This is an optimization exercise on Yosys and OpenROAD, whose aim is small area, not a production implementation. In this exercise RTL edits were held to simulation tests only and were not proved equivalent to the original. Not every run is shown, and edits may drop behaviour that the tests do not exercise.

## flow/design.v in outline (module list and top-level ports)
// module wavelet_transform: 3023 lines
module wavelet_transform #(
    parameter BITS_PER_ELEM = 8,
    parameter TOTAL_FILTERS = 7,
    parameter SUM_TRUNCATION = 8
) (
    input wire clk,
    input wire rst,
    input wire signed [BITS_PER_ELEM - 1:0] i_value,
    input wire i_data_clk,
    input wire [7:0] i_select_output_channel,
    output wire [SUM_TRUNCATION - 1:0] o_multiplexed_wavelet_out,
    output wire o_active,
    output [8:0] io_oeb
);
  // ...
==> flow/flow/run.sh <==
#!/bin/bash
# Own flow: the standard synthesis; then fixinv3.py removes the inverters
# synthesis left between cells, mostly around full adders (a full adder is
# self-dual, so some fa cells are flipped to take and give complemented
# signals; some gates are swapped for their inverted-output twins); then
# the standard layout from floorplan to finish on that netlist, with clock
# tree synthesis given the buffer list and sink clustering in flow/cts_args
# and no dummy loads.  Each step's output goes to its own log here.
set -euo pipefail
R=orfs/results/${FLOW_PLATFORM}/wavelet_transform/base
bash standard.sh synth > synth.log 2>&1
cp "$R/1_2_yosys.v" 1_2_yosys.std.v
python3 flow/fixinv3.py 1_2_yosys.std.v "$R/1_2_yosys.v" > fixinv.log 2>&1
rm -f "$R/1_synth.odb" "$R/1_synth.sdc"
CTS="-sink_clustering_enable -repair_clock_nets -dont_use_dummy_load"
if [[ -f flow/cts_args ]]; then CTS="$CTS $(cat flow/cts_args)"; fi
bash standard.sh finish "CTS_ARGS=$CTS" > finish.log 2>&1
==> flow/flow/cts_args <==
-buf_list sky130_fd_sc_hd__clkbuf_16 -sink_clustering_size 25 -sink_clustering_max_diameter 100
==> flow/flow/fixinv3.py <==
#!/usr/bin/env python3
"""Remove inverters from a flat Yosys netlist of sky130hd cells.

Every inverter is removed; then each cell below may change form, and one
inverter is added back for each signal some load still needs inverted:
  * fa (full adder) is self-dual: FA(~a,~b,~c) = ~FA(a,b,c), so a fa cell may
    take complemented inputs and give complemented outputs;
  * a gate may be swapped for its inverted-output twin with the same inputs
    (a22o/a22oi, xor2/xnor2, nand2/and2, ...; found from the liberty file),
    which may change its area (counted in the cost);
  * ha (half adder) may be rebuilt from two gates of the same total area:
    xor2 or xnor2 for the sum, and nand2 (carry given inverted) or nor2 (on
    inverted inputs) for the carry.
The choice minimises the added inverters plus any area change (simulated
annealing).  The logic function of the netlist does not change.

usage: fixinv3.py IN.v OUT.v
"""
import re
import sys
import math
import random

P = 'sky130_fd_sc_hd__'
INV = re.compile(r'^sky130_fd_sc_hd__(inv|clkinv)_\d+$')
OUTPINS = {'X', 'Y', 'Q', 'Q_N', 'SUM', 'COUT', 'HI', 'LO'}
INV_AREA = 3.7536
LIB = '/OpenROAD-flow-scripts/flow/platforms/sky130hd/lib/sky130_fd_sc_hd__tt_025C_1v80.lib'


def load_twins():
    """type -> (twin type, output pin map, area delta): cells with the same
    input pins whose single output is the complement of this cell's."""
    import os
    import itertools
    lib = os.path.join(os.environ.get('FLOW_HOME', '/OpenROAD-flow-scripts/flow'),
                       'platforms/sky130hd/lib/sky130_fd_sc_hd__tt_025C_1v80.lib')
    if not os.path.exists(lib):
        lib = LIB
    t = open(lib).read()
    cells = {}
    for m in re.finditer(r'cell \("sky130_fd_sc_hd__(\w+)"\)\s*\{(.*?)\n    \}\n', t, re.S):
        name, body = m.group(1), m.group(2)
        if name.startswith(('lpflow', 'probe')) or 'dont_use : true' in body:
            continue
        if not re.match(r'^[a-z0-9]+_\d+$', name):
            continue
        a = re.search(r'area\s*:\s*([\d.]+)', body)
        pins = re.findall(r'pin \("(\w+)"\)\s*\{(.*?)\n        \}', body, re.S)
        outs = [(p, re.search(r'function\s*:\s*"([^"]*)"', b)) for p, b in pins if 'direction : "output"' in b]
        ins = sorted(p for p, b in pins if 'direction : "input"' in b)
        if len(outs) != 1 or not outs[0][1] or len(ins) > 6 or outs[0][0] == 'Z':
            continue
        if re.search(r'\bff\s*\(|\blatch\s*\(|clock\s*:\s*true', body):
            continue
        fn = outs[0][1].group(1)
        expr = fn.replace('!', ' not ').replace('&', ' and ').replace('|', ' or ').replace('^', ' != ')
        tt = []
        for vals in itertools.product((False, True), repeat=len(ins)):
            env = dict(zip(ins, vals))
            try:
                tt.append(bool(eval(expr, {}, env)))
            except Exception:
                tt = None
                break
        if tt is None:
            continue
        cells[name] = (float(a.group(1)), outs[0][0], tuple(ins), tuple(tt))
    byfn = {}
    for n, (ar, op, ins, tt) in cells.items():
        byfn.setdefault((ins, tt), []).append((ar, n, op))
    tw = {}
    for n, (ar, op, ins, tt) in cells.items():
        comp = tuple(not x for x in tt)
        c = byfn.get((ins, comp))
        if not c:
            continue
        ar2, n2, op2 = min(c)
        tw[n] = (n2, {op: op2}, ar2 - ar)
    return tw


TWIN = load_twins()

lines = open(sys.argv[1]).read().split('\n')

ports = set()
cells = []
first_cell_line = None
i = 0
while i < len(lines):
    ln = lines[i]
    m = re.match(r'^\s*(input|output|inout)\s+(\[[^\]]*\]\s*)?(.*);', ln)
    if m:
        for p in m.group(3).split(','):
            ports.add(p.strip())
    m = re.match(r'^\s*(sky130_fd_sc_hd__\w+)\s+(\S+(?: )?)\s*\($', ln)
    if m:
        if first_cell_line is None:
            first_cell_line = i
        pins = []
        j = i + 1
        while not re.match(r'^\s*\);\s*$', lines[j]):
            pm = re.match(r'^\s*\.(\w+)\((.*)\),?\s*$', lines[j])
            assert pm, lines[j]
            pins.append((pm.group(1), pm.group(2).strip()))
            j += 1
        cells.append(dict(type=m.group(1)[len(P):], name=m.group(2).strip(), pins=pins, lo=i, hi=j))
        i = j + 1
        continue
    i += 1


def portbase(net):
    return re.sub(r'\[\d+\]$', '', net.lstrip('\\').strip())


def isport(net):
    return portbase(net) in ports


def vnet(n):
    return n + ' ' if n.startswith('\\') else n


driver = {}
for k, c in enumerate(cells):
    for p, n in c['pins']:
        if p in OUTPINS:
            driver[n] = (k, p)

removable = set()
inv_in = {}
for k, c in enumerate(cells):
    if INV.match(P + c['type']):
        d = dict(c['pins'])
        if not isport(d['Y']):
            removable.add(k)
            inv_in[d['Y']] = d['A']


def literal(net):
    p = 0
    while net in inv_in:
        net = inv_in[net]
        p ^= 1
    return net, p


# node kinds
KIND = [None] * len(cells)
for k, c in enumerate(cells):
    if k in removable:
        continue
    outs = [n for p, n in c['pins'] if p in OUTPINS]
    if any(isport(n) for n in outs):
        continue
    t = c['type']
    if re.match(r'^fa_\d+$', t):
        KIND[k] = 'fa'
    elif t == 'ha_1' and all(n for p, n in c['pins']) and len(c['pins']) == 4:
        KIND[k] = 'ha'
    elif t in TWIN and TWIN[t][2] < INV_AREA:
        KIND[k] = 'twin'

# state: fa: 0/1 flip; twin: 0/1 swapped; ha: (mode 0..2, sumpol 0/1)
state = [0] * len(cells)


def outpar(k, pin):
    kd = KIND[k]
    st = state[k]
    if kd == 'fa' or kd == 'twin':
        return st & 1
    if kd == 'ha':
        mode, sp = st >> 1, st & 1
        if pin == 'SUM':
            return 0 if mode == 0 else sp
        return (0, 1, 0)[mode]
    return 0


def inreq(k, pin):
    kd = KIND[k]
    if kd == 'fa':
        return state[k] & 1
    if kd == 'ha':
        return 1 if (state[k] >> 1) == 2 else 0
    return 0


def areadelta(k):
    if KIND[k] == 'twin' and state[k]:
        return TWIN[cells[k]['type']][2]
    return 0.0


loads = []
byroot = {}
for k, c in enumerate(cells):
    if k in removable:
        continue
    for pi, (p, n) in enumerate(c['pins']):
        if p in OUTPINS:
            continue
        r, par = literal(n)
        loads.append((k, pi, p, r, par))
        byroot.setdefault(r, []).append(len(loads) - 1)


def phys(li):
    k, pi, p, r, par = loads[li]
    v = par
    d = driver.get(r)
    if d is not None:
        v ^= outpar(d[0], d[1])
    return v ^ inreq(k, p)


def rootcost(r):
    return INV_AREA if any(phys(li) for li in byroot[r]) else 0.0


touch = {}
for k in range(len(cells)):
    if KIND[k] is None:
        continue
    rs = set()
    for p, n in cells[k]['pins']:
        if p in OUTPINS:
            if n in byroot:
                rs.add(n)
        else:
            rs.add(literal(n)[0])
    touch[k] = list(rs)


def localcost(k):
    return sum(rootcost(r) for r in touch[k]) + areadelta(k)


def moves(k):
    kd = KIND[k]
    if kd in ('fa', 'twin'):
        return [state[k] ^ 1]
    return [x for x in range(6) if x != state[k] and x != 1]   # mode 0 has one sum form


total0 = sum(rootcost(r) for r in byroot)
cands = list(touch.keys())
rng = random.Random(1)
cur = total0
best = cur
bests = list(state)
steps = 400 * max(1, len(cands))
T0 = 2.0 * INV_AREA
for it in range(steps):
    k = cands[rng.randrange(len(cands))]
    old = state[k]
    before = localcost(k)
    state[k] = rng.choice(moves(k))
    d = localcost(k) - before
    T = max(0.05, T0 * (1 - it / steps))
    if d <= 0 or rng.random() < math.exp(-d / T):
        cur += d
        if cur < best - 1e-9:
            best = cur
            bests = list(state)
    else:
        state[k] = old
state = bests
total1 = sum(rootcost(r) for r in byroot) + sum(areadelta(k) for k in range(len(cells)))

# --- rewrite ---------------------------------------------------------------
newinv = {}
newcells = []
newwires = []
conn = {}
for li, (k, pi, p, r, par) in enumerate(loads):
    if phys(li):
        if r not in newinv:
            nm = 'fixinv_n%d' % len(newinv)
            newinv[r] = nm
            newwires.append(nm)
            newcells.append('  %sinv_1 fixinv_%d (\n    .A(%s),\n    .Y(%s)\n  );'
                            % (P, len(newinv) - 1, vnet(r), nm))
        conn[(k, pi)] = newinv[r]
    else:
        conn[(k, pi)] = r

drop = set()
for k in removable:
    drop.update(range(cells[k]['lo'], cells[k]['hi'] + 1))
repl = {}
nha = [0, 0, 0]
ntwin = 0
for k, c in enumerate(cells):
    if k in removable:
        continue
    pins = [(p, conn.get((k, pi), n)) for pi, (p, n) in enumerate(c['pins'])]
    kd = KIND[k]
    if kd == 'ha' and (state[k] >> 1) != 0:
        mode, sp = state[k] >> 1, state[k] & 1
        nha[mode] += 1
        d = dict(pins)
        st = 'xnor2_1' if sp else 'xor2_1'
        ct = 'nand2_1' if mode == 1 else 'nor2_1'
        txt = ['  %s%s %s (' % (P, st, vnet(c['name'] + '_hs')),
               '    .A(%s),' % vnet(d['A']), '    .B(%s),' % vnet(d['B']),
               '    .%s(%s)' % ('Y' if sp else 'X', vnet(d['SUM'])), '  );',
               '  %s%s %s (' % (P, ct, vnet(c['name'] + '_hc')),
               '    .A(%s),' % vnet(d['A']), '    .B(%s),' % vnet(d['B']),
               '    .Y(%s)' % vnet(d['COUT']), '  );']
        for x in range(c['lo'], c['hi'] + 1):
            drop.add(x)
        repl[c['lo']] = '\n'.join(txt)
        continue
    ty = c['type']
    if kd == 'twin' and state[k]:
        ntwin += 1
        ty, pm, _ = TWIN[ty]
        pins = [(pm.get(p, p), n) for p, n in pins]
    if kd == 'fa' and state[k]:
        pass
    txt = ['  %s%s %s (' % (P, ty, vnet(c['name'])) if c['name'].startswith('\\') else '  %s%s %s (' % (P, ty, c['name'])]
    for x, (p, n) in enumerate(pins):
        txt.append('    .%s(%s)%s' % (p, vnet(n), ',' if x < len(pins) - 1 else ''))
    txt.append('  );')
    for x in range(c['lo'], c['hi'] + 1):
        drop.add(x)
    repl[c['lo']] = '\n'.join(txt)

out = []
for x, ln in enumerate(lines):
    if x == first_cell_line:
        out.extend('  wire %s;' % w for w in newwires)
    if x in repl:
        out.append(repl[x])
        continue
    if x in drop:
        continue
    out.append(ln)
em = max(x for x, ln in enumerate(out) if ln.strip() == 'endmodule')
out[em:em] = newcells
open(sys.argv[2], 'w').write('\n'.join(out) + '\n')
sys.stderr.write('inverters removed %d, added back %d; cost %.1f -> %.1f um2; fa flipped %d; '
                 'twins swapped %d; ha rebuilt nand %d nor %d\n'
                 % (len(removable), len(newinv), total0, total1,
                    sum(1 for k in range(len(cells)) if KIND[k] == 'fa' and state[k]),
                    ntwin, nha[1], nha[2]))
==> flow/standard.sh <==
#!/bin/bash
# synth_recipe.tcl (not shown) runs the flow's synth.tcl, then flattens the netlist and writes it again
# the make line also repeats each setting of config.mk as NAME=value (left out here)
make -C /OpenROAD-flow-scripts/flow DESIGN_CONFIG=/design/flow/config.mk WORK_HOME=/design/flow/orfs CLKGATE_MAP_FILE= SYNTH_SCRIPT=/design/flow/synth_recipe.tcl "${@:-finish}"
==> flow/config.mk <==
export PLATFORM = sky130hd
export DESIGN_NAME = wavelet_transform
export DESIGN_NICKNAME = wavelet_transform
export VERILOG_FILES = /design/flow/design.v
export SDC_FILE = /design/flow/constraint.sdc
export NUM_CORES = 4
export LEC_CHECK = 0
export CAP_MARGIN = 20
export CORE_MARGIN = 2
export CORE_UTILIZATION = 60
export SLEW_MARGIN = 20
==> flow/constraint.sdc <==
create_clock -name core_clock -period 14.0 [get_ports {clk}]
set_input_delay 2.8000 -clock core_clock [delete_from_list [all_inputs] [get_ports {clk}]]
set_output_delay 2.8000 -clock core_clock [all_outputs]
set_load 0.01 [all_outputs]
**Run 1: metal layers overlaid**

The bar under the picture is 100 µm long.
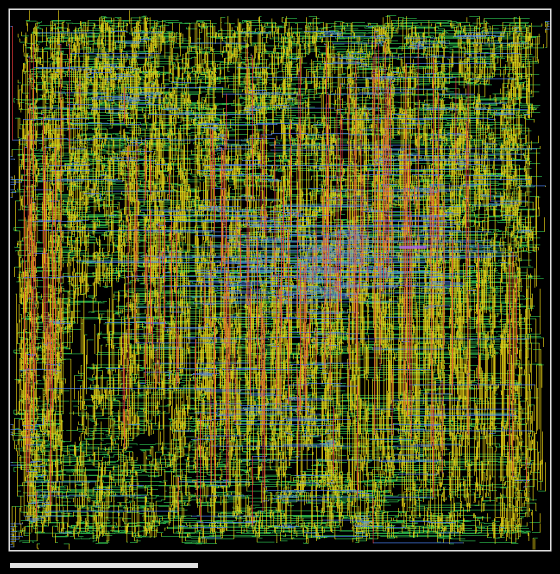
[metal 3] blue | wire length: 13000 µm
[metal 2] yellow | wire length: 73.1 mm
[metal 4] red | wire length: 10200 µm
[metal 5] purple | wire length: 12.9 µm
[metal 1] green | wire length: 56.4 mm

**Run 1: path with the least slack**

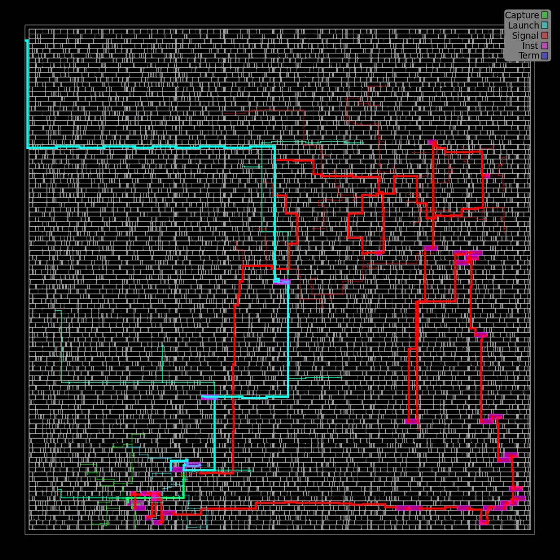
Layout Utilization: 0.637
Setup TNS Final: 0 ns

**Run 1: the metal 3 layer**

The bar under the picture is 100 µm long.
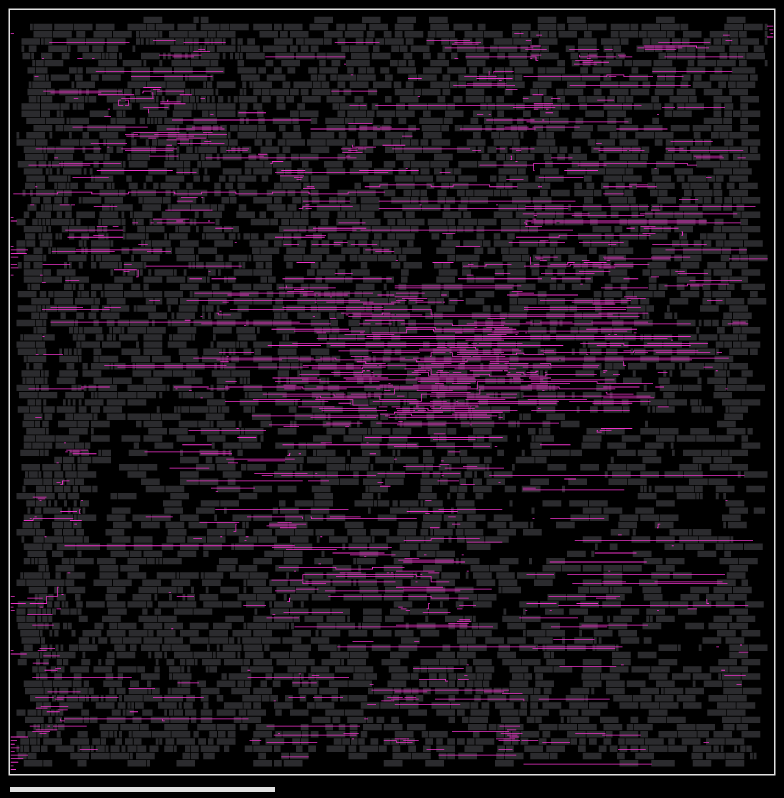
share of all routed wire: 8.5%
main direction: horizontal
longest straight run: 132 µm
wire length on this layer: 13000 µm

==> out/qor_table.md, run 1 <==
| Metric | Value |
| --- | --- |
| Number of nets with antenna violations after detailed routing | 0 |
| Endpoint class of the critical path | flip-flop |
| Unrepaired setup endpoints after global routing | false |
| Number of search-and-repair iterations in the first detailed-routing pass | 10 |
| Via count of the routed design | 32.1k |
| Number of clock sinks | 770 |
| Path class of the lowest-slack min-delay path | flip-flop to flip-flop |
| Pin count of the biggest net entering global routing | 260 |
| Core area | 80200 µm² |
| Ports placed on the boundary | 37 |
| Skew final | 0.113 ns |
| Critical-path cell with the highest stage delay | fa_1 |
| Total congestion overflow | 0 |
| Minimum period implied by the final worst setup slack | 13.49 ns |
| Ratio of final minimum period to clock period | 0.963 |
| Most frequent standard cell in the layout excluding fill and tap cells | fa_1 |
| Number of maximum-capacitance violations | 0 |
| Number of nets in the layout | 4784 |
| Final Routed Wirelength | 153 mm |
| Required time at the worst-slack endpoint | 14.44 ns |
| Detail-routed net length per standard cell | 31.7 µm |
| CP dominant cell by count | fa_1 |
| Die area | 82900 µm² |
| Number of global-route vias before repair | 33.7k |
| Hold buffer count at CTS | 0 |
| Warnings, synthesis | 1 |
| First-pass GRT wire length | 225 mm |
| Die Span Y | 288 µm |
| Fraction of layout cells with a size suffix above 1 | 0.0503 |
| Clock slew at reported path FFs | 0.10 ns |
| Crit Path Class | flip-flop to flip-flop |
| Buffers from clock root to sink, at most | 3 |
| Hold Vio Cnt, Final | 0 |
| Outcome | no timing/DRC/antenna violations |
| Area overhead of the layout relative to synthesis | 5.47% |
| CP peak stage delay | 0.75 ns |
| Number of pins with negative max-slew slack in the final report | 0 |
| Number of DRC markers after the initial detailed-route iteration | 4269 |
| Final HPWL from detailed placement | 123 mm |
| Resized cells post-CTS | 0 |
| Clock tree from TritonCTS | done |
| Worst-path fanout max | 42 |
| Worst-case register-to-register setup slack | 0.51 ns |
| Routability congestion estimate from global placement | 0.991 |
| Leading cell types in the layout, fill and taps excluded | fa_1, dfxtp_1, a22o_1, inv_1, a222oi_1 |
| Cell area after placement | 50000 µm² |
| Starting utilization of the core area | 0.604 |
| Number of flip-flops in the largest register | 20 |
| Number of standard cells after synthesis | 3809 |
| Cell count of the worst hold path | 1 |
| Highest clock frequency the design can meet | 74.1 MHz |
| Number of remaining DRC errors | 0 |
| Die outline width | 288 µm |
| Actual transition at the worst max-transition pin | 1.19 ns |
| Count of cells along the worst register-to-register path | 31 |
| Max-slew headroom at the worst pin | 0.206 |
| Number of setup buffers added after CTS | 0 |
| Quantity of I/O buffers inserted on ports | 27 |
| Syn Area/Cell | 12.7 µm² |
| Gr usage total | 0.377 |
| Num CTS Buffers | 41 |
| Detailed-route vias per instance | 6.67 |
| CTS root buffer | clkbuf_16 |
| Total of endpoints with negative setup slack in the final report | 0 |
| Depth of the CTS H-tree | 2 |
| Final standard cell area without fillers | 51000 µm² |
| Cell area after synthesis | 48400 µm² |
| Row count | 104 |
| Clock network latency to the later pin of the worst-skew pair | 0.65 ns |
| Number of antenna violations at the first check in global routing | 2 |
| Startpoint type of the worst setup path | flip-flop |
| Worst Path Arrival | 13.93 ns |
## run 1: critical path: cells and delay by family, from the launching register on
family	cells	cell delay, ns
compound gates	2	0.41
xor+xnor	1	0.22
fa+ha+maj	26	11.05
buf+inv	2	0.82
flops	1	0.74
## run 1: per-layer routing
layer  routed length [µm]  global-route usage  vias up
li1                     -                   -    13300
met1                56400               0.485    16900
met2                73100               0.606     1600
met3                13000              0.0731      349
met4                10200               0.207        2
met5                   12                   0        -
## run 1: cell type report
class / instances / area, µm²
clock buffer: 41 / 1030
inverter: 296 / 1130
tap: 1060 / 1330
fill: 6252 / 29100
multi-input combinational: 2499 / 30900
sequential: 770 / 15400
timing repair buffer: 148 / 1250
antenna: 1 / 2.50
## run 1: metrics by stage
step                      worst slack [ns]  instances  utilization  hold WS (ns)
after floorplan                       1.58       3817            -         0.425
after global placement               0.737       4771        0.624         0.438
after detailed placement             0.636       4771        0.624         0.454
after CTS                            0.604       4812        0.636         0.466
after global routing                0.0998       4814        0.637         0.482
final                                0.512       4815        0.637         0.462
**Run 1: logic cells by family**

The bar under the picture is 100 µm long.
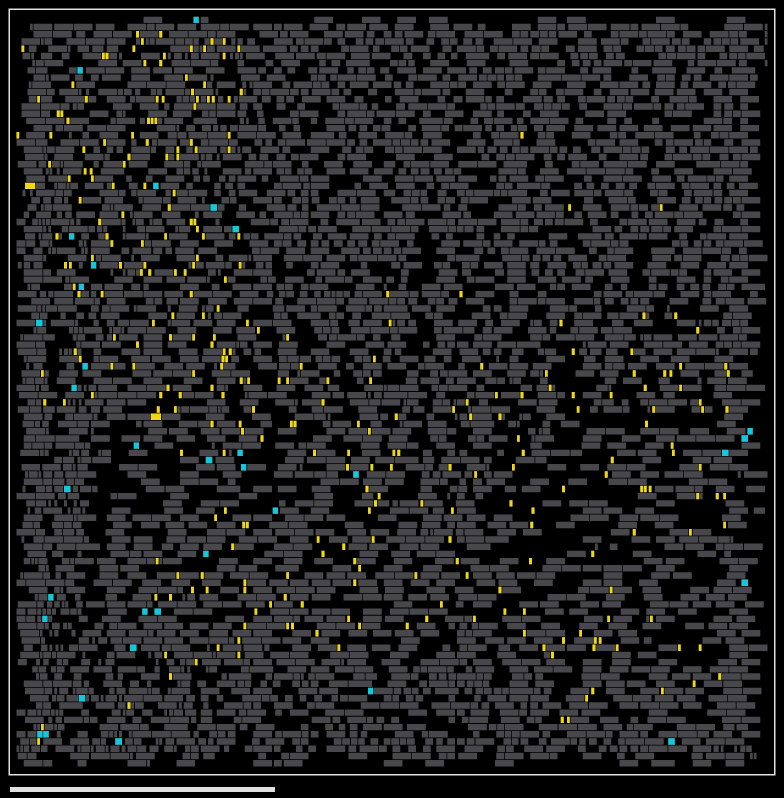

--- run 2 (diff from run 1) ---
==> flow/flow/cts_args (replaced) <==
-buf_list sky130_fd_sc_hd__clkbuf_8 -sink_clustering_size 15 -sink_clustering_max_diameter 80
**Run 2: logic cells by family**

The bar under the picture is 100 µm long.
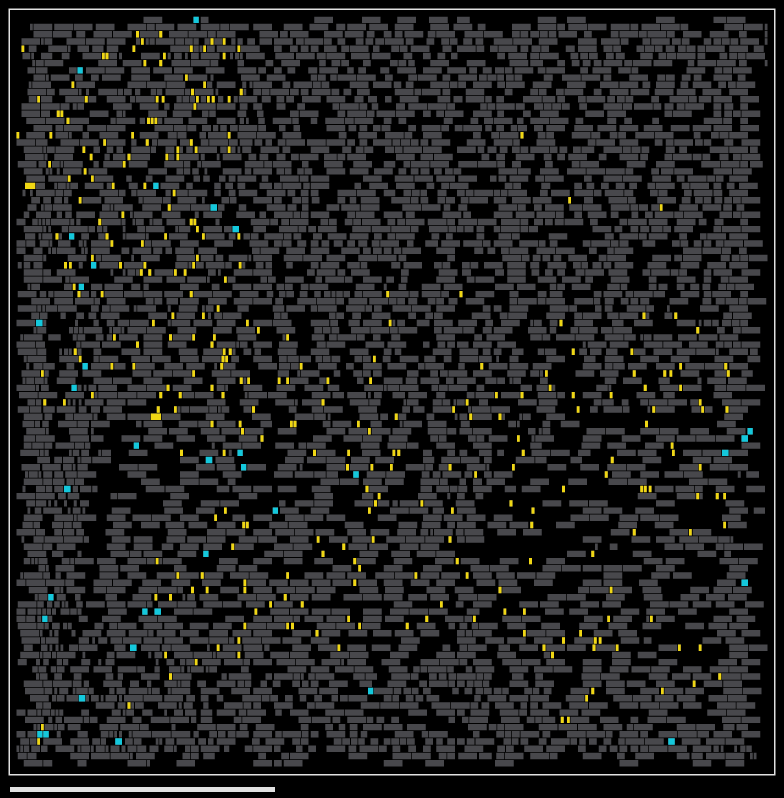
[AND and OR gates] cyan | cells: 34 | most used: or2_2 | where: all over the die
[inverters] yellow | cells: 296 | most used: inv_1 | where: all over the die

**Run 2: the metal 3 layer**

The bar under the picture is 100 µm long.
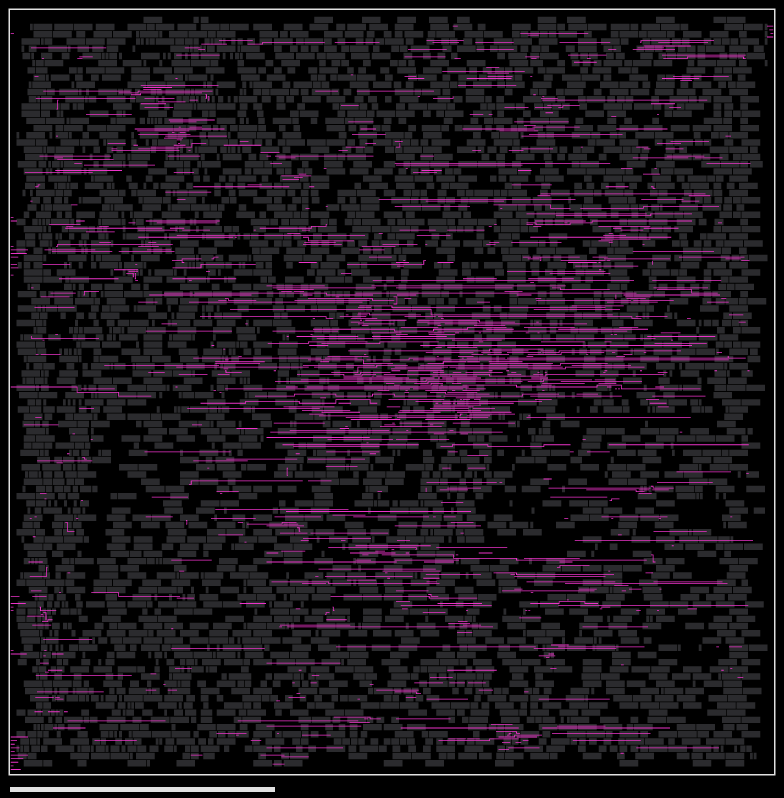
share of all routed wire: 8.6%
wire length on this layer: 13100 µm

==> run 2 against run 1 <==
- still clean on timing, DRC and antenna
- synthesized cell count is the same
- core utilization shrank 0.14 points
- via count grew 0.59%
- global-route usage grew 0.20 points
- non-clock buffer count is the same
- critical path type unchanged
- critical endpoint unchanged
==> out/qor_table.md, run 2 <==
| Metric | Value | Delta |
| --- | --- | --- |
| Outcome | no timing/DRC/antenna violations | unchanged |
| Setup TNS Final | 0 ns | unchanged |
| Number of clock sinks | 770 | unchanged |
| CTS root buffer | clkbuf_8 | was clkbuf_16 |
| Detailed-route vias per instance | 6.67 | about the same |
| Core area | 80200 µm² | unchanged |
| Row count | 104 | unchanged |
| Number of global-route vias before repair | 33.9k | was 33.7k |
| Detail-routed net length per standard cell | 31.7 µm | about the same |
| Most frequent standard cell in the layout excluding fill and tap cells | fa_1 | unchanged |
| Buffers from clock root to sink, at most | 3 | unchanged |
| Number of search-and-repair iterations in the first detailed-routing pass | 11 | was 10 |
| Actual transition at the worst max-transition pin | 1.20 ns | was 1.19 ns |
| Startpoint type of the worst setup path | flip-flop | unchanged |
| CP peak stage delay | 0.75 ns | about the same |
| Routability congestion estimate from global placement | 0.991 | unchanged |
| Area overhead of the layout relative to synthesis | 5.24% | was 5.47% |
| Endpoint class of the critical path | flip-flop | unchanged |
| Final Routed Wirelength | 153 mm | about the same |
| Die outline width | 288 µm | unchanged |
| CP dominant cell by count | fa_1 | unchanged |
| Number of standard cells after synthesis | 3809 | unchanged |
| Final HPWL from detailed placement | 123 mm | unchanged |
| Number of remaining DRC errors | 0 | unchanged |
| Number of nets with antenna violations after detailed routing | 0 | unchanged |
| Worst-path fanout max | 42 | unchanged |
| Number of maximum-capacitance violations | 0 | unchanged |
| Sequential cell area | 15400 µm² | unchanged |
| Num CTS Buffers | 66 | was 41 |
| Crit Path Class | flip-flop to flip-flop | unchanged |
| Quantity of I/O buffers inserted on ports | 27 | unchanged |
| Worst Path Arrival | 13.93 ns | about the same |
| Number of pins with negative max-slew slack in the final report | 0 | unchanged |
| Cell count of the worst hold path | 1 | unchanged |
| Unrepaired setup endpoints after global routing | false | unchanged |
| Leading cell types in the layout, fill and taps excluded | fa_1, dfxtp_1, a22o_1, inv_1, a222oi_1 | unchanged |
| Depth of the CTS H-tree | 3 | was 2 |
| Ratio of final minimum period to clock period | 0.955 | was 0.963 |
| Highest clock frequency the design can meet | 74.8 MHz | was 74.1 MHz |
| Number of antenna violations at the first check in global routing | 5 | was 2 |
| Clock tree from TritonCTS | done | unchanged |
| Number of nets in the layout | 4809 | was 4784 |
| Critical-path cell with the highest stage delay | dfxtp_4 | was fa_1 |
| Number of flip-flops in the largest register | 20 | unchanged |
| Starting utilization of the core area | 0.604 | unchanged |
| Syn Area/Cell | 12.7 µm² | unchanged |
| Path class of the lowest-slack min-delay path | flip-flop to flip-flop | unchanged |
| Skew final | 0.126 ns | was 0.113 ns |
| Hold slack | 0.443 ns | was 0.462 ns |
| Required time at the worst-slack endpoint | 14.55 ns | was 14.44 ns |
| Gr usage total | 0.379 | was 0.377 |
| Resized cells post-CTS | 0 | unchanged |
| Hold Vio Cnt, Final | 0 | unchanged |
| Worst-case register-to-register setup slack | 0.63 ns | was 0.51 ns |
| Fraction of layout cells with a size suffix above 1 | 0.0566 | was 0.0503 |
| Total congestion overflow | 0 | unchanged |
| Hold buffer count at CTS | 0 | unchanged |
| Number of DRC markers after the initial detailed-route iteration | 3986 | was 4269 |
| Warnings, synthesis | 1 | unchanged |
| Clock slew at reported path FFs | 0.09 ns | was 0.10 ns |
| Die Span Y | 288 µm | unchanged |
| Count of cells along the worst register-to-register path | 31 | unchanged |
| Max-slew headroom at the worst pin | 0.198 | was 0.206 |
| First-pass GRT wire length | 226 mm | was 225 mm |
| Total of endpoints with negative setup slack in the final report | 0 | unchanged |
| Number of setup buffers added after CTS | 0 | unchanged |
| Ports placed on the boundary | 37 | unchanged |
| Via count of the routed design | 32.3k | was 32.1k |
| Die area | 82900 µm² | unchanged |
| Filler cells | 6285 | was 6252 |
| Cell area after synthesis | 48400 µm² | unchanged |
| Clock network latency to the later pin of the worst-skew pair | 0.73 ns | was 0.65 ns |
| Pin count of the biggest net entering global routing | 260 | unchanged |
| Multi-input gate area in the final layout | 30900 µm² | unchanged |
**Run 2: path with the least slack**

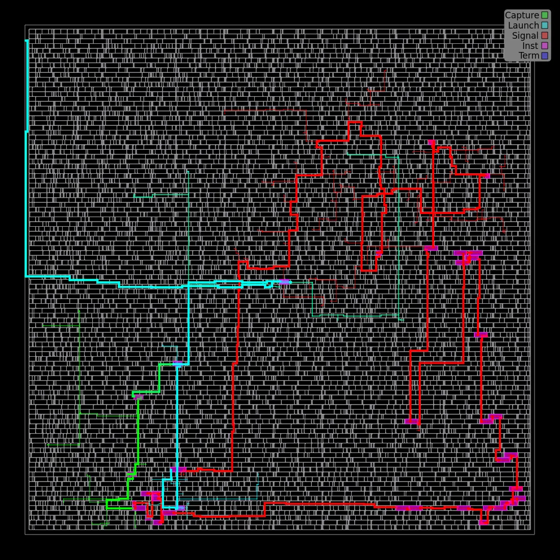
minimum period implied by the final worst setup slack: 13.37 ns
Cell Count, Final, Fillers Out: 4842
Layout Utilization: 0.635

**Run 2: clock network drawn from the DEF**

The bar under the picture is 100 µm long.
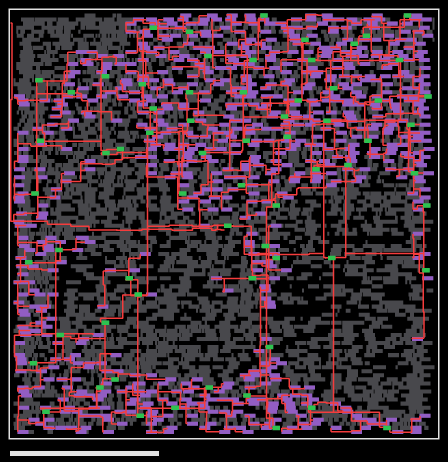
[clock drivers] green | count: 66
[clock wires] red | length: 9170 µm
[flip-flops] purple | count: 770
flops lie: all over the die
routed clock nets: 67

-- run 2: per-stage QoR --
stage / cells / worst slack, ns / utilization / instance area, µm²
after floorplan: 3817 / 1.58 / - / 48400
after global placement: 4771 / 0.737 / 0.624 / 50000
after detailed placement: 4771 / 0.636 / 0.624 / 50000
after CTS: 4837 / 0.686 / 0.635 / 50900
after global routing: 4840 / 0.176 / 0.635 / 50900
final: 4842 / 0.627 / 0.635 / 50900
-- run 2: cell type report --
cell class	instances	share of cell area
diodes	3	0.000147
clock buffers	66	0.0178
inverters	296	0.0221
multi-input cells	2499	0.606
flip-flops and latches	770	0.303
well taps	1060	0.0260
repair buffers	148	0.0245
-- run 2: worst max-delay path: cells and delay by family, from the launching register on --
kind	cells	cell delay [ns]
AO/OA/AOI/OAI	2	0.39
flip-flops	1	0.75
adder cells (fa/ha/maj)	26	11.04
XOR/XNOR	1	0.18
buffers and inverters	2	0.83
-- run 2: routing by layer --
layer,up-vias,share of wire,track usage
met4,2,0.073,0.225
met5,-,0.00011,0
met3,407,0.086,0.0753
met1,17000,0.37,0.485
li1,13300,-,-
met2,1588,0.47,0.603
**Run 2: metal layers overlaid**

The bar under the picture is 100 µm long.
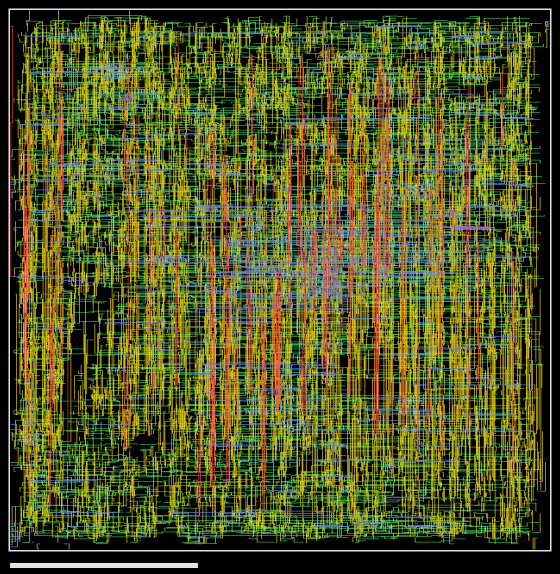

--- run 3: outline of the changes from run 2 ---
flow/design.v: 3024 -> 3010 lines; modules unchanged: 0
  wavelet_transform: edited, 3023 -> 3009 lines
**Run 3: metal layers overlaid**

The bar under the picture is 100 µm long.
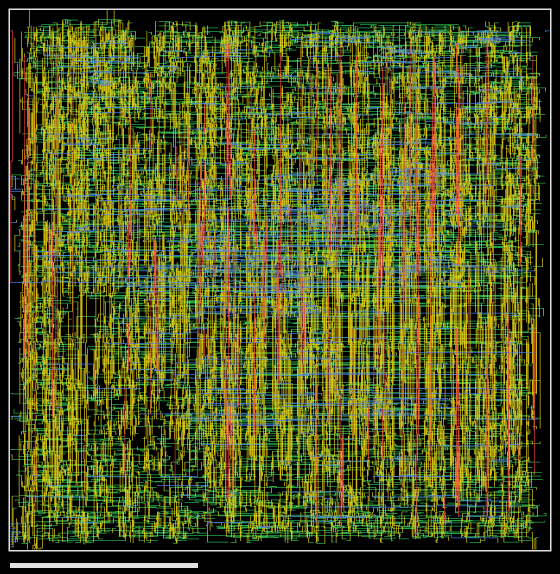
[metal 2] yellow | wire length: 73.6 mm
[metal 4] red | wire length: 10500 µm
[metal 1] green | wire length: 56.8 mm
[metal 3] blue | wire length: 11500 µm

**Run 3: clock network drawn from the DEF**

The bar under the picture is 100 µm long.
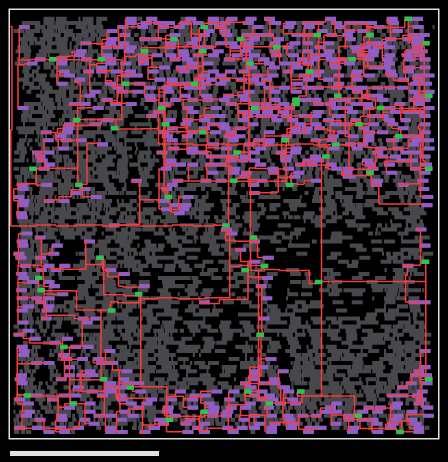
[clock drivers] green | count: 66
[flip-flops] purple | count: 770
[clock wires] red | length: 9120 µm
flops lie: all over the die

==> run 3 against run 2 <==
- still clean
- clock skew rose by 0.0077 ns
- global-route usage down 0.13 points
- critical endpoint unchanged
- highest routed layer is now met4
==> out/qor_table.md, run 3 <==
| Metric | Value | Delta |
| --- | --- | --- |
| Final HPWL from detailed placement | 122 mm | was 123 mm |
| Total of endpoints with negative setup slack in the final report | 0 | unchanged |
| Depth of the CTS H-tree | 3 | unchanged |
| Critical-path cell with the highest stage delay | a222oi_1 | was dfxtp_4 |
| Crit Path Class | flip-flop to flip-flop | unchanged |
| Final Routed Wirelength | 152 mm | was 153 mm |
| Via count of the routed design | 32.0k | was 32.3k |
| Row count | 103 | was 104 |
| Total congestion overflow | 0 | unchanged |
| Minimum period implied by the final worst setup slack | 13.50 ns | was 13.37 ns |
| Count of cells along the worst register-to-register path | 29 | was 31 |
| Core area | 79300 µm² | was 80200 µm² |
| Buffering stage count on the worst path with inverters included | 1 | was 2 |
| Cell area after synthesis | 48200 µm² | was 48400 µm² |
| Cell area after placement | 49800 µm² | was 50000 µm² |
| Quantity of I/O buffers inserted on ports | 27 | unchanged |
| Leading cell types in the layout, fill and taps excluded | fa_1, dfxtp_1, a22o_1, inv_1, a222oi_1 | unchanged |
| Most frequent standard cell in the layout excluding fill and tap cells | fa_1 | unchanged |
| Detail-routed net length per standard cell | 31.7 µm | about the same |
| Final standard cell area without fillers | 50800 µm² | was 50900 µm² |
| Number of DRC markers after the initial detailed-route iteration | 4073 | was 3986 |
| Clock network latency to the later pin of the worst-skew pair | 0.75 ns | was 0.73 ns |
| Number of search-and-repair iterations in the first detailed-routing pass | 8 | was 11 |
| Cell count of the worst hold path | 1 | unchanged |
| Clock tree from TritonCTS | done | unchanged |
| Unrepaired setup endpoints after global routing | false | unchanged |
| Gr usage total | 0.378 | was 0.379 |
| Syn Area/Cell | 12.7 µm² | about the same |
| Endpoint class of the critical path | flip-flop | unchanged |
| CTS root buffer | clkbuf_8 | unchanged |
| Warnings, synthesis | 1 | unchanged |
| Area overhead of the layout relative to synthesis | 5.29% | was 5.24% |
| Skew final | 0.133 ns | was 0.126 ns |
| Number of standard cells after synthesis | 3783 | was 3809 |
| Detailed-route vias per instance | 6.66 | was 6.67 |
| Actual transition at the worst max-transition pin | 1.33 ns | was 1.20 ns |
| CP peak stage delay | 0.95 ns | was 0.75 ns |
| Number of maximum-capacitance violations | 0 | unchanged |
| Startpoint type of the worst setup path | flip-flop | unchanged |
| Ports placed on the boundary | 37 | unchanged |
| Ratio of final minimum period to clock period | 0.964 | was 0.955 |
| Die area | 82600 µm² | was 82900 µm² |
| Worst Path Arrival | 14.01 ns | was 13.93 ns |
| Clock slew at reported path FFs | 0.10 ns | was 0.09 ns |
| Num CTS Buffers | 66 | unchanged |
| Number of setup buffers added after CTS | 0 | unchanged |
| Pin count of the biggest net entering global routing | 261 | was 260 |
| Number of nets with antenna violations after detailed routing | 0 | unchanged |
| Die Span Y | 287 µm | was 288 µm |
| Worst-case register-to-register setup slack | 0.50 ns | was 0.63 ns |
| Number of antenna violations at the first check in global routing | 4 | was 5 |
| Number of global-route vias before repair | 33.4k | was 33.9k |
| Crit path max-delay family | adder cells | unchanged |
| Worst-path fanout max | 101 | was 42 |
| Required time at the worst-slack endpoint | 14.51 ns | was 14.55 ns |
| First-pass GRT wire length | 225 mm | was 226 mm |
| Number of pins with negative max-slew slack in the final report | 0 | unchanged |
| Resized cells post-CTS | 0 | unchanged |
| Number of clock sinks | 770 | unchanged |
| CP dominant cell by count | fa_1 | unchanged |
| Number of nets in the layout | 4788 | was 4809 |
| Fraction of layout cells with a size suffix above 1 | 0.0558 | was 0.0566 |
| Routability congestion estimate from global placement | 1.01 | was 0.991 |
| Hold slack | 0.453 ns | was 0.443 ns |
| Outcome | no timing/DRC/antenna violations | unchanged |
| Number of stages on the worst setup path | 29 | was 31 |
| Starting utilization of the core area | 0.608 | was 0.604 |
| Number of flip-flops in the largest register | 20 | unchanged |
| Buffers from clock root to sink, at most | 3 | unchanged |
| Path class of the lowest-slack min-delay path | flip-flop to flip-flop | unchanged |
| Setup TNS Final | 0 ns | unchanged |
| Hold Vio Cnt, Final | 0 | unchanged |
| Number of remaining DRC errors | 0 | unchanged |
| Hold buffer count at CTS | 0 | unchanged |
| Die outline width | 287 µm | was 288 µm |
| Max-slew headroom at the worst pin | 0.113 | was 0.198 |
| Highest clock frequency the design can meet | 74.1 MHz | was 74.8 MHz |
**Run 3: the metal 3 layer**

The bar under the picture is 100 µm long.
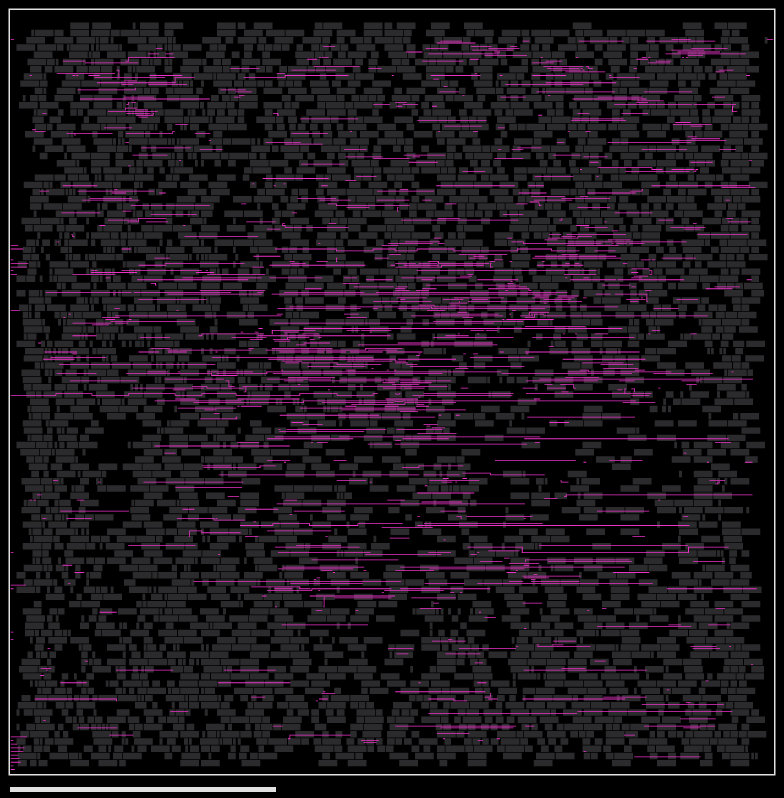
main direction: horizontal
wire length on this layer: 11500 µm
longest straight run: 120 µm
share of all routed wire: 7.6%
nets with wire on the layer: 498

**Run 3: logic cells by family**

The bar under the picture is 100 µm long.
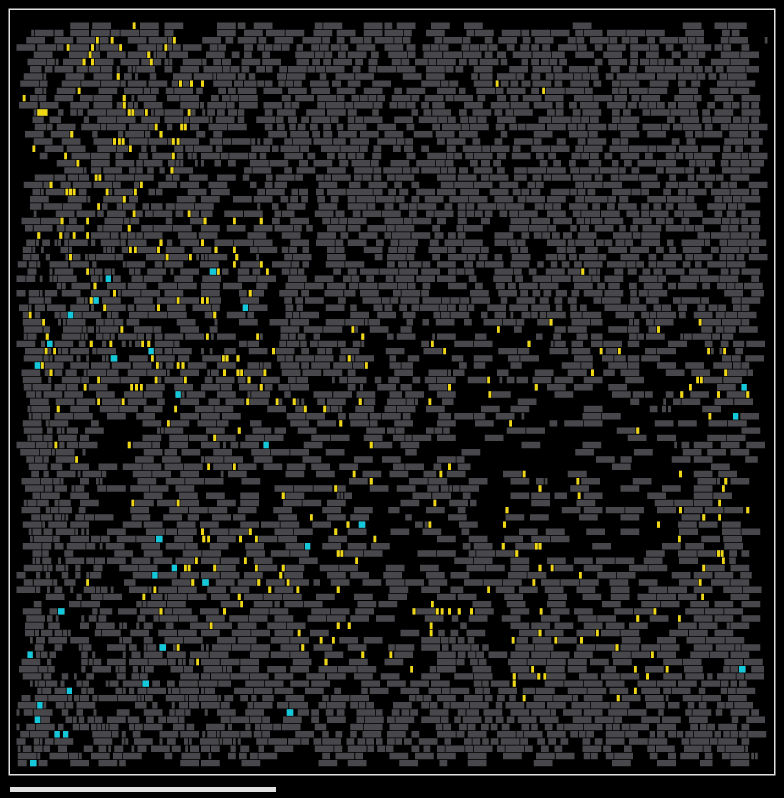
[inverters] yellow | cells: 299 | most used: inv_1 | where: all over the die
[AND and OR gates] cyan | cells: 31 | most used: or2_2

[run 3: changes by cell type in the layout (fill, tap and decap cells not counted), moves of 6 or more]
cell | previous run | this run
nand2_1 | 87 | 73
xor2_1 | 48 | 41
a22oi_1 | 85 | 92
o21ai_0 | 33 | 39
ha_1 | 119 | 133
xnor2_1 | 68 | 58
nand3_1 | 8 | 1
[run 3: cell type report]
type	count	area, µm²
Inverter	299	1130
Timing Repair Buffer	144	1240
Tap cell	1050	1310
Clock buffer	66	908
Sequential cell	770	15400
Multi-Input combinational cell	2467	30700
Fill cell	6103	28500
Antenna cell	2	5.00
[run 3: worst reg2reg max path, delay by kind of cell (launching register included)]
kind	cells	cell delay [ns]
fa+ha+maj	25	10.99
xor+xnor	1	0.18
buf+inv	1	0.25
compound gates	2	1.31
flops	1	0.52
[run 3: metal layers]
metal,up-vias,share of wire,track usage
met1,16900,0.37,0.487
met3,384,0.076,0.0702
met5,-,0,0
met4,0,0.069,0.207
met2,1499,0.48,0.609
li1,13200,-,-
[run 3: per-stage QoR]
step           std cells  utilization  setup WS, ns
2_1_floorplan       3791            -          1.09
3_3_place_gp        4727        0.628         0.715
3_5_place_dp        4729        0.629         0.584
4_1_cts             4795        0.640         0.481
5_1_grt             4798        0.641        0.0619
6_report            4798        0.641         0.497
**Run 3: path with the least slack**

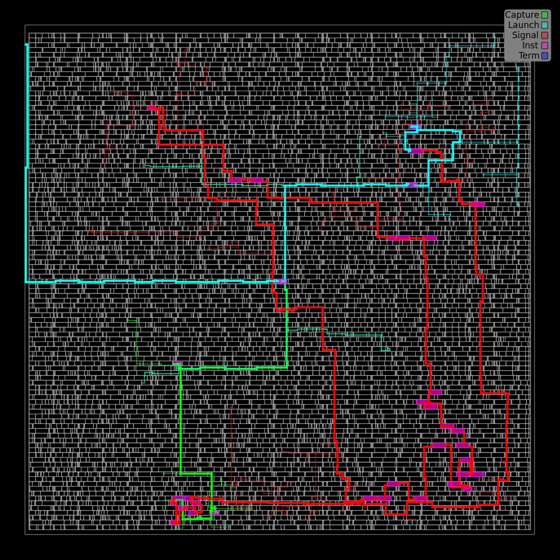

--- run 4 (diff from run 3) ---
--- a/flow/config.mk
+++ b/flow/config.mk
@@ -5,7 +5,7 @@
 export SDC_FILE = /design/flow/constraint.sdc
 export NUM_CORES = 4
 export LEC_CHECK = 0
-export CAP_MARGIN = 20
+export CAP_MARGIN = 10
 export CORE_MARGIN = 2
-export CORE_UTILIZATION = 60
-export SLEW_MARGIN = 20
+export CORE_UTILIZATION = 70
+export SLEW_MARGIN = 10
**Run 4: path with the least slack**

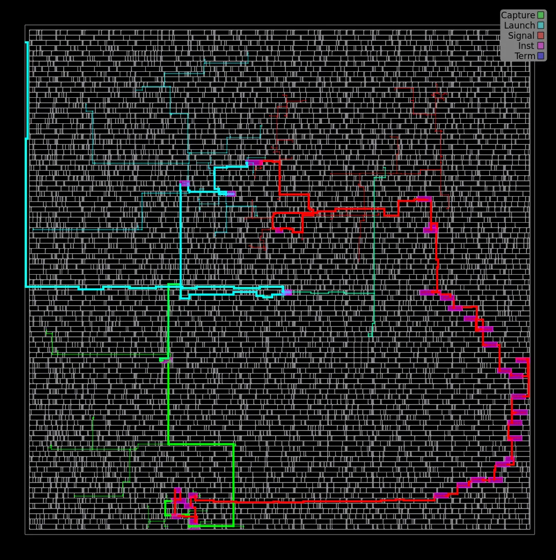
Layout Utilization: 0.738
Cell Count, Final, Fillers Out: 4626

**Run 4: clock network drawn from the DEF**

The bar under the picture is 100 µm long.
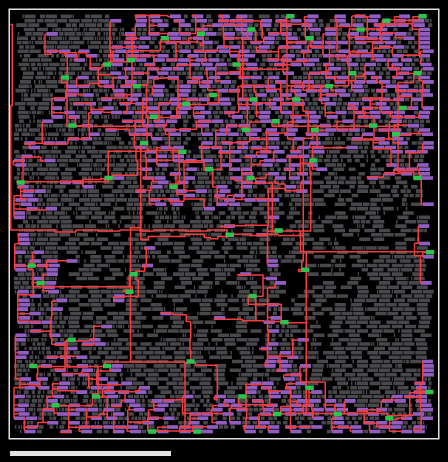
[clock drivers] green | count: 61
[flip-flops] purple | count: 770
[clock wires] red | length: 8370 µm
flops lie: all over the die
routed clock nets: 62

==> run 4 against run 3 <==
- now fails the layout checks on slew limit
- critical path type unchanged
- count of clock-buffer cells in the layout down 5
- flip-flop and latch count stayed put
- first-iteration DRC count up 21%
- sequential share of layout area rose by 0.21 points
- synthesized cell count did not move
- worst setup slack gained 0.016 ns
==> out/qor_table.md, run 4 <==
| Metric | Value | Delta |
| --- | --- | --- |
| Count of cells along the worst register-to-register path | 29 | unchanged |
| Via count of the routed design | 32.7k | was 32.0k |
| Area overhead of the layout relative to synthesis | 4.56% | was 5.29% |
| Number of search-and-repair iterations in the first detailed-routing pass | 16 | was 8 |
| Final HPWL from detailed placement | 120 mm | was 122 mm |
| Number of flip-flops in the largest register | 20 | unchanged |
| Num CTS Buffers | 61 | was 66 |
| Startpoint type of the worst setup path | flip-flop | unchanged |
| Worst Path Arrival | 14.06 ns | was 14.01 ns |
| Fraction of layout cells with a size suffix above 1 | 0.0545 | was 0.0558 |
| First-pass GRT wire length | 222 mm | was 225 mm |
| Syn Area/Cell | 12.7 µm² | unchanged |
| Number of global-route vias before repair | 34.4k | was 33.4k |
| Cell count of the worst hold path | 1 | unchanged |
| Sequential cell area | 15400 µm² | unchanged |
| Die outline width | 266 µm | was 287 µm |
| Buffers from clock root to sink, at most | 3 | unchanged |
| Clock network latency to the later pin of the worst-skew pair | 0.77 ns | was 0.75 ns |
| Row count | 96 | was 103 |
| Critical-path cell with the highest stage delay | a222oi_1 | unchanged |
| Starting utilization of the core area | 0.705 | was 0.608 |
| Number of nets with antenna violations after detailed routing | 0 | unchanged |
| Crit path max-delay family | adder cells | unchanged |
| Die area | 71000 µm² | was 82600 µm² |
| Number of antenna violations at the first check in global routing | 3 | was 4 |
| Cell area after synthesis | 48200 µm² | unchanged |
| Quantity of I/O buffers inserted on ports | 27 | unchanged |
| Resized cells post-CTS | 0 | unchanged |
| Endpoint class of the critical path | flip-flop | unchanged |
| Crit Path Class | flip-flop to flip-flop | unchanged |
| Required time at the worst-slack endpoint | 14.57 ns | was 14.51 ns |
| Setup TNS Final | 0 ns | unchanged |
| Hold Vio Cnt, Final | 0 | unchanged |
| Filler cells | 4557 | was 6103 |
| Skew final | 0.129 ns | was 0.133 ns |
| Minimum period implied by the final worst setup slack | 13.49 ns | was 13.50 ns |
| CTS root buffer | clkbuf_8 | unchanged |
| Max-slew headroom at the worst pin | -0.0589 | was 0.113 |
| Number of stages on the worst setup path | 29 | unchanged |
| Number of clock sinks | 770 | unchanged |
| Depth of the CTS H-tree | 2 | was 3 |
| Total of endpoints with negative setup slack in the final report | 0 | unchanged |
| Number of standard cells after synthesis | 3783 | unchanged |
| Core area | 68300 µm² | was 79300 µm² |
| Pin count of the biggest net entering global routing | 247 | was 261 |
| Number of remaining DRC errors | 0 | unchanged |
| Highest clock frequency the design can meet | 74.1 MHz | about the same |
| Hold buffer count at CTS | 0 | unchanged |
| Multi-input gate area in the final layout | 30700 µm² | unchanged |
| Worst-path fanout max | 46 | was 101 |
| Clock slew at reported path FFs | 0.09 ns | was 0.10 ns |
| Die Span Y | 266 µm | was 287 µm |
| Detailed-route vias per instance | 7.07 | was 6.66 |
| Clock tree from TritonCTS | done | unchanged |
| Worst-case register-to-register setup slack | 0.51 ns | was 0.50 ns |
| Buffering stage count on the worst path with inverters included | 1 | unchanged |
| Actual transition at the worst max-transition pin | 1.59 ns | was 1.33 ns |
| Number of pins with negative max-slew slack in the final report | 3 | was 0 |
| Number of DRC markers after the initial detailed-route iteration | 4918 | was 4073 |
| Unrepaired setup endpoints after global routing | false | unchanged |
| Path class of the lowest-slack min-delay path | flip-flop to flip-flop | unchanged |
| Routability congestion estimate from global placement | 1.06 | was 1.01 |
| Violated checks | slew limit |  |
| Detail-routed net length per standard cell | 32.0 µm | was 31.7 µm |
| Number of nets in the layout | 4783 | was 4788 |
| Number of maximum-capacitance violations | 0 | unchanged |
| Ratio of final minimum period to clock period | 0.963 | was 0.964 |
| Outcome | finished with violations | was no timing/DRC/antenna violations |
| Gr usage total | 0.430 | was 0.378 |
| Warnings, synthesis | 1 | unchanged |
| Leading cell types in the layout, fill and taps excluded | fa_1, dfxtp_1, a22o_1, inv_1, a222oi_1 | unchanged |
| Total congestion overflow | 0 | unchanged |
| Most frequent standard cell in the layout excluding fill and tap cells | fa_1 | unchanged |
| Final Routed Wirelength | 148 mm | was 152 mm |
| CP peak stage delay | 1.14 ns | was 0.95 ns |
| CP dominant cell by count | fa_1 | unchanged |
| Number of setup buffers added after CTS | 0 | unchanged |
| Ports placed on the boundary | 37 | unchanged |
**Run 4: metal layers overlaid**

The bar under the picture is 100 µm long.
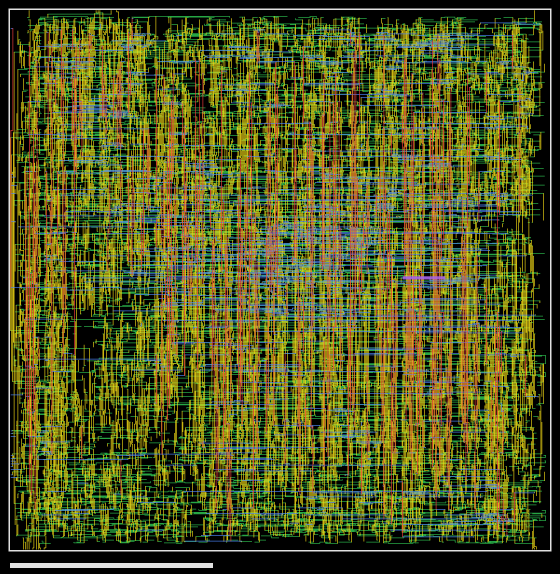
[metal 3] blue | wire length: 14000 µm
[metal 2] yellow | wire length: 69.0 mm
[metal 4] red | wire length: 13300 µm
[metal 1] green | wire length: 51.8 mm
[metal 5] purple | wire length: 19.3 µm

**Run 4: logic cells by family**

The bar under the picture is 100 µm long.
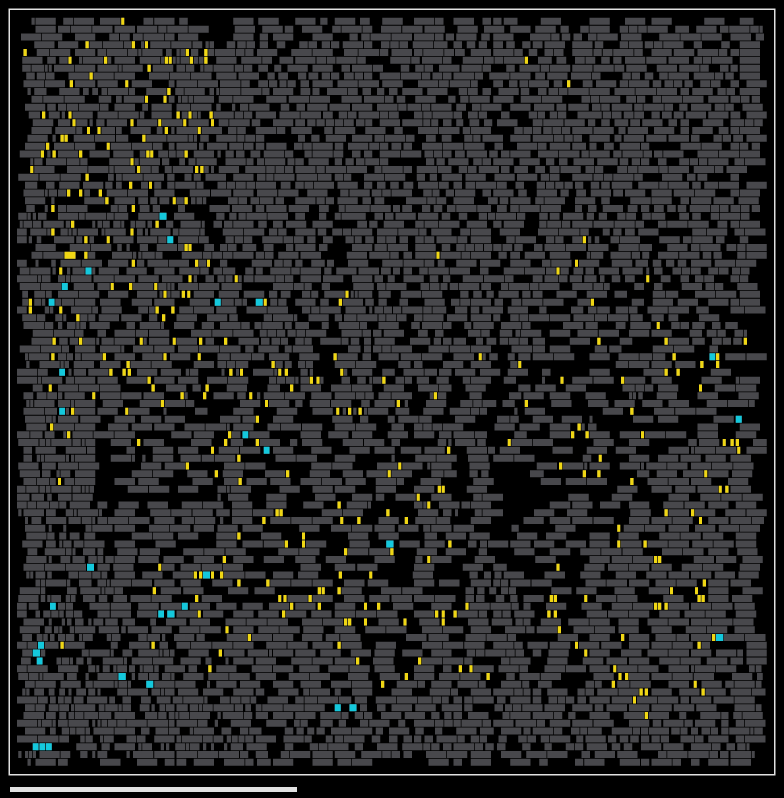
[AND and OR gates] cyan | cells: 31 | most used: or2_2
[inverters] yellow | cells: 299 | most used: inv_1 | where: all over the die

-- run 4: cell count changes in the layout (fill, tap and decap cells not counted), sizes merged --
cell and change:
clkbuf -3, buf -2, diode +1
-- run 4: final cells by class --
class / instances / area share
multi-input cells: 2467 / 0.610
repair buffers: 144 / 0.0232
flip-flops and latches: 770 / 0.306
inverters: 299 / 0.0224
diodes: 3 / 0.000149
clock buffers: 61 / 0.0167
well taps: 882 / 0.0219
-- run 4: through the flow --
stage                     setup WS (ns)  std cells   util  hold WS, ns  area [µm²]
final                             0.513       4626  0.738        0.475       50400
after global placement            0.797       4559  0.725        0.442       49500
after CTS                         0.611       4620  0.737        0.473       50400
after global routing             0.0979       4625  0.738        0.489       50400
after floorplan                    1.09       3791      -        0.425       48200
after detailed placement          0.672       4559  0.725        0.461       49500
-- run 4: per-layer routing --
layer	share of wire	vias to the layer above	wire, µm	track usage
met5	0.00013	-	19	0
met4	0.090	2	13300	0.306
met3	0.094	556	14000	0.0899
met2	0.47	2072	69000	0.674
met1	0.35	16800	51800	0.536
li1	-	13200	-	-
**Run 4: the metal 3 layer**

The bar under the picture is 100 µm long.
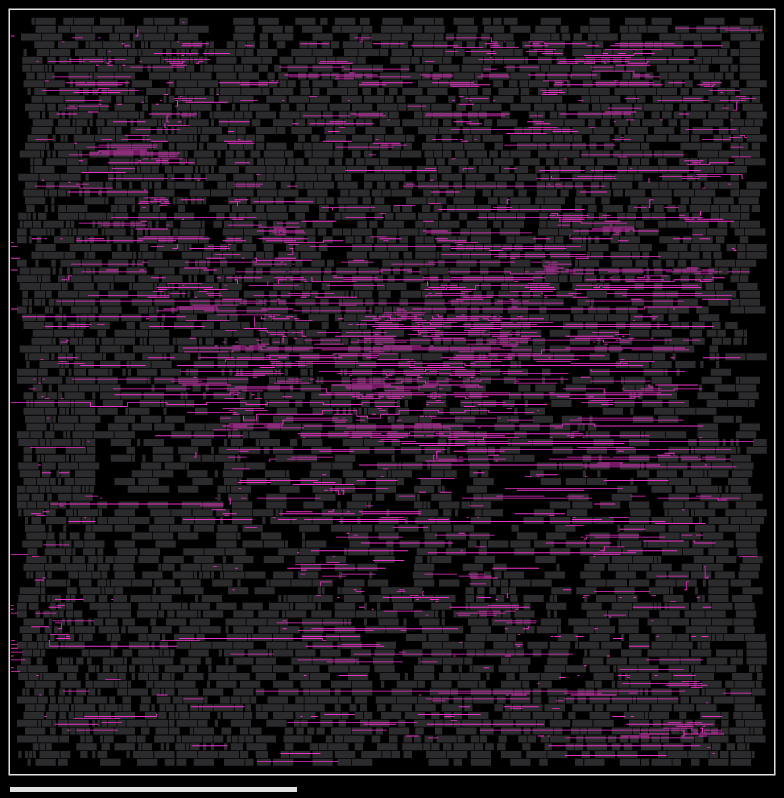

--- run 5 (diff from run 4) ---
--- a/flow/config.mk
+++ b/flow/config.mk
@@ -7,5 +7,5 @@
 export LEC_CHECK = 0
 export CAP_MARGIN = 10
 export CORE_MARGIN = 2
-export CORE_UTILIZATION = 70
+export CORE_UTILIZATION = 50
 export SLEW_MARGIN = 10
**Run 5: the metal 3 layer**

The bar under the picture is 100 µm long.
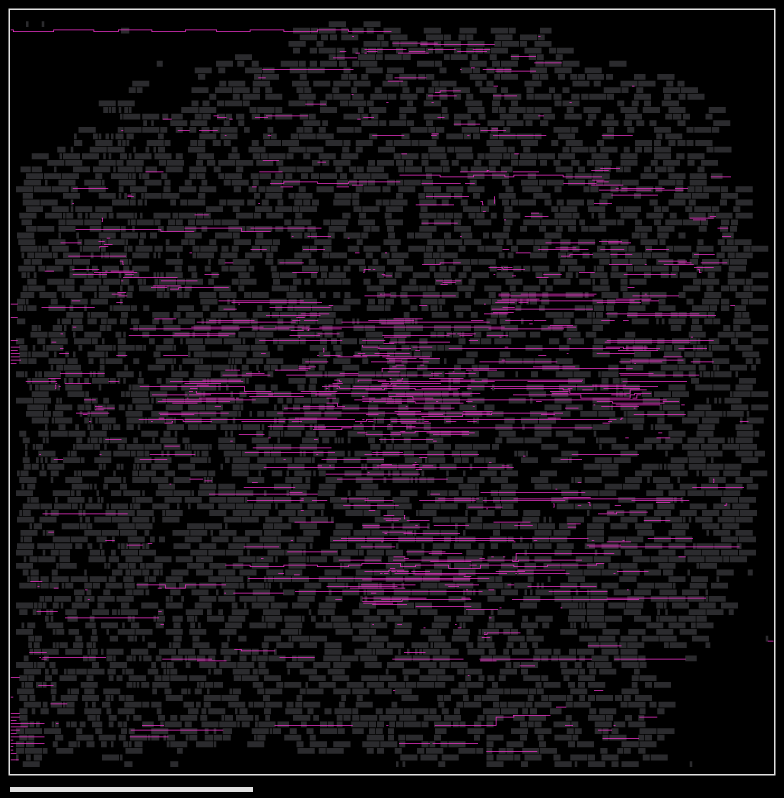
wire length on this layer: 9530 µm
nets with wire on the layer: 425
longest straight run: 128 µm
share of all routed wire: 6.5%
main direction: horizontal

**Run 5: metal layers overlaid**

The bar under the picture is 100 µm long.
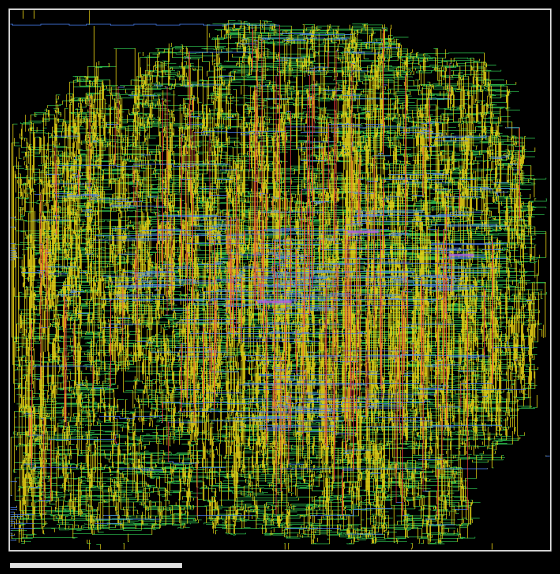
[metal 3] blue | wire length: 9530 µm
[metal 5] purple | wire length: 47.8 µm
[metal 2] yellow | wire length: 70.9 mm
[metal 1] green | wire length: 58.9 mm
[metal 4] red | wire length: 8390 µm

**Run 5: logic cells by family**

The bar under the picture is 100 µm long.
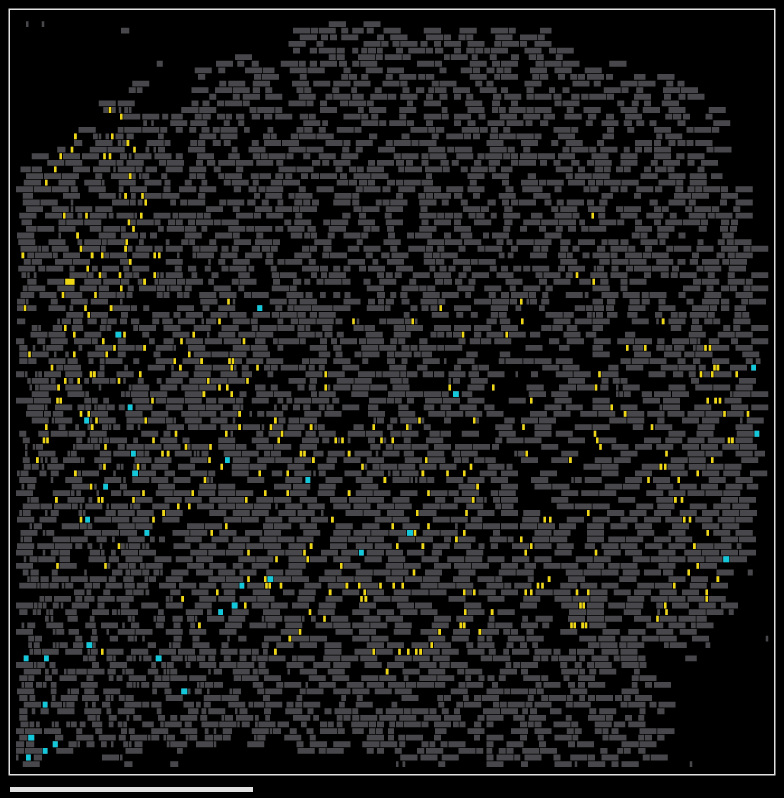
[inverters] yellow | cells: 299 | most used: inv_1
[AND and OR gates] cyan | cells: 31 | most used: or2_2

**Run 5: path with the least slack**

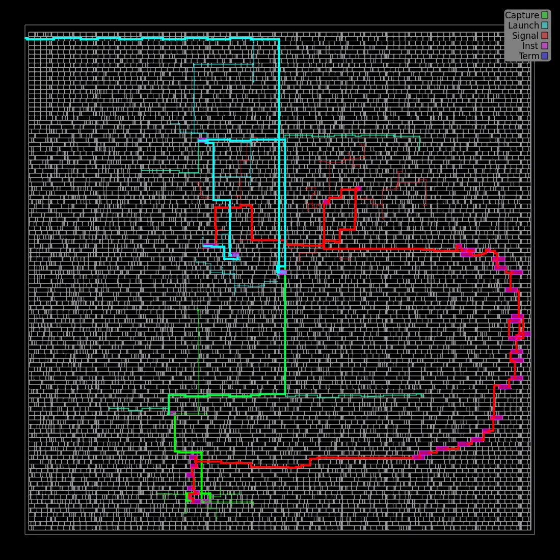
Layout Utilization: 0.536
Cell Count, Final, Fillers Out: 5027
setup ws final: 0.561 ns
minimum period implied by the final worst setup slack: 13.44 ns

==> run 5 against run 4 <==
- the run now finishes clean
- worst setup slack improved by 0.048 ns
- area after synthesis unchanged
- hold slack got worse by 0.057 ns
- die area increased by 39%
- sequential share of layout area decreased by 0.40 points
- register-to-register slack improved by 0.05 ns
- synthesized cell count unchanged
- wire length decreased by 0.22%
- maximum frequency increased by 0.36%
==> out/qor_table.md, run 5 <==
| Metric | Value | Delta |
| --- | --- | --- |
| Outcome | no timing/DRC/antenna violations | was finished with violations |
| Crit Path Class | flip-flop to flip-flop | unchanged |
| Number of setup buffers added after CTS | 0 | unchanged |
| Hold slack | 0.418 ns | was 0.475 ns |
| Number of antenna violations at the first check in global routing | 4 | was 3 |
| Path class of the lowest-slack min-delay path | flip-flop to flip-flop | unchanged |
| Number of DRC markers after the initial detailed-route iteration | 3583 | was 4918 |
| Unrepaired setup endpoints after global routing | false | unchanged |
| Number of nets with antenna violations after detailed routing | 0 | unchanged |
| Number of nets in the layout | 4803 | was 4783 |
| Number of remaining DRC errors | 0 | unchanged |
| Required time at the worst-slack endpoint | 14.54 ns | was 14.57 ns |
| Endpoint class of the critical path | flip-flop | unchanged |
| Most frequent standard cell in the layout excluding fill and tap cells | fa_1 | unchanged |
| Detail-routed net length per standard cell | 29.4 µm | was 32.0 µm |
| Total congestion overflow | 0 | unchanged |
| Via count of the routed design | 31.2k | was 32.7k |
| Area overhead of the layout relative to synthesis | 5.96% | was 4.56% |
| Total of endpoints with negative setup slack in the final report | 0 | unchanged |
| Syn Area/Cell | 12.7 µm² | unchanged |
| Final standard cell area without fillers | 51100 µm² | was 50400 µm² |
| Num CTS Buffers | 66 | was 61 |
| Hold buffer count at CTS | 0 | unchanged |
| Detailed-route vias per instance | 6.21 | was 7.07 |
| Depth of the CTS H-tree | 3 | was 2 |
| Worst-path fanout max | 30 | was 46 |
| Starting utilization of the core area | 0.506 | was 0.705 |
| Number of pins with negative max-slew slack in the final report | 0 | was 3 |
| Core area | 95300 µm² | was 68300 µm² |
| Highest clock frequency the design can meet | 74.4 MHz | was 74.1 MHz |
| Quantity of I/O buffers inserted on ports | 27 | unchanged |
| Pin count of the biggest net entering global routing | 242 | was 247 |
| Row count | 113 | was 96 |
| Warnings, synthesis | 1 | unchanged |
| Skew final | 0.0996 ns | was 0.129 ns |
| Startpoint type of the worst setup path | flip-flop | unchanged |
| Cell area after synthesis | 48200 µm² | unchanged |
| Clock network latency to the later pin of the worst-skew pair | 0.75 ns | was 0.77 ns |
| Worst Path Arrival | 13.98 ns | was 14.06 ns |
| Pre-CTS setup slack | 0.721 ns | was 0.672 ns |
| Actual transition at the worst max-transition pin | 1.44 ns | was 1.59 ns |
| First-pass GRT wire length | 220 mm | was 222 mm |
| Number of maximum-capacitance violations | 0 | unchanged |
| Die outline width | 315 µm | was 266 µm |
| CP peak stage delay | 1.21 ns | was 1.14 ns |
| Ratio of final minimum period to clock period | 0.960 | was 0.963 |
| Hold Vio Cnt, Final | 0 | unchanged |
| Buffers from clock root to sink, at most | 3 | unchanged |
| Clock slew at reported path FFs | 0.10 ns | was 0.09 ns |
| CP dominant cell by count | fa_1 | unchanged |
| Count of cells along the worst register-to-register path | 33 | was 29 |
| CTS root buffer | clkbuf_8 | unchanged |
| Cell area after placement | 50200 µm² | was 49500 µm² |
| Die area | 98900 µm² | was 71000 µm² |
| Critical-path cell with the highest stage delay | a222oi_1 | unchanged |
| Number of global-route vias before repair | 32.7k | was 34.4k |
| Final Routed Wirelength | 148 mm | about the same |
| Fraction of layout cells with a size suffix above 1 | 0.0596 | was 0.0545 |
| Worst-case register-to-register setup slack | 0.56 ns | was 0.51 ns |
| Clock tree from TritonCTS | done | unchanged |
| Number of search-and-repair iterations in the first detailed-routing pass | 10 | was 16 |
| Number of standard cells after synthesis | 3783 | unchanged |
| Number of flip-flops in the largest register | 20 | unchanged |
| Ports placed on the boundary | 37 | unchanged |
| Resized cells post-CTS | 0 | unchanged |
| Max-slew headroom at the worst pin | 0.0381 | was -0.0589 |
| Cell count after placement | 4960 | was 4559 |
| Number of clock sinks | 770 | unchanged |
| Leading cell types in the layout, fill and taps excluded | fa_1, dfxtp_1, a22o_1, inv_1, a222oi_1 | unchanged |
| Gr usage total | 0.306 | was 0.430 |
| Final HPWL from detailed placement | 117 mm | was 120 mm |
| Routability congestion estimate from global placement | 1.01 | was 1.06 |
| Setup TNS Final | 0 ns | unchanged |
| Cell count of the worst hold path | 1 | unchanged |
| Die Span Y | 315 µm | was 266 µm |
[run 5: cell types whose count changed in the layout (fill, tap and decap cells not counted), sizes merged]
cell | before | now
clkbuf | 63 | 66
buf | 115 | 132
diode | 3 | 1
[run 5: layout make-up]
class / count / area (µm²)
Sequential cell: 770 / 15400
Inverter: 299 / 1130
Clock buffer: 66 / 908
Multi-Input combinational cell: 2467 / 30700
Fill cell: 8281 / 44200
Timing Repair Buffer: 159 / 1300
Tap cell: 1265 / 1580
Antenna cell: 1 / 2.50
[run 5: worst max-delay path, delay by kind of cell, from the launching register on]
kind            cells  cell delay, ns
compound gates      2            1.30
xor+xnor            3            0.55
fa+ha+maj          25           10.46
buf+inv             3            0.40
flops               1            0.49
[run 5: per-layer routing]
| metal | up-vias | track usage | share of wire |
|---|---|---|---|
| li1 | 13300 | - | - |
| met1 | 16400 | 0.405 | 0.40 |
| met2 | 1214 | 0.490 | 0.48 |
| met3 | 321 | 0.0535 | 0.064 |
| met4 | 6 | 0.147 | 0.057 |
| met5 | - | 0 | 0.00032 |
**Run 5: clock network drawn from the DEF**

The bar under the picture is 100 µm long.
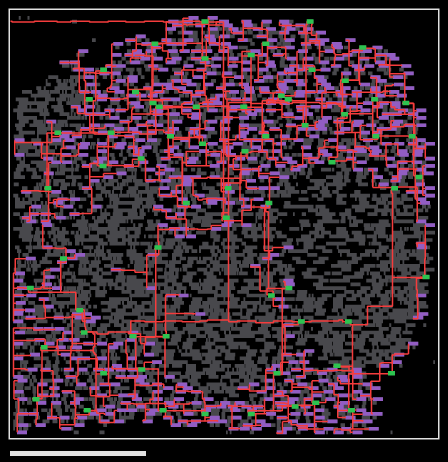

--- run 6 (diff from run 5) ---
--- a/flow/config.mk
+++ b/flow/config.mk
@@ -7,5 +7,5 @@
 export LEC_CHECK = 0
 export CAP_MARGIN = 10
 export CORE_MARGIN = 2
-export CORE_UTILIZATION = 50
+export CORE_UTILIZATION = 60
 export SLEW_MARGIN = 10
**Run 6: clock network drawn from the DEF**

The bar under the picture is 100 µm long.
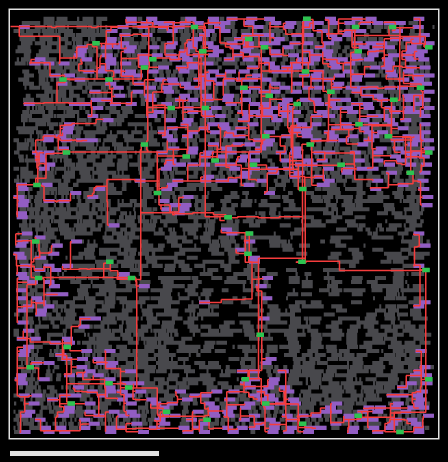
[clock wires] red | length: 8920 µm
[clock drivers] green | count: 61
[flip-flops] purple | count: 770
flops lie: all over the die

**Run 6: metal layers overlaid**

The bar under the picture is 100 µm long.
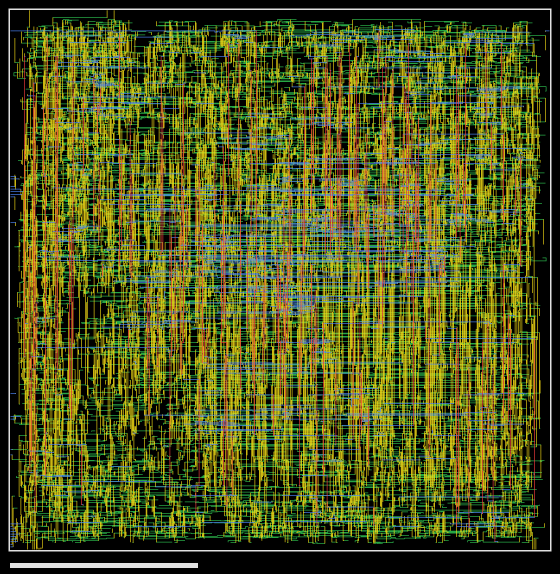
[metal 1] green | wire length: 57.2 mm
[metal 2] yellow | wire length: 73.8 mm
[metal 3] blue | wire length: 11200 µm
[metal 4] red | wire length: 9970 µm

==> run 6 against run 5 <==
- still clean
- register-to-register slack lost 0.11 ns
- die area shrank 16%
- clock skew grew 0.046 ns
==> out/qor_table.md, run 6 <==
| Metric | Value | Delta |
| --- | --- | --- |
| Num CTS Buffers | 61 | was 66 |
| Total of endpoints with negative setup slack in the final report | 0 | unchanged |
| Clock slew at reported path FFs | 0.10 ns | about the same |
| Number of standard cells after synthesis | 3783 | unchanged |
| Filler cells | 6109 | was 8281 |
| Outcome | no timing/DRC/antenna violations | unchanged |
| Pin count of the biggest net entering global routing | 261 | was 242 |
| Via count of the routed design | 31.9k | was 31.2k |
| Pre-CTS setup slack | 0.597 ns | was 0.721 ns |
| Highest clock frequency the design can meet | 73.8 MHz | was 74.4 MHz |
| CP dominant cell by count | fa_1 | unchanged |
| Setup ws final | 0.454 ns | was 0.561 ns |
| Area overhead of the layout relative to synthesis | 5.07% | was 5.96% |
| Number of flip-flops in the largest register | 20 | unchanged |
| Number of pins with negative max-slew slack in the final report | 0 | unchanged |
| Detail-routed net length per standard cell | 31.8 µm | was 29.4 µm |
| Number of nets with antenna violations after detailed routing | 0 | unchanged |
| Number of antenna violations at the first check in global routing | 3 | was 4 |
| Count of cells along the worst register-to-register path | 29 | was 33 |
| Minimum period implied by the final worst setup slack | 13.55 ns | was 13.44 ns |
| Clock network latency to the later pin of the worst-skew pair | 0.79 ns | was 0.75 ns |
| Number of remaining DRC errors | 0 | unchanged |
| Max-slew headroom at the worst pin | 0.112 | was 0.0381 |
| Starting utilization of the core area | 0.608 | was 0.506 |
| Skew final | 0.146 ns | was 0.0996 ns |
| Core area | 79300 µm² | was 95300 µm² |
| CTS root buffer | clkbuf_8 | unchanged |
| Unrepaired setup endpoints after global routing | false | unchanged |
| Setup TNS Final | 0 ns | unchanged |
| Cell count of the worst hold path | 1 | unchanged |
| Hold Vio Cnt, Final | 0 | unchanged |
| Worst-path fanout max | 101 | was 30 |
| Number of nets in the layout | 4781 | was 4803 |
| Gr usage total | 0.376 | was 0.306 |
| Number of maximum-capacitance violations | 0 | unchanged |
| Number of DRC markers after the initial detailed-route iteration | 4009 | was 3583 |
| Final HPWL from detailed placement | 122 mm | was 117 mm |
| Routability congestion estimate from global placement | 1.01 | about the same |
| Die Span Y | 287 µm | was 315 µm |
| Hold slack | 0.406 ns | was 0.418 ns |
| Syn Area/Cell | 12.7 µm² | unchanged |
| Resized cells post-CTS | 0 | unchanged |
| Clock tree from TritonCTS | done | unchanged |
| Worst Path Arrival | 14.08 ns | was 13.98 ns |
| Number of global-route vias before repair | 33.4k | was 32.7k |
| Die outline width | 287 µm | was 315 µm |
| Buffers from clock root to sink, at most | 3 | unchanged |
| Die area | 82600 µm² | was 98900 µm² |
| Ratio of final minimum period to clock period | 0.968 | was 0.960 |
| Ports placed on the boundary | 37 | unchanged |
| Endpoint class of the critical path | flip-flop | unchanged |
| Row count | 103 | was 113 |
| Actual transition at the worst max-transition pin | 1.33 ns | was 1.44 ns |
| Most frequent standard cell in the layout excluding fill and tap cells | fa_1 | unchanged |
| Worst-case register-to-register setup slack | 0.45 ns | was 0.56 ns |
| Total congestion overflow | 0 | unchanged |
| Startpoint type of the worst setup path | flip-flop | unchanged |
| Number of setup buffers added after CTS | 0 | unchanged |
| Critical-path cell with the highest stage delay | a222oi_1 | unchanged |
| Leading cell types in the layout, fill and taps excluded | fa_1, dfxtp_1, a22o_1, inv_1, a222oi_1 | unchanged |
| Final Routed Wirelength | 152 mm | was 148 mm |
| CP peak stage delay | 0.99 ns | was 1.21 ns |
**Run 6: the metal 3 layer**

The bar under the picture is 100 µm long.
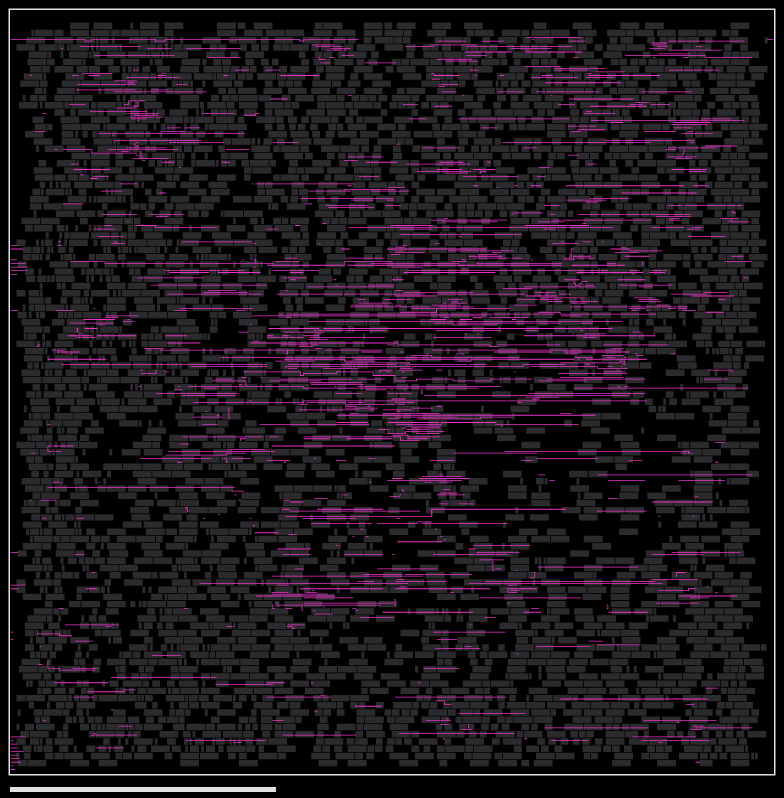
wire length on this layer: 11200 µm
longest straight run: 129 µm
main direction: horizontal

**Run 6: logic cells by family**

The bar under the picture is 100 µm long.
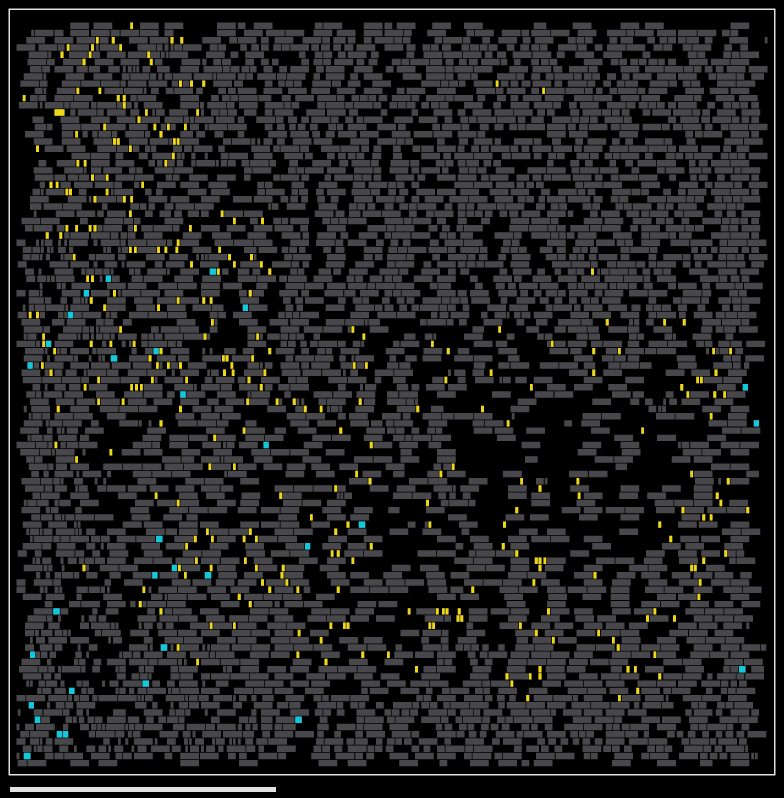
[AND and OR gates] cyan | cells: 31 | most used: or2_2
[inverters] yellow | cells: 299 | most used: inv_1 | where: all over the die

run 6: final cells by class:
class | count | area (µm²) | share of cell area
antenna | 1 | 2.50 | 0.0000494
clock buffer | 61 | 840 | 0.0166
inverter | 299 | 1130 | 0.0223
multi-input combinational | 2467 | 30700 | 0.607
sequential | 770 | 15400 | 0.305
tap | 1050 | 1310 | 0.0259
timing repair buffer | 142 | 1210 | 0.0239
run 6: per-stage QoR:
step | std cells | area (µm²)
4_1_cts | 4789 | 50700
3_3_place_gp | 4727 | 49800
5_1_grt | 4790 | 50700
6_report | 4790 | 50700
2_1_floorplan | 3791 | 48200
3_5_place_dp | 4728 | 49800
run 6: layer usage:
metal  share of wire  GRT usage
met1            0.38      0.489
met2            0.48      0.612
met5               0          0
met3           0.074     0.0589
met4           0.065      0.200
run 6: critical path, delay by kind of cell (launching register included):
kind / cells / cell delay, ns
adder cells (fa/ha/maj): 25 / 11.00
AO/OA/AOI/OAI: 2 / 1.08
XOR/XNOR: 1 / 0.16
buffers and inverters: 1 / 0.25
flip-flops: 1 / 0.53
--- run 7 (diff from run 6) ---
==> flow/flow/cts_args (replaced) <==
-buf_list sky130_fd_sc_hd__clkbuf_4 sky130_fd_sc_hd__clkbuf_8 -sink_clustering_size 15 -sink_clustering_max_diameter 80
==> run 7 against run 6 <==
- the flow now stops in clock tree synthesis
- synthesized cell count did not move
- area after synthesis is the same
==> out/qor_table.md, run 7 <==
| Metric | Value | Delta |
| --- | --- | --- |
| Outcome | aborted with a tool error | was no timing/DRC/antenna violations |
| Stage where the flow stopped | clock tree synthesis |  |
| Error message | [ERROR STA-0564] clock_tree_synthesis positional arguments not supported. |  |
| Quantity of I/O buffers inserted on ports | 27 | unchanged |
| Number of standard cells after synthesis | 3783 | unchanged |
| Cell area after synthesis | 48200 µm² | unchanged |
| Cell area after placement | 49800 µm² | unchanged |
| Routability congestion estimate from global placement | 1.01 | unchanged |
| Die Span Y | 287 µm | unchanged |
| Final HPWL from detailed placement | 122 mm | unchanged |
| Syn Area/Cell | 12.7 µm² | unchanged |
| Starting utilization of the core area | 0.608 | unchanged |
| Ports placed on the boundary | 37 | unchanged |
| Row count | 103 | unchanged |
| Die outline width | 287 µm | unchanged |
| Warnings, synthesis | 1 | unchanged |
-- run 7: metrics by stage --
| step | setup WS, ns | hold WS, ns | util | instances |
|---|---|---|---|---|
| floorplan | 1.09 | 0.425 | - | 3791 |
| global placement | 0.715 | 0.437 | 0.628 | 4727 |
| detailed placement | 0.597 | 0.453 | 0.629 | 4728 |
--- run 8 (diff from run 7) ---
==> flow/flow/cts_args (replaced) <==
-buf_list {sky130_fd_sc_hd__clkbuf_4 sky130_fd_sc_hd__clkbuf_8} -sink_clustering_size 15 -sink_clustering_max_diameter 80
**Run 8: path with the least slack**

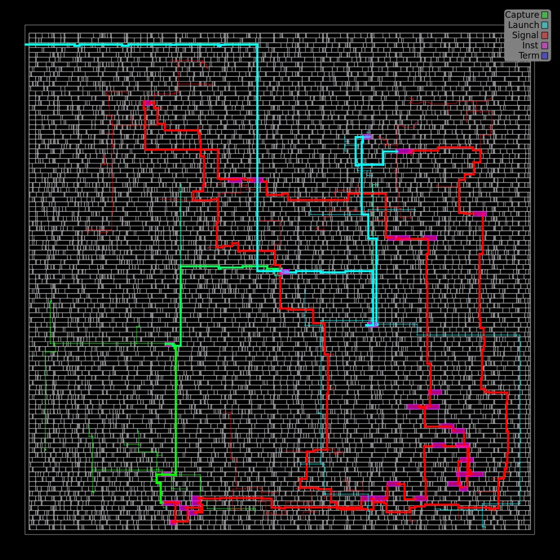
minimum period implied by the final worst setup slack: 13.55 ns
setup ws final: 0.454 ns
Layout Utilization: 0.639

==> run 8 against run 7 <==
- now clean on timing, DRC and antenna
- synthesized cell count stayed put
- area after synthesis did not move
==> out/qor_table.md, run 8 <==
| Metric | Value | Delta |
| --- | --- | --- |
| Worst Path Arrival | 14.08 ns |  |
| Ratio of final minimum period to clock period | 0.968 |  |
| Number of standard cells after synthesis | 3783 | unchanged |
| Die area | 82600 µm² |  |
| GR Layer Usage met3 | 0.0589 |  |
| Leading cell types in the layout, fill and taps excluded | fa_1, dfxtp_1, a22o_1, inv_1, a222oi_1 |  |
| Die Span Y | 287 µm | unchanged |
| Clock tree from TritonCTS | done |  |
| Cell area after synthesis | 48200 µm² | unchanged |
| Number of remaining DRC errors | 0 |  |
| Hold Vio Cnt, Final | 0 |  |
| Most Crowded Layer GR | met2 |  |
| Fraction of layout cells with a size suffix above 1 | 0.0540 |  |
| Path class of the lowest-slack min-delay path | flip-flop to flip-flop |  |
| Clock slew at reported path FFs | 0.10 ns |  |
| Max-slew headroom at the worst pin | 0.112 |  |
| Number of flip-flops in the largest register | 20 |  |
| Number of nets with antenna violations after detailed routing | 0 |  |
| Routability congestion estimate from global placement | 1.01 | unchanged |
| Final Routed Wirelength | 152 mm |  |
| Quantity of I/O buffers inserted on ports | 27 | unchanged |
| Resized cells post-CTS | 0 |  |
| Clock network latency to the later pin of the worst-skew pair | 0.79 ns |  |
| Die outline width | 287 µm | unchanged |
| Met1 demand-to-capacity share in global routing | 0.489 |  |
| Gr usage total | 0.376 |  |
| Unrepaired setup endpoints after global routing | false |  |
| Total congestion overflow | 0 |  |
| Number of search-and-repair iterations in the first detailed-routing pass | 10 |  |
| Cell count of the worst hold path | 1 |  |
| Actual transition at the worst max-transition pin | 1.33 ns |  |
| Number of maximum-capacitance violations | 0 |  |
| Endpoint class of the critical path | flip-flop |  |
| Number of setup buffers added after CTS | 0 |  |
| Hold buffer count at CTS | 0 |  |
| Outcome | no timing/DRC/antenna violations | was aborted with a tool error |
| Num CTS Buffers | 61 |  |
| Depth of the CTS H-tree | 2 |  |
| Detailed-route vias per instance | 6.67 |  |
| Ports placed on the boundary | 37 | unchanged |
| Warnings, synthesis | 1 | unchanged |
| Starting utilization of the core area | 0.608 | unchanged |
| Setup TNS Final | 0 ns |  |
| Core area | 79300 µm² |  |
| Area overhead of the layout relative to synthesis | 5.07% |  |
| Number of DRC markers after the initial detailed-route iteration | 4009 |  |
| Most frequent standard cell in the layout excluding fill and tap cells | fa_1 |  |
| CP dominant cell by count | fa_1 |  |
| Final HPWL from detailed placement | 122 mm | unchanged |
| Row count | 103 | unchanged |
| CP peak stage delay | 0.99 ns |  |
| Via count of the routed design | 31.9k |  |
| Buffers from clock root to sink, at most | 3 |  |
| First-pass GRT wire length | 224 mm |  |
| Count of cells along the worst register-to-register path | 29 |  |
| Number of pins with negative max-slew slack in the final report | 0 |  |
| Number of clock sinks | 770 |  |
| Skew final | 0.146 ns |  |
| Crit Path Class | flip-flop to flip-flop |  |
| Worst-path fanout max | 101 |  |
| Number of nets in the layout | 4781 |  |
| Syn Area/Cell | 12.7 µm² | unchanged |
| Detail-routed net length per standard cell | 31.8 µm |  |
| Startpoint type of the worst setup path | flip-flop |  |
| Total of endpoints with negative setup slack in the final report | 0 |  |
| Pin count of the biggest net entering global routing | 261 |  |
| Critical-path cell with the highest stage delay | a222oi_1 |  |
| Number of global-route vias before repair | 33.4k |  |
| Worst-case register-to-register setup slack | 0.45 ns |  |
| CTS root buffer | clkbuf_8 |  |
| Number of antenna violations at the first check in global routing | 3 |  |
| Highest clock frequency the design can meet | 73.8 MHz |  |
| Met2 demand-to-capacity share in global routing | 0.612 |  |
| Required time at the worst-slack endpoint | 14.54 ns |  |
[run 8: per-layer routing]
layer  share of wire  vias to the layer above
met2            0.48                     1572
met3           0.074                      367
li1                -                    13200
met1            0.38                    16800
met4           0.065                        0
met5               0                        -
[run 8: final cells by class]
| class | count | area (µm²) |
|---|---|---|
| Multi-Input combinational cell | 2467 | 30700 |
| Fill cell | 6109 | 28600 |
| Sequential cell | 770 | 15400 |
| Tap cell | 1050 | 1310 |
| Timing Repair Buffer | 142 | 1210 |
| Inverter | 299 | 1130 |
| Clock buffer | 61 | 840 |
| Antenna cell | 1 | 2.50 |
[run 8: stage by stage]
stage          std cells  setup slack, ns  hold WS [ns]  utilization  instance area [µm²]
2_1_floorplan       3791             1.09         0.425            -                48200
3_3_place_gp        4727            0.715         0.437        0.628                49800
3_5_place_dp        4728            0.597         0.453        0.629                49800
4_1_cts             4789            0.496         0.411        0.639                50700
5_1_grt             4790            0.130         0.436        0.639                50700
6_report            4790            0.454         0.406        0.639                50700
[run 8: critical path: cells and delay by family, from the launching register on]
family	cells	cell delay [ns]
xor+xnor	1	0.16
fa+ha+maj	25	11.00
flops	1	0.53
compound gates	2	1.08
buf+inv	1	0.25

## what the ideal ports hide
The flow's constraints put no driver on any port. The routed layouts listed below were extracted and timed again, unchanged, in two steps.
Step 1 sets driving cells, clkbuf_16 on the clock port and buf_2 on the other inputs (assumed; they add their load-dependent delay and slew).
Step 2 times the ports against the registers' clock, not the clock port: input delays grow and output delays shrink by t, the midpoint of the rising clock arrivals with the driver on.
a / b / c = no drivers / after step 1 / after step 2; a / b = the first two.
| run | shift t [ns] | setup WS [ns] | worst setup path at the end | clock arrival spread, ns | worst data-port slew with drivers (ns) |
|---|---|---|---|---|---|
| run 1 | 0.667 | 0.512 / 0.512 / 0.512 | register to register | 0.113 / 0.114 | 0.04 |
| run 2 | 0.733 | 0.627 / 0.627 / 0.627 | register to register | 0.128 / 0.128 | 0.04 |
| run 3 | 0.742 | 0.497 / 0.497 / 0.497 | register to register | 0.134 / 0.133 | 0.06 |
| run 4 | 0.776 | 0.513 / 0.513 / 0.513 | register to register | 0.131 / 0.130 | 0.05 |
| run 5 | 0.772 | 0.561 / 0.561 / 0.561 | register to register | 0.100 / 0.100 | 0.03 |
| run 6 | 0.787 | 0.454 / 0.454 / 0.454 | register to register | 0.147 / 0.147 | 0.05 |
| run 8 | 0.787 | 0.454 / 0.454 / 0.454 | register to register | 0.147 / 0.147 | 0.05 |
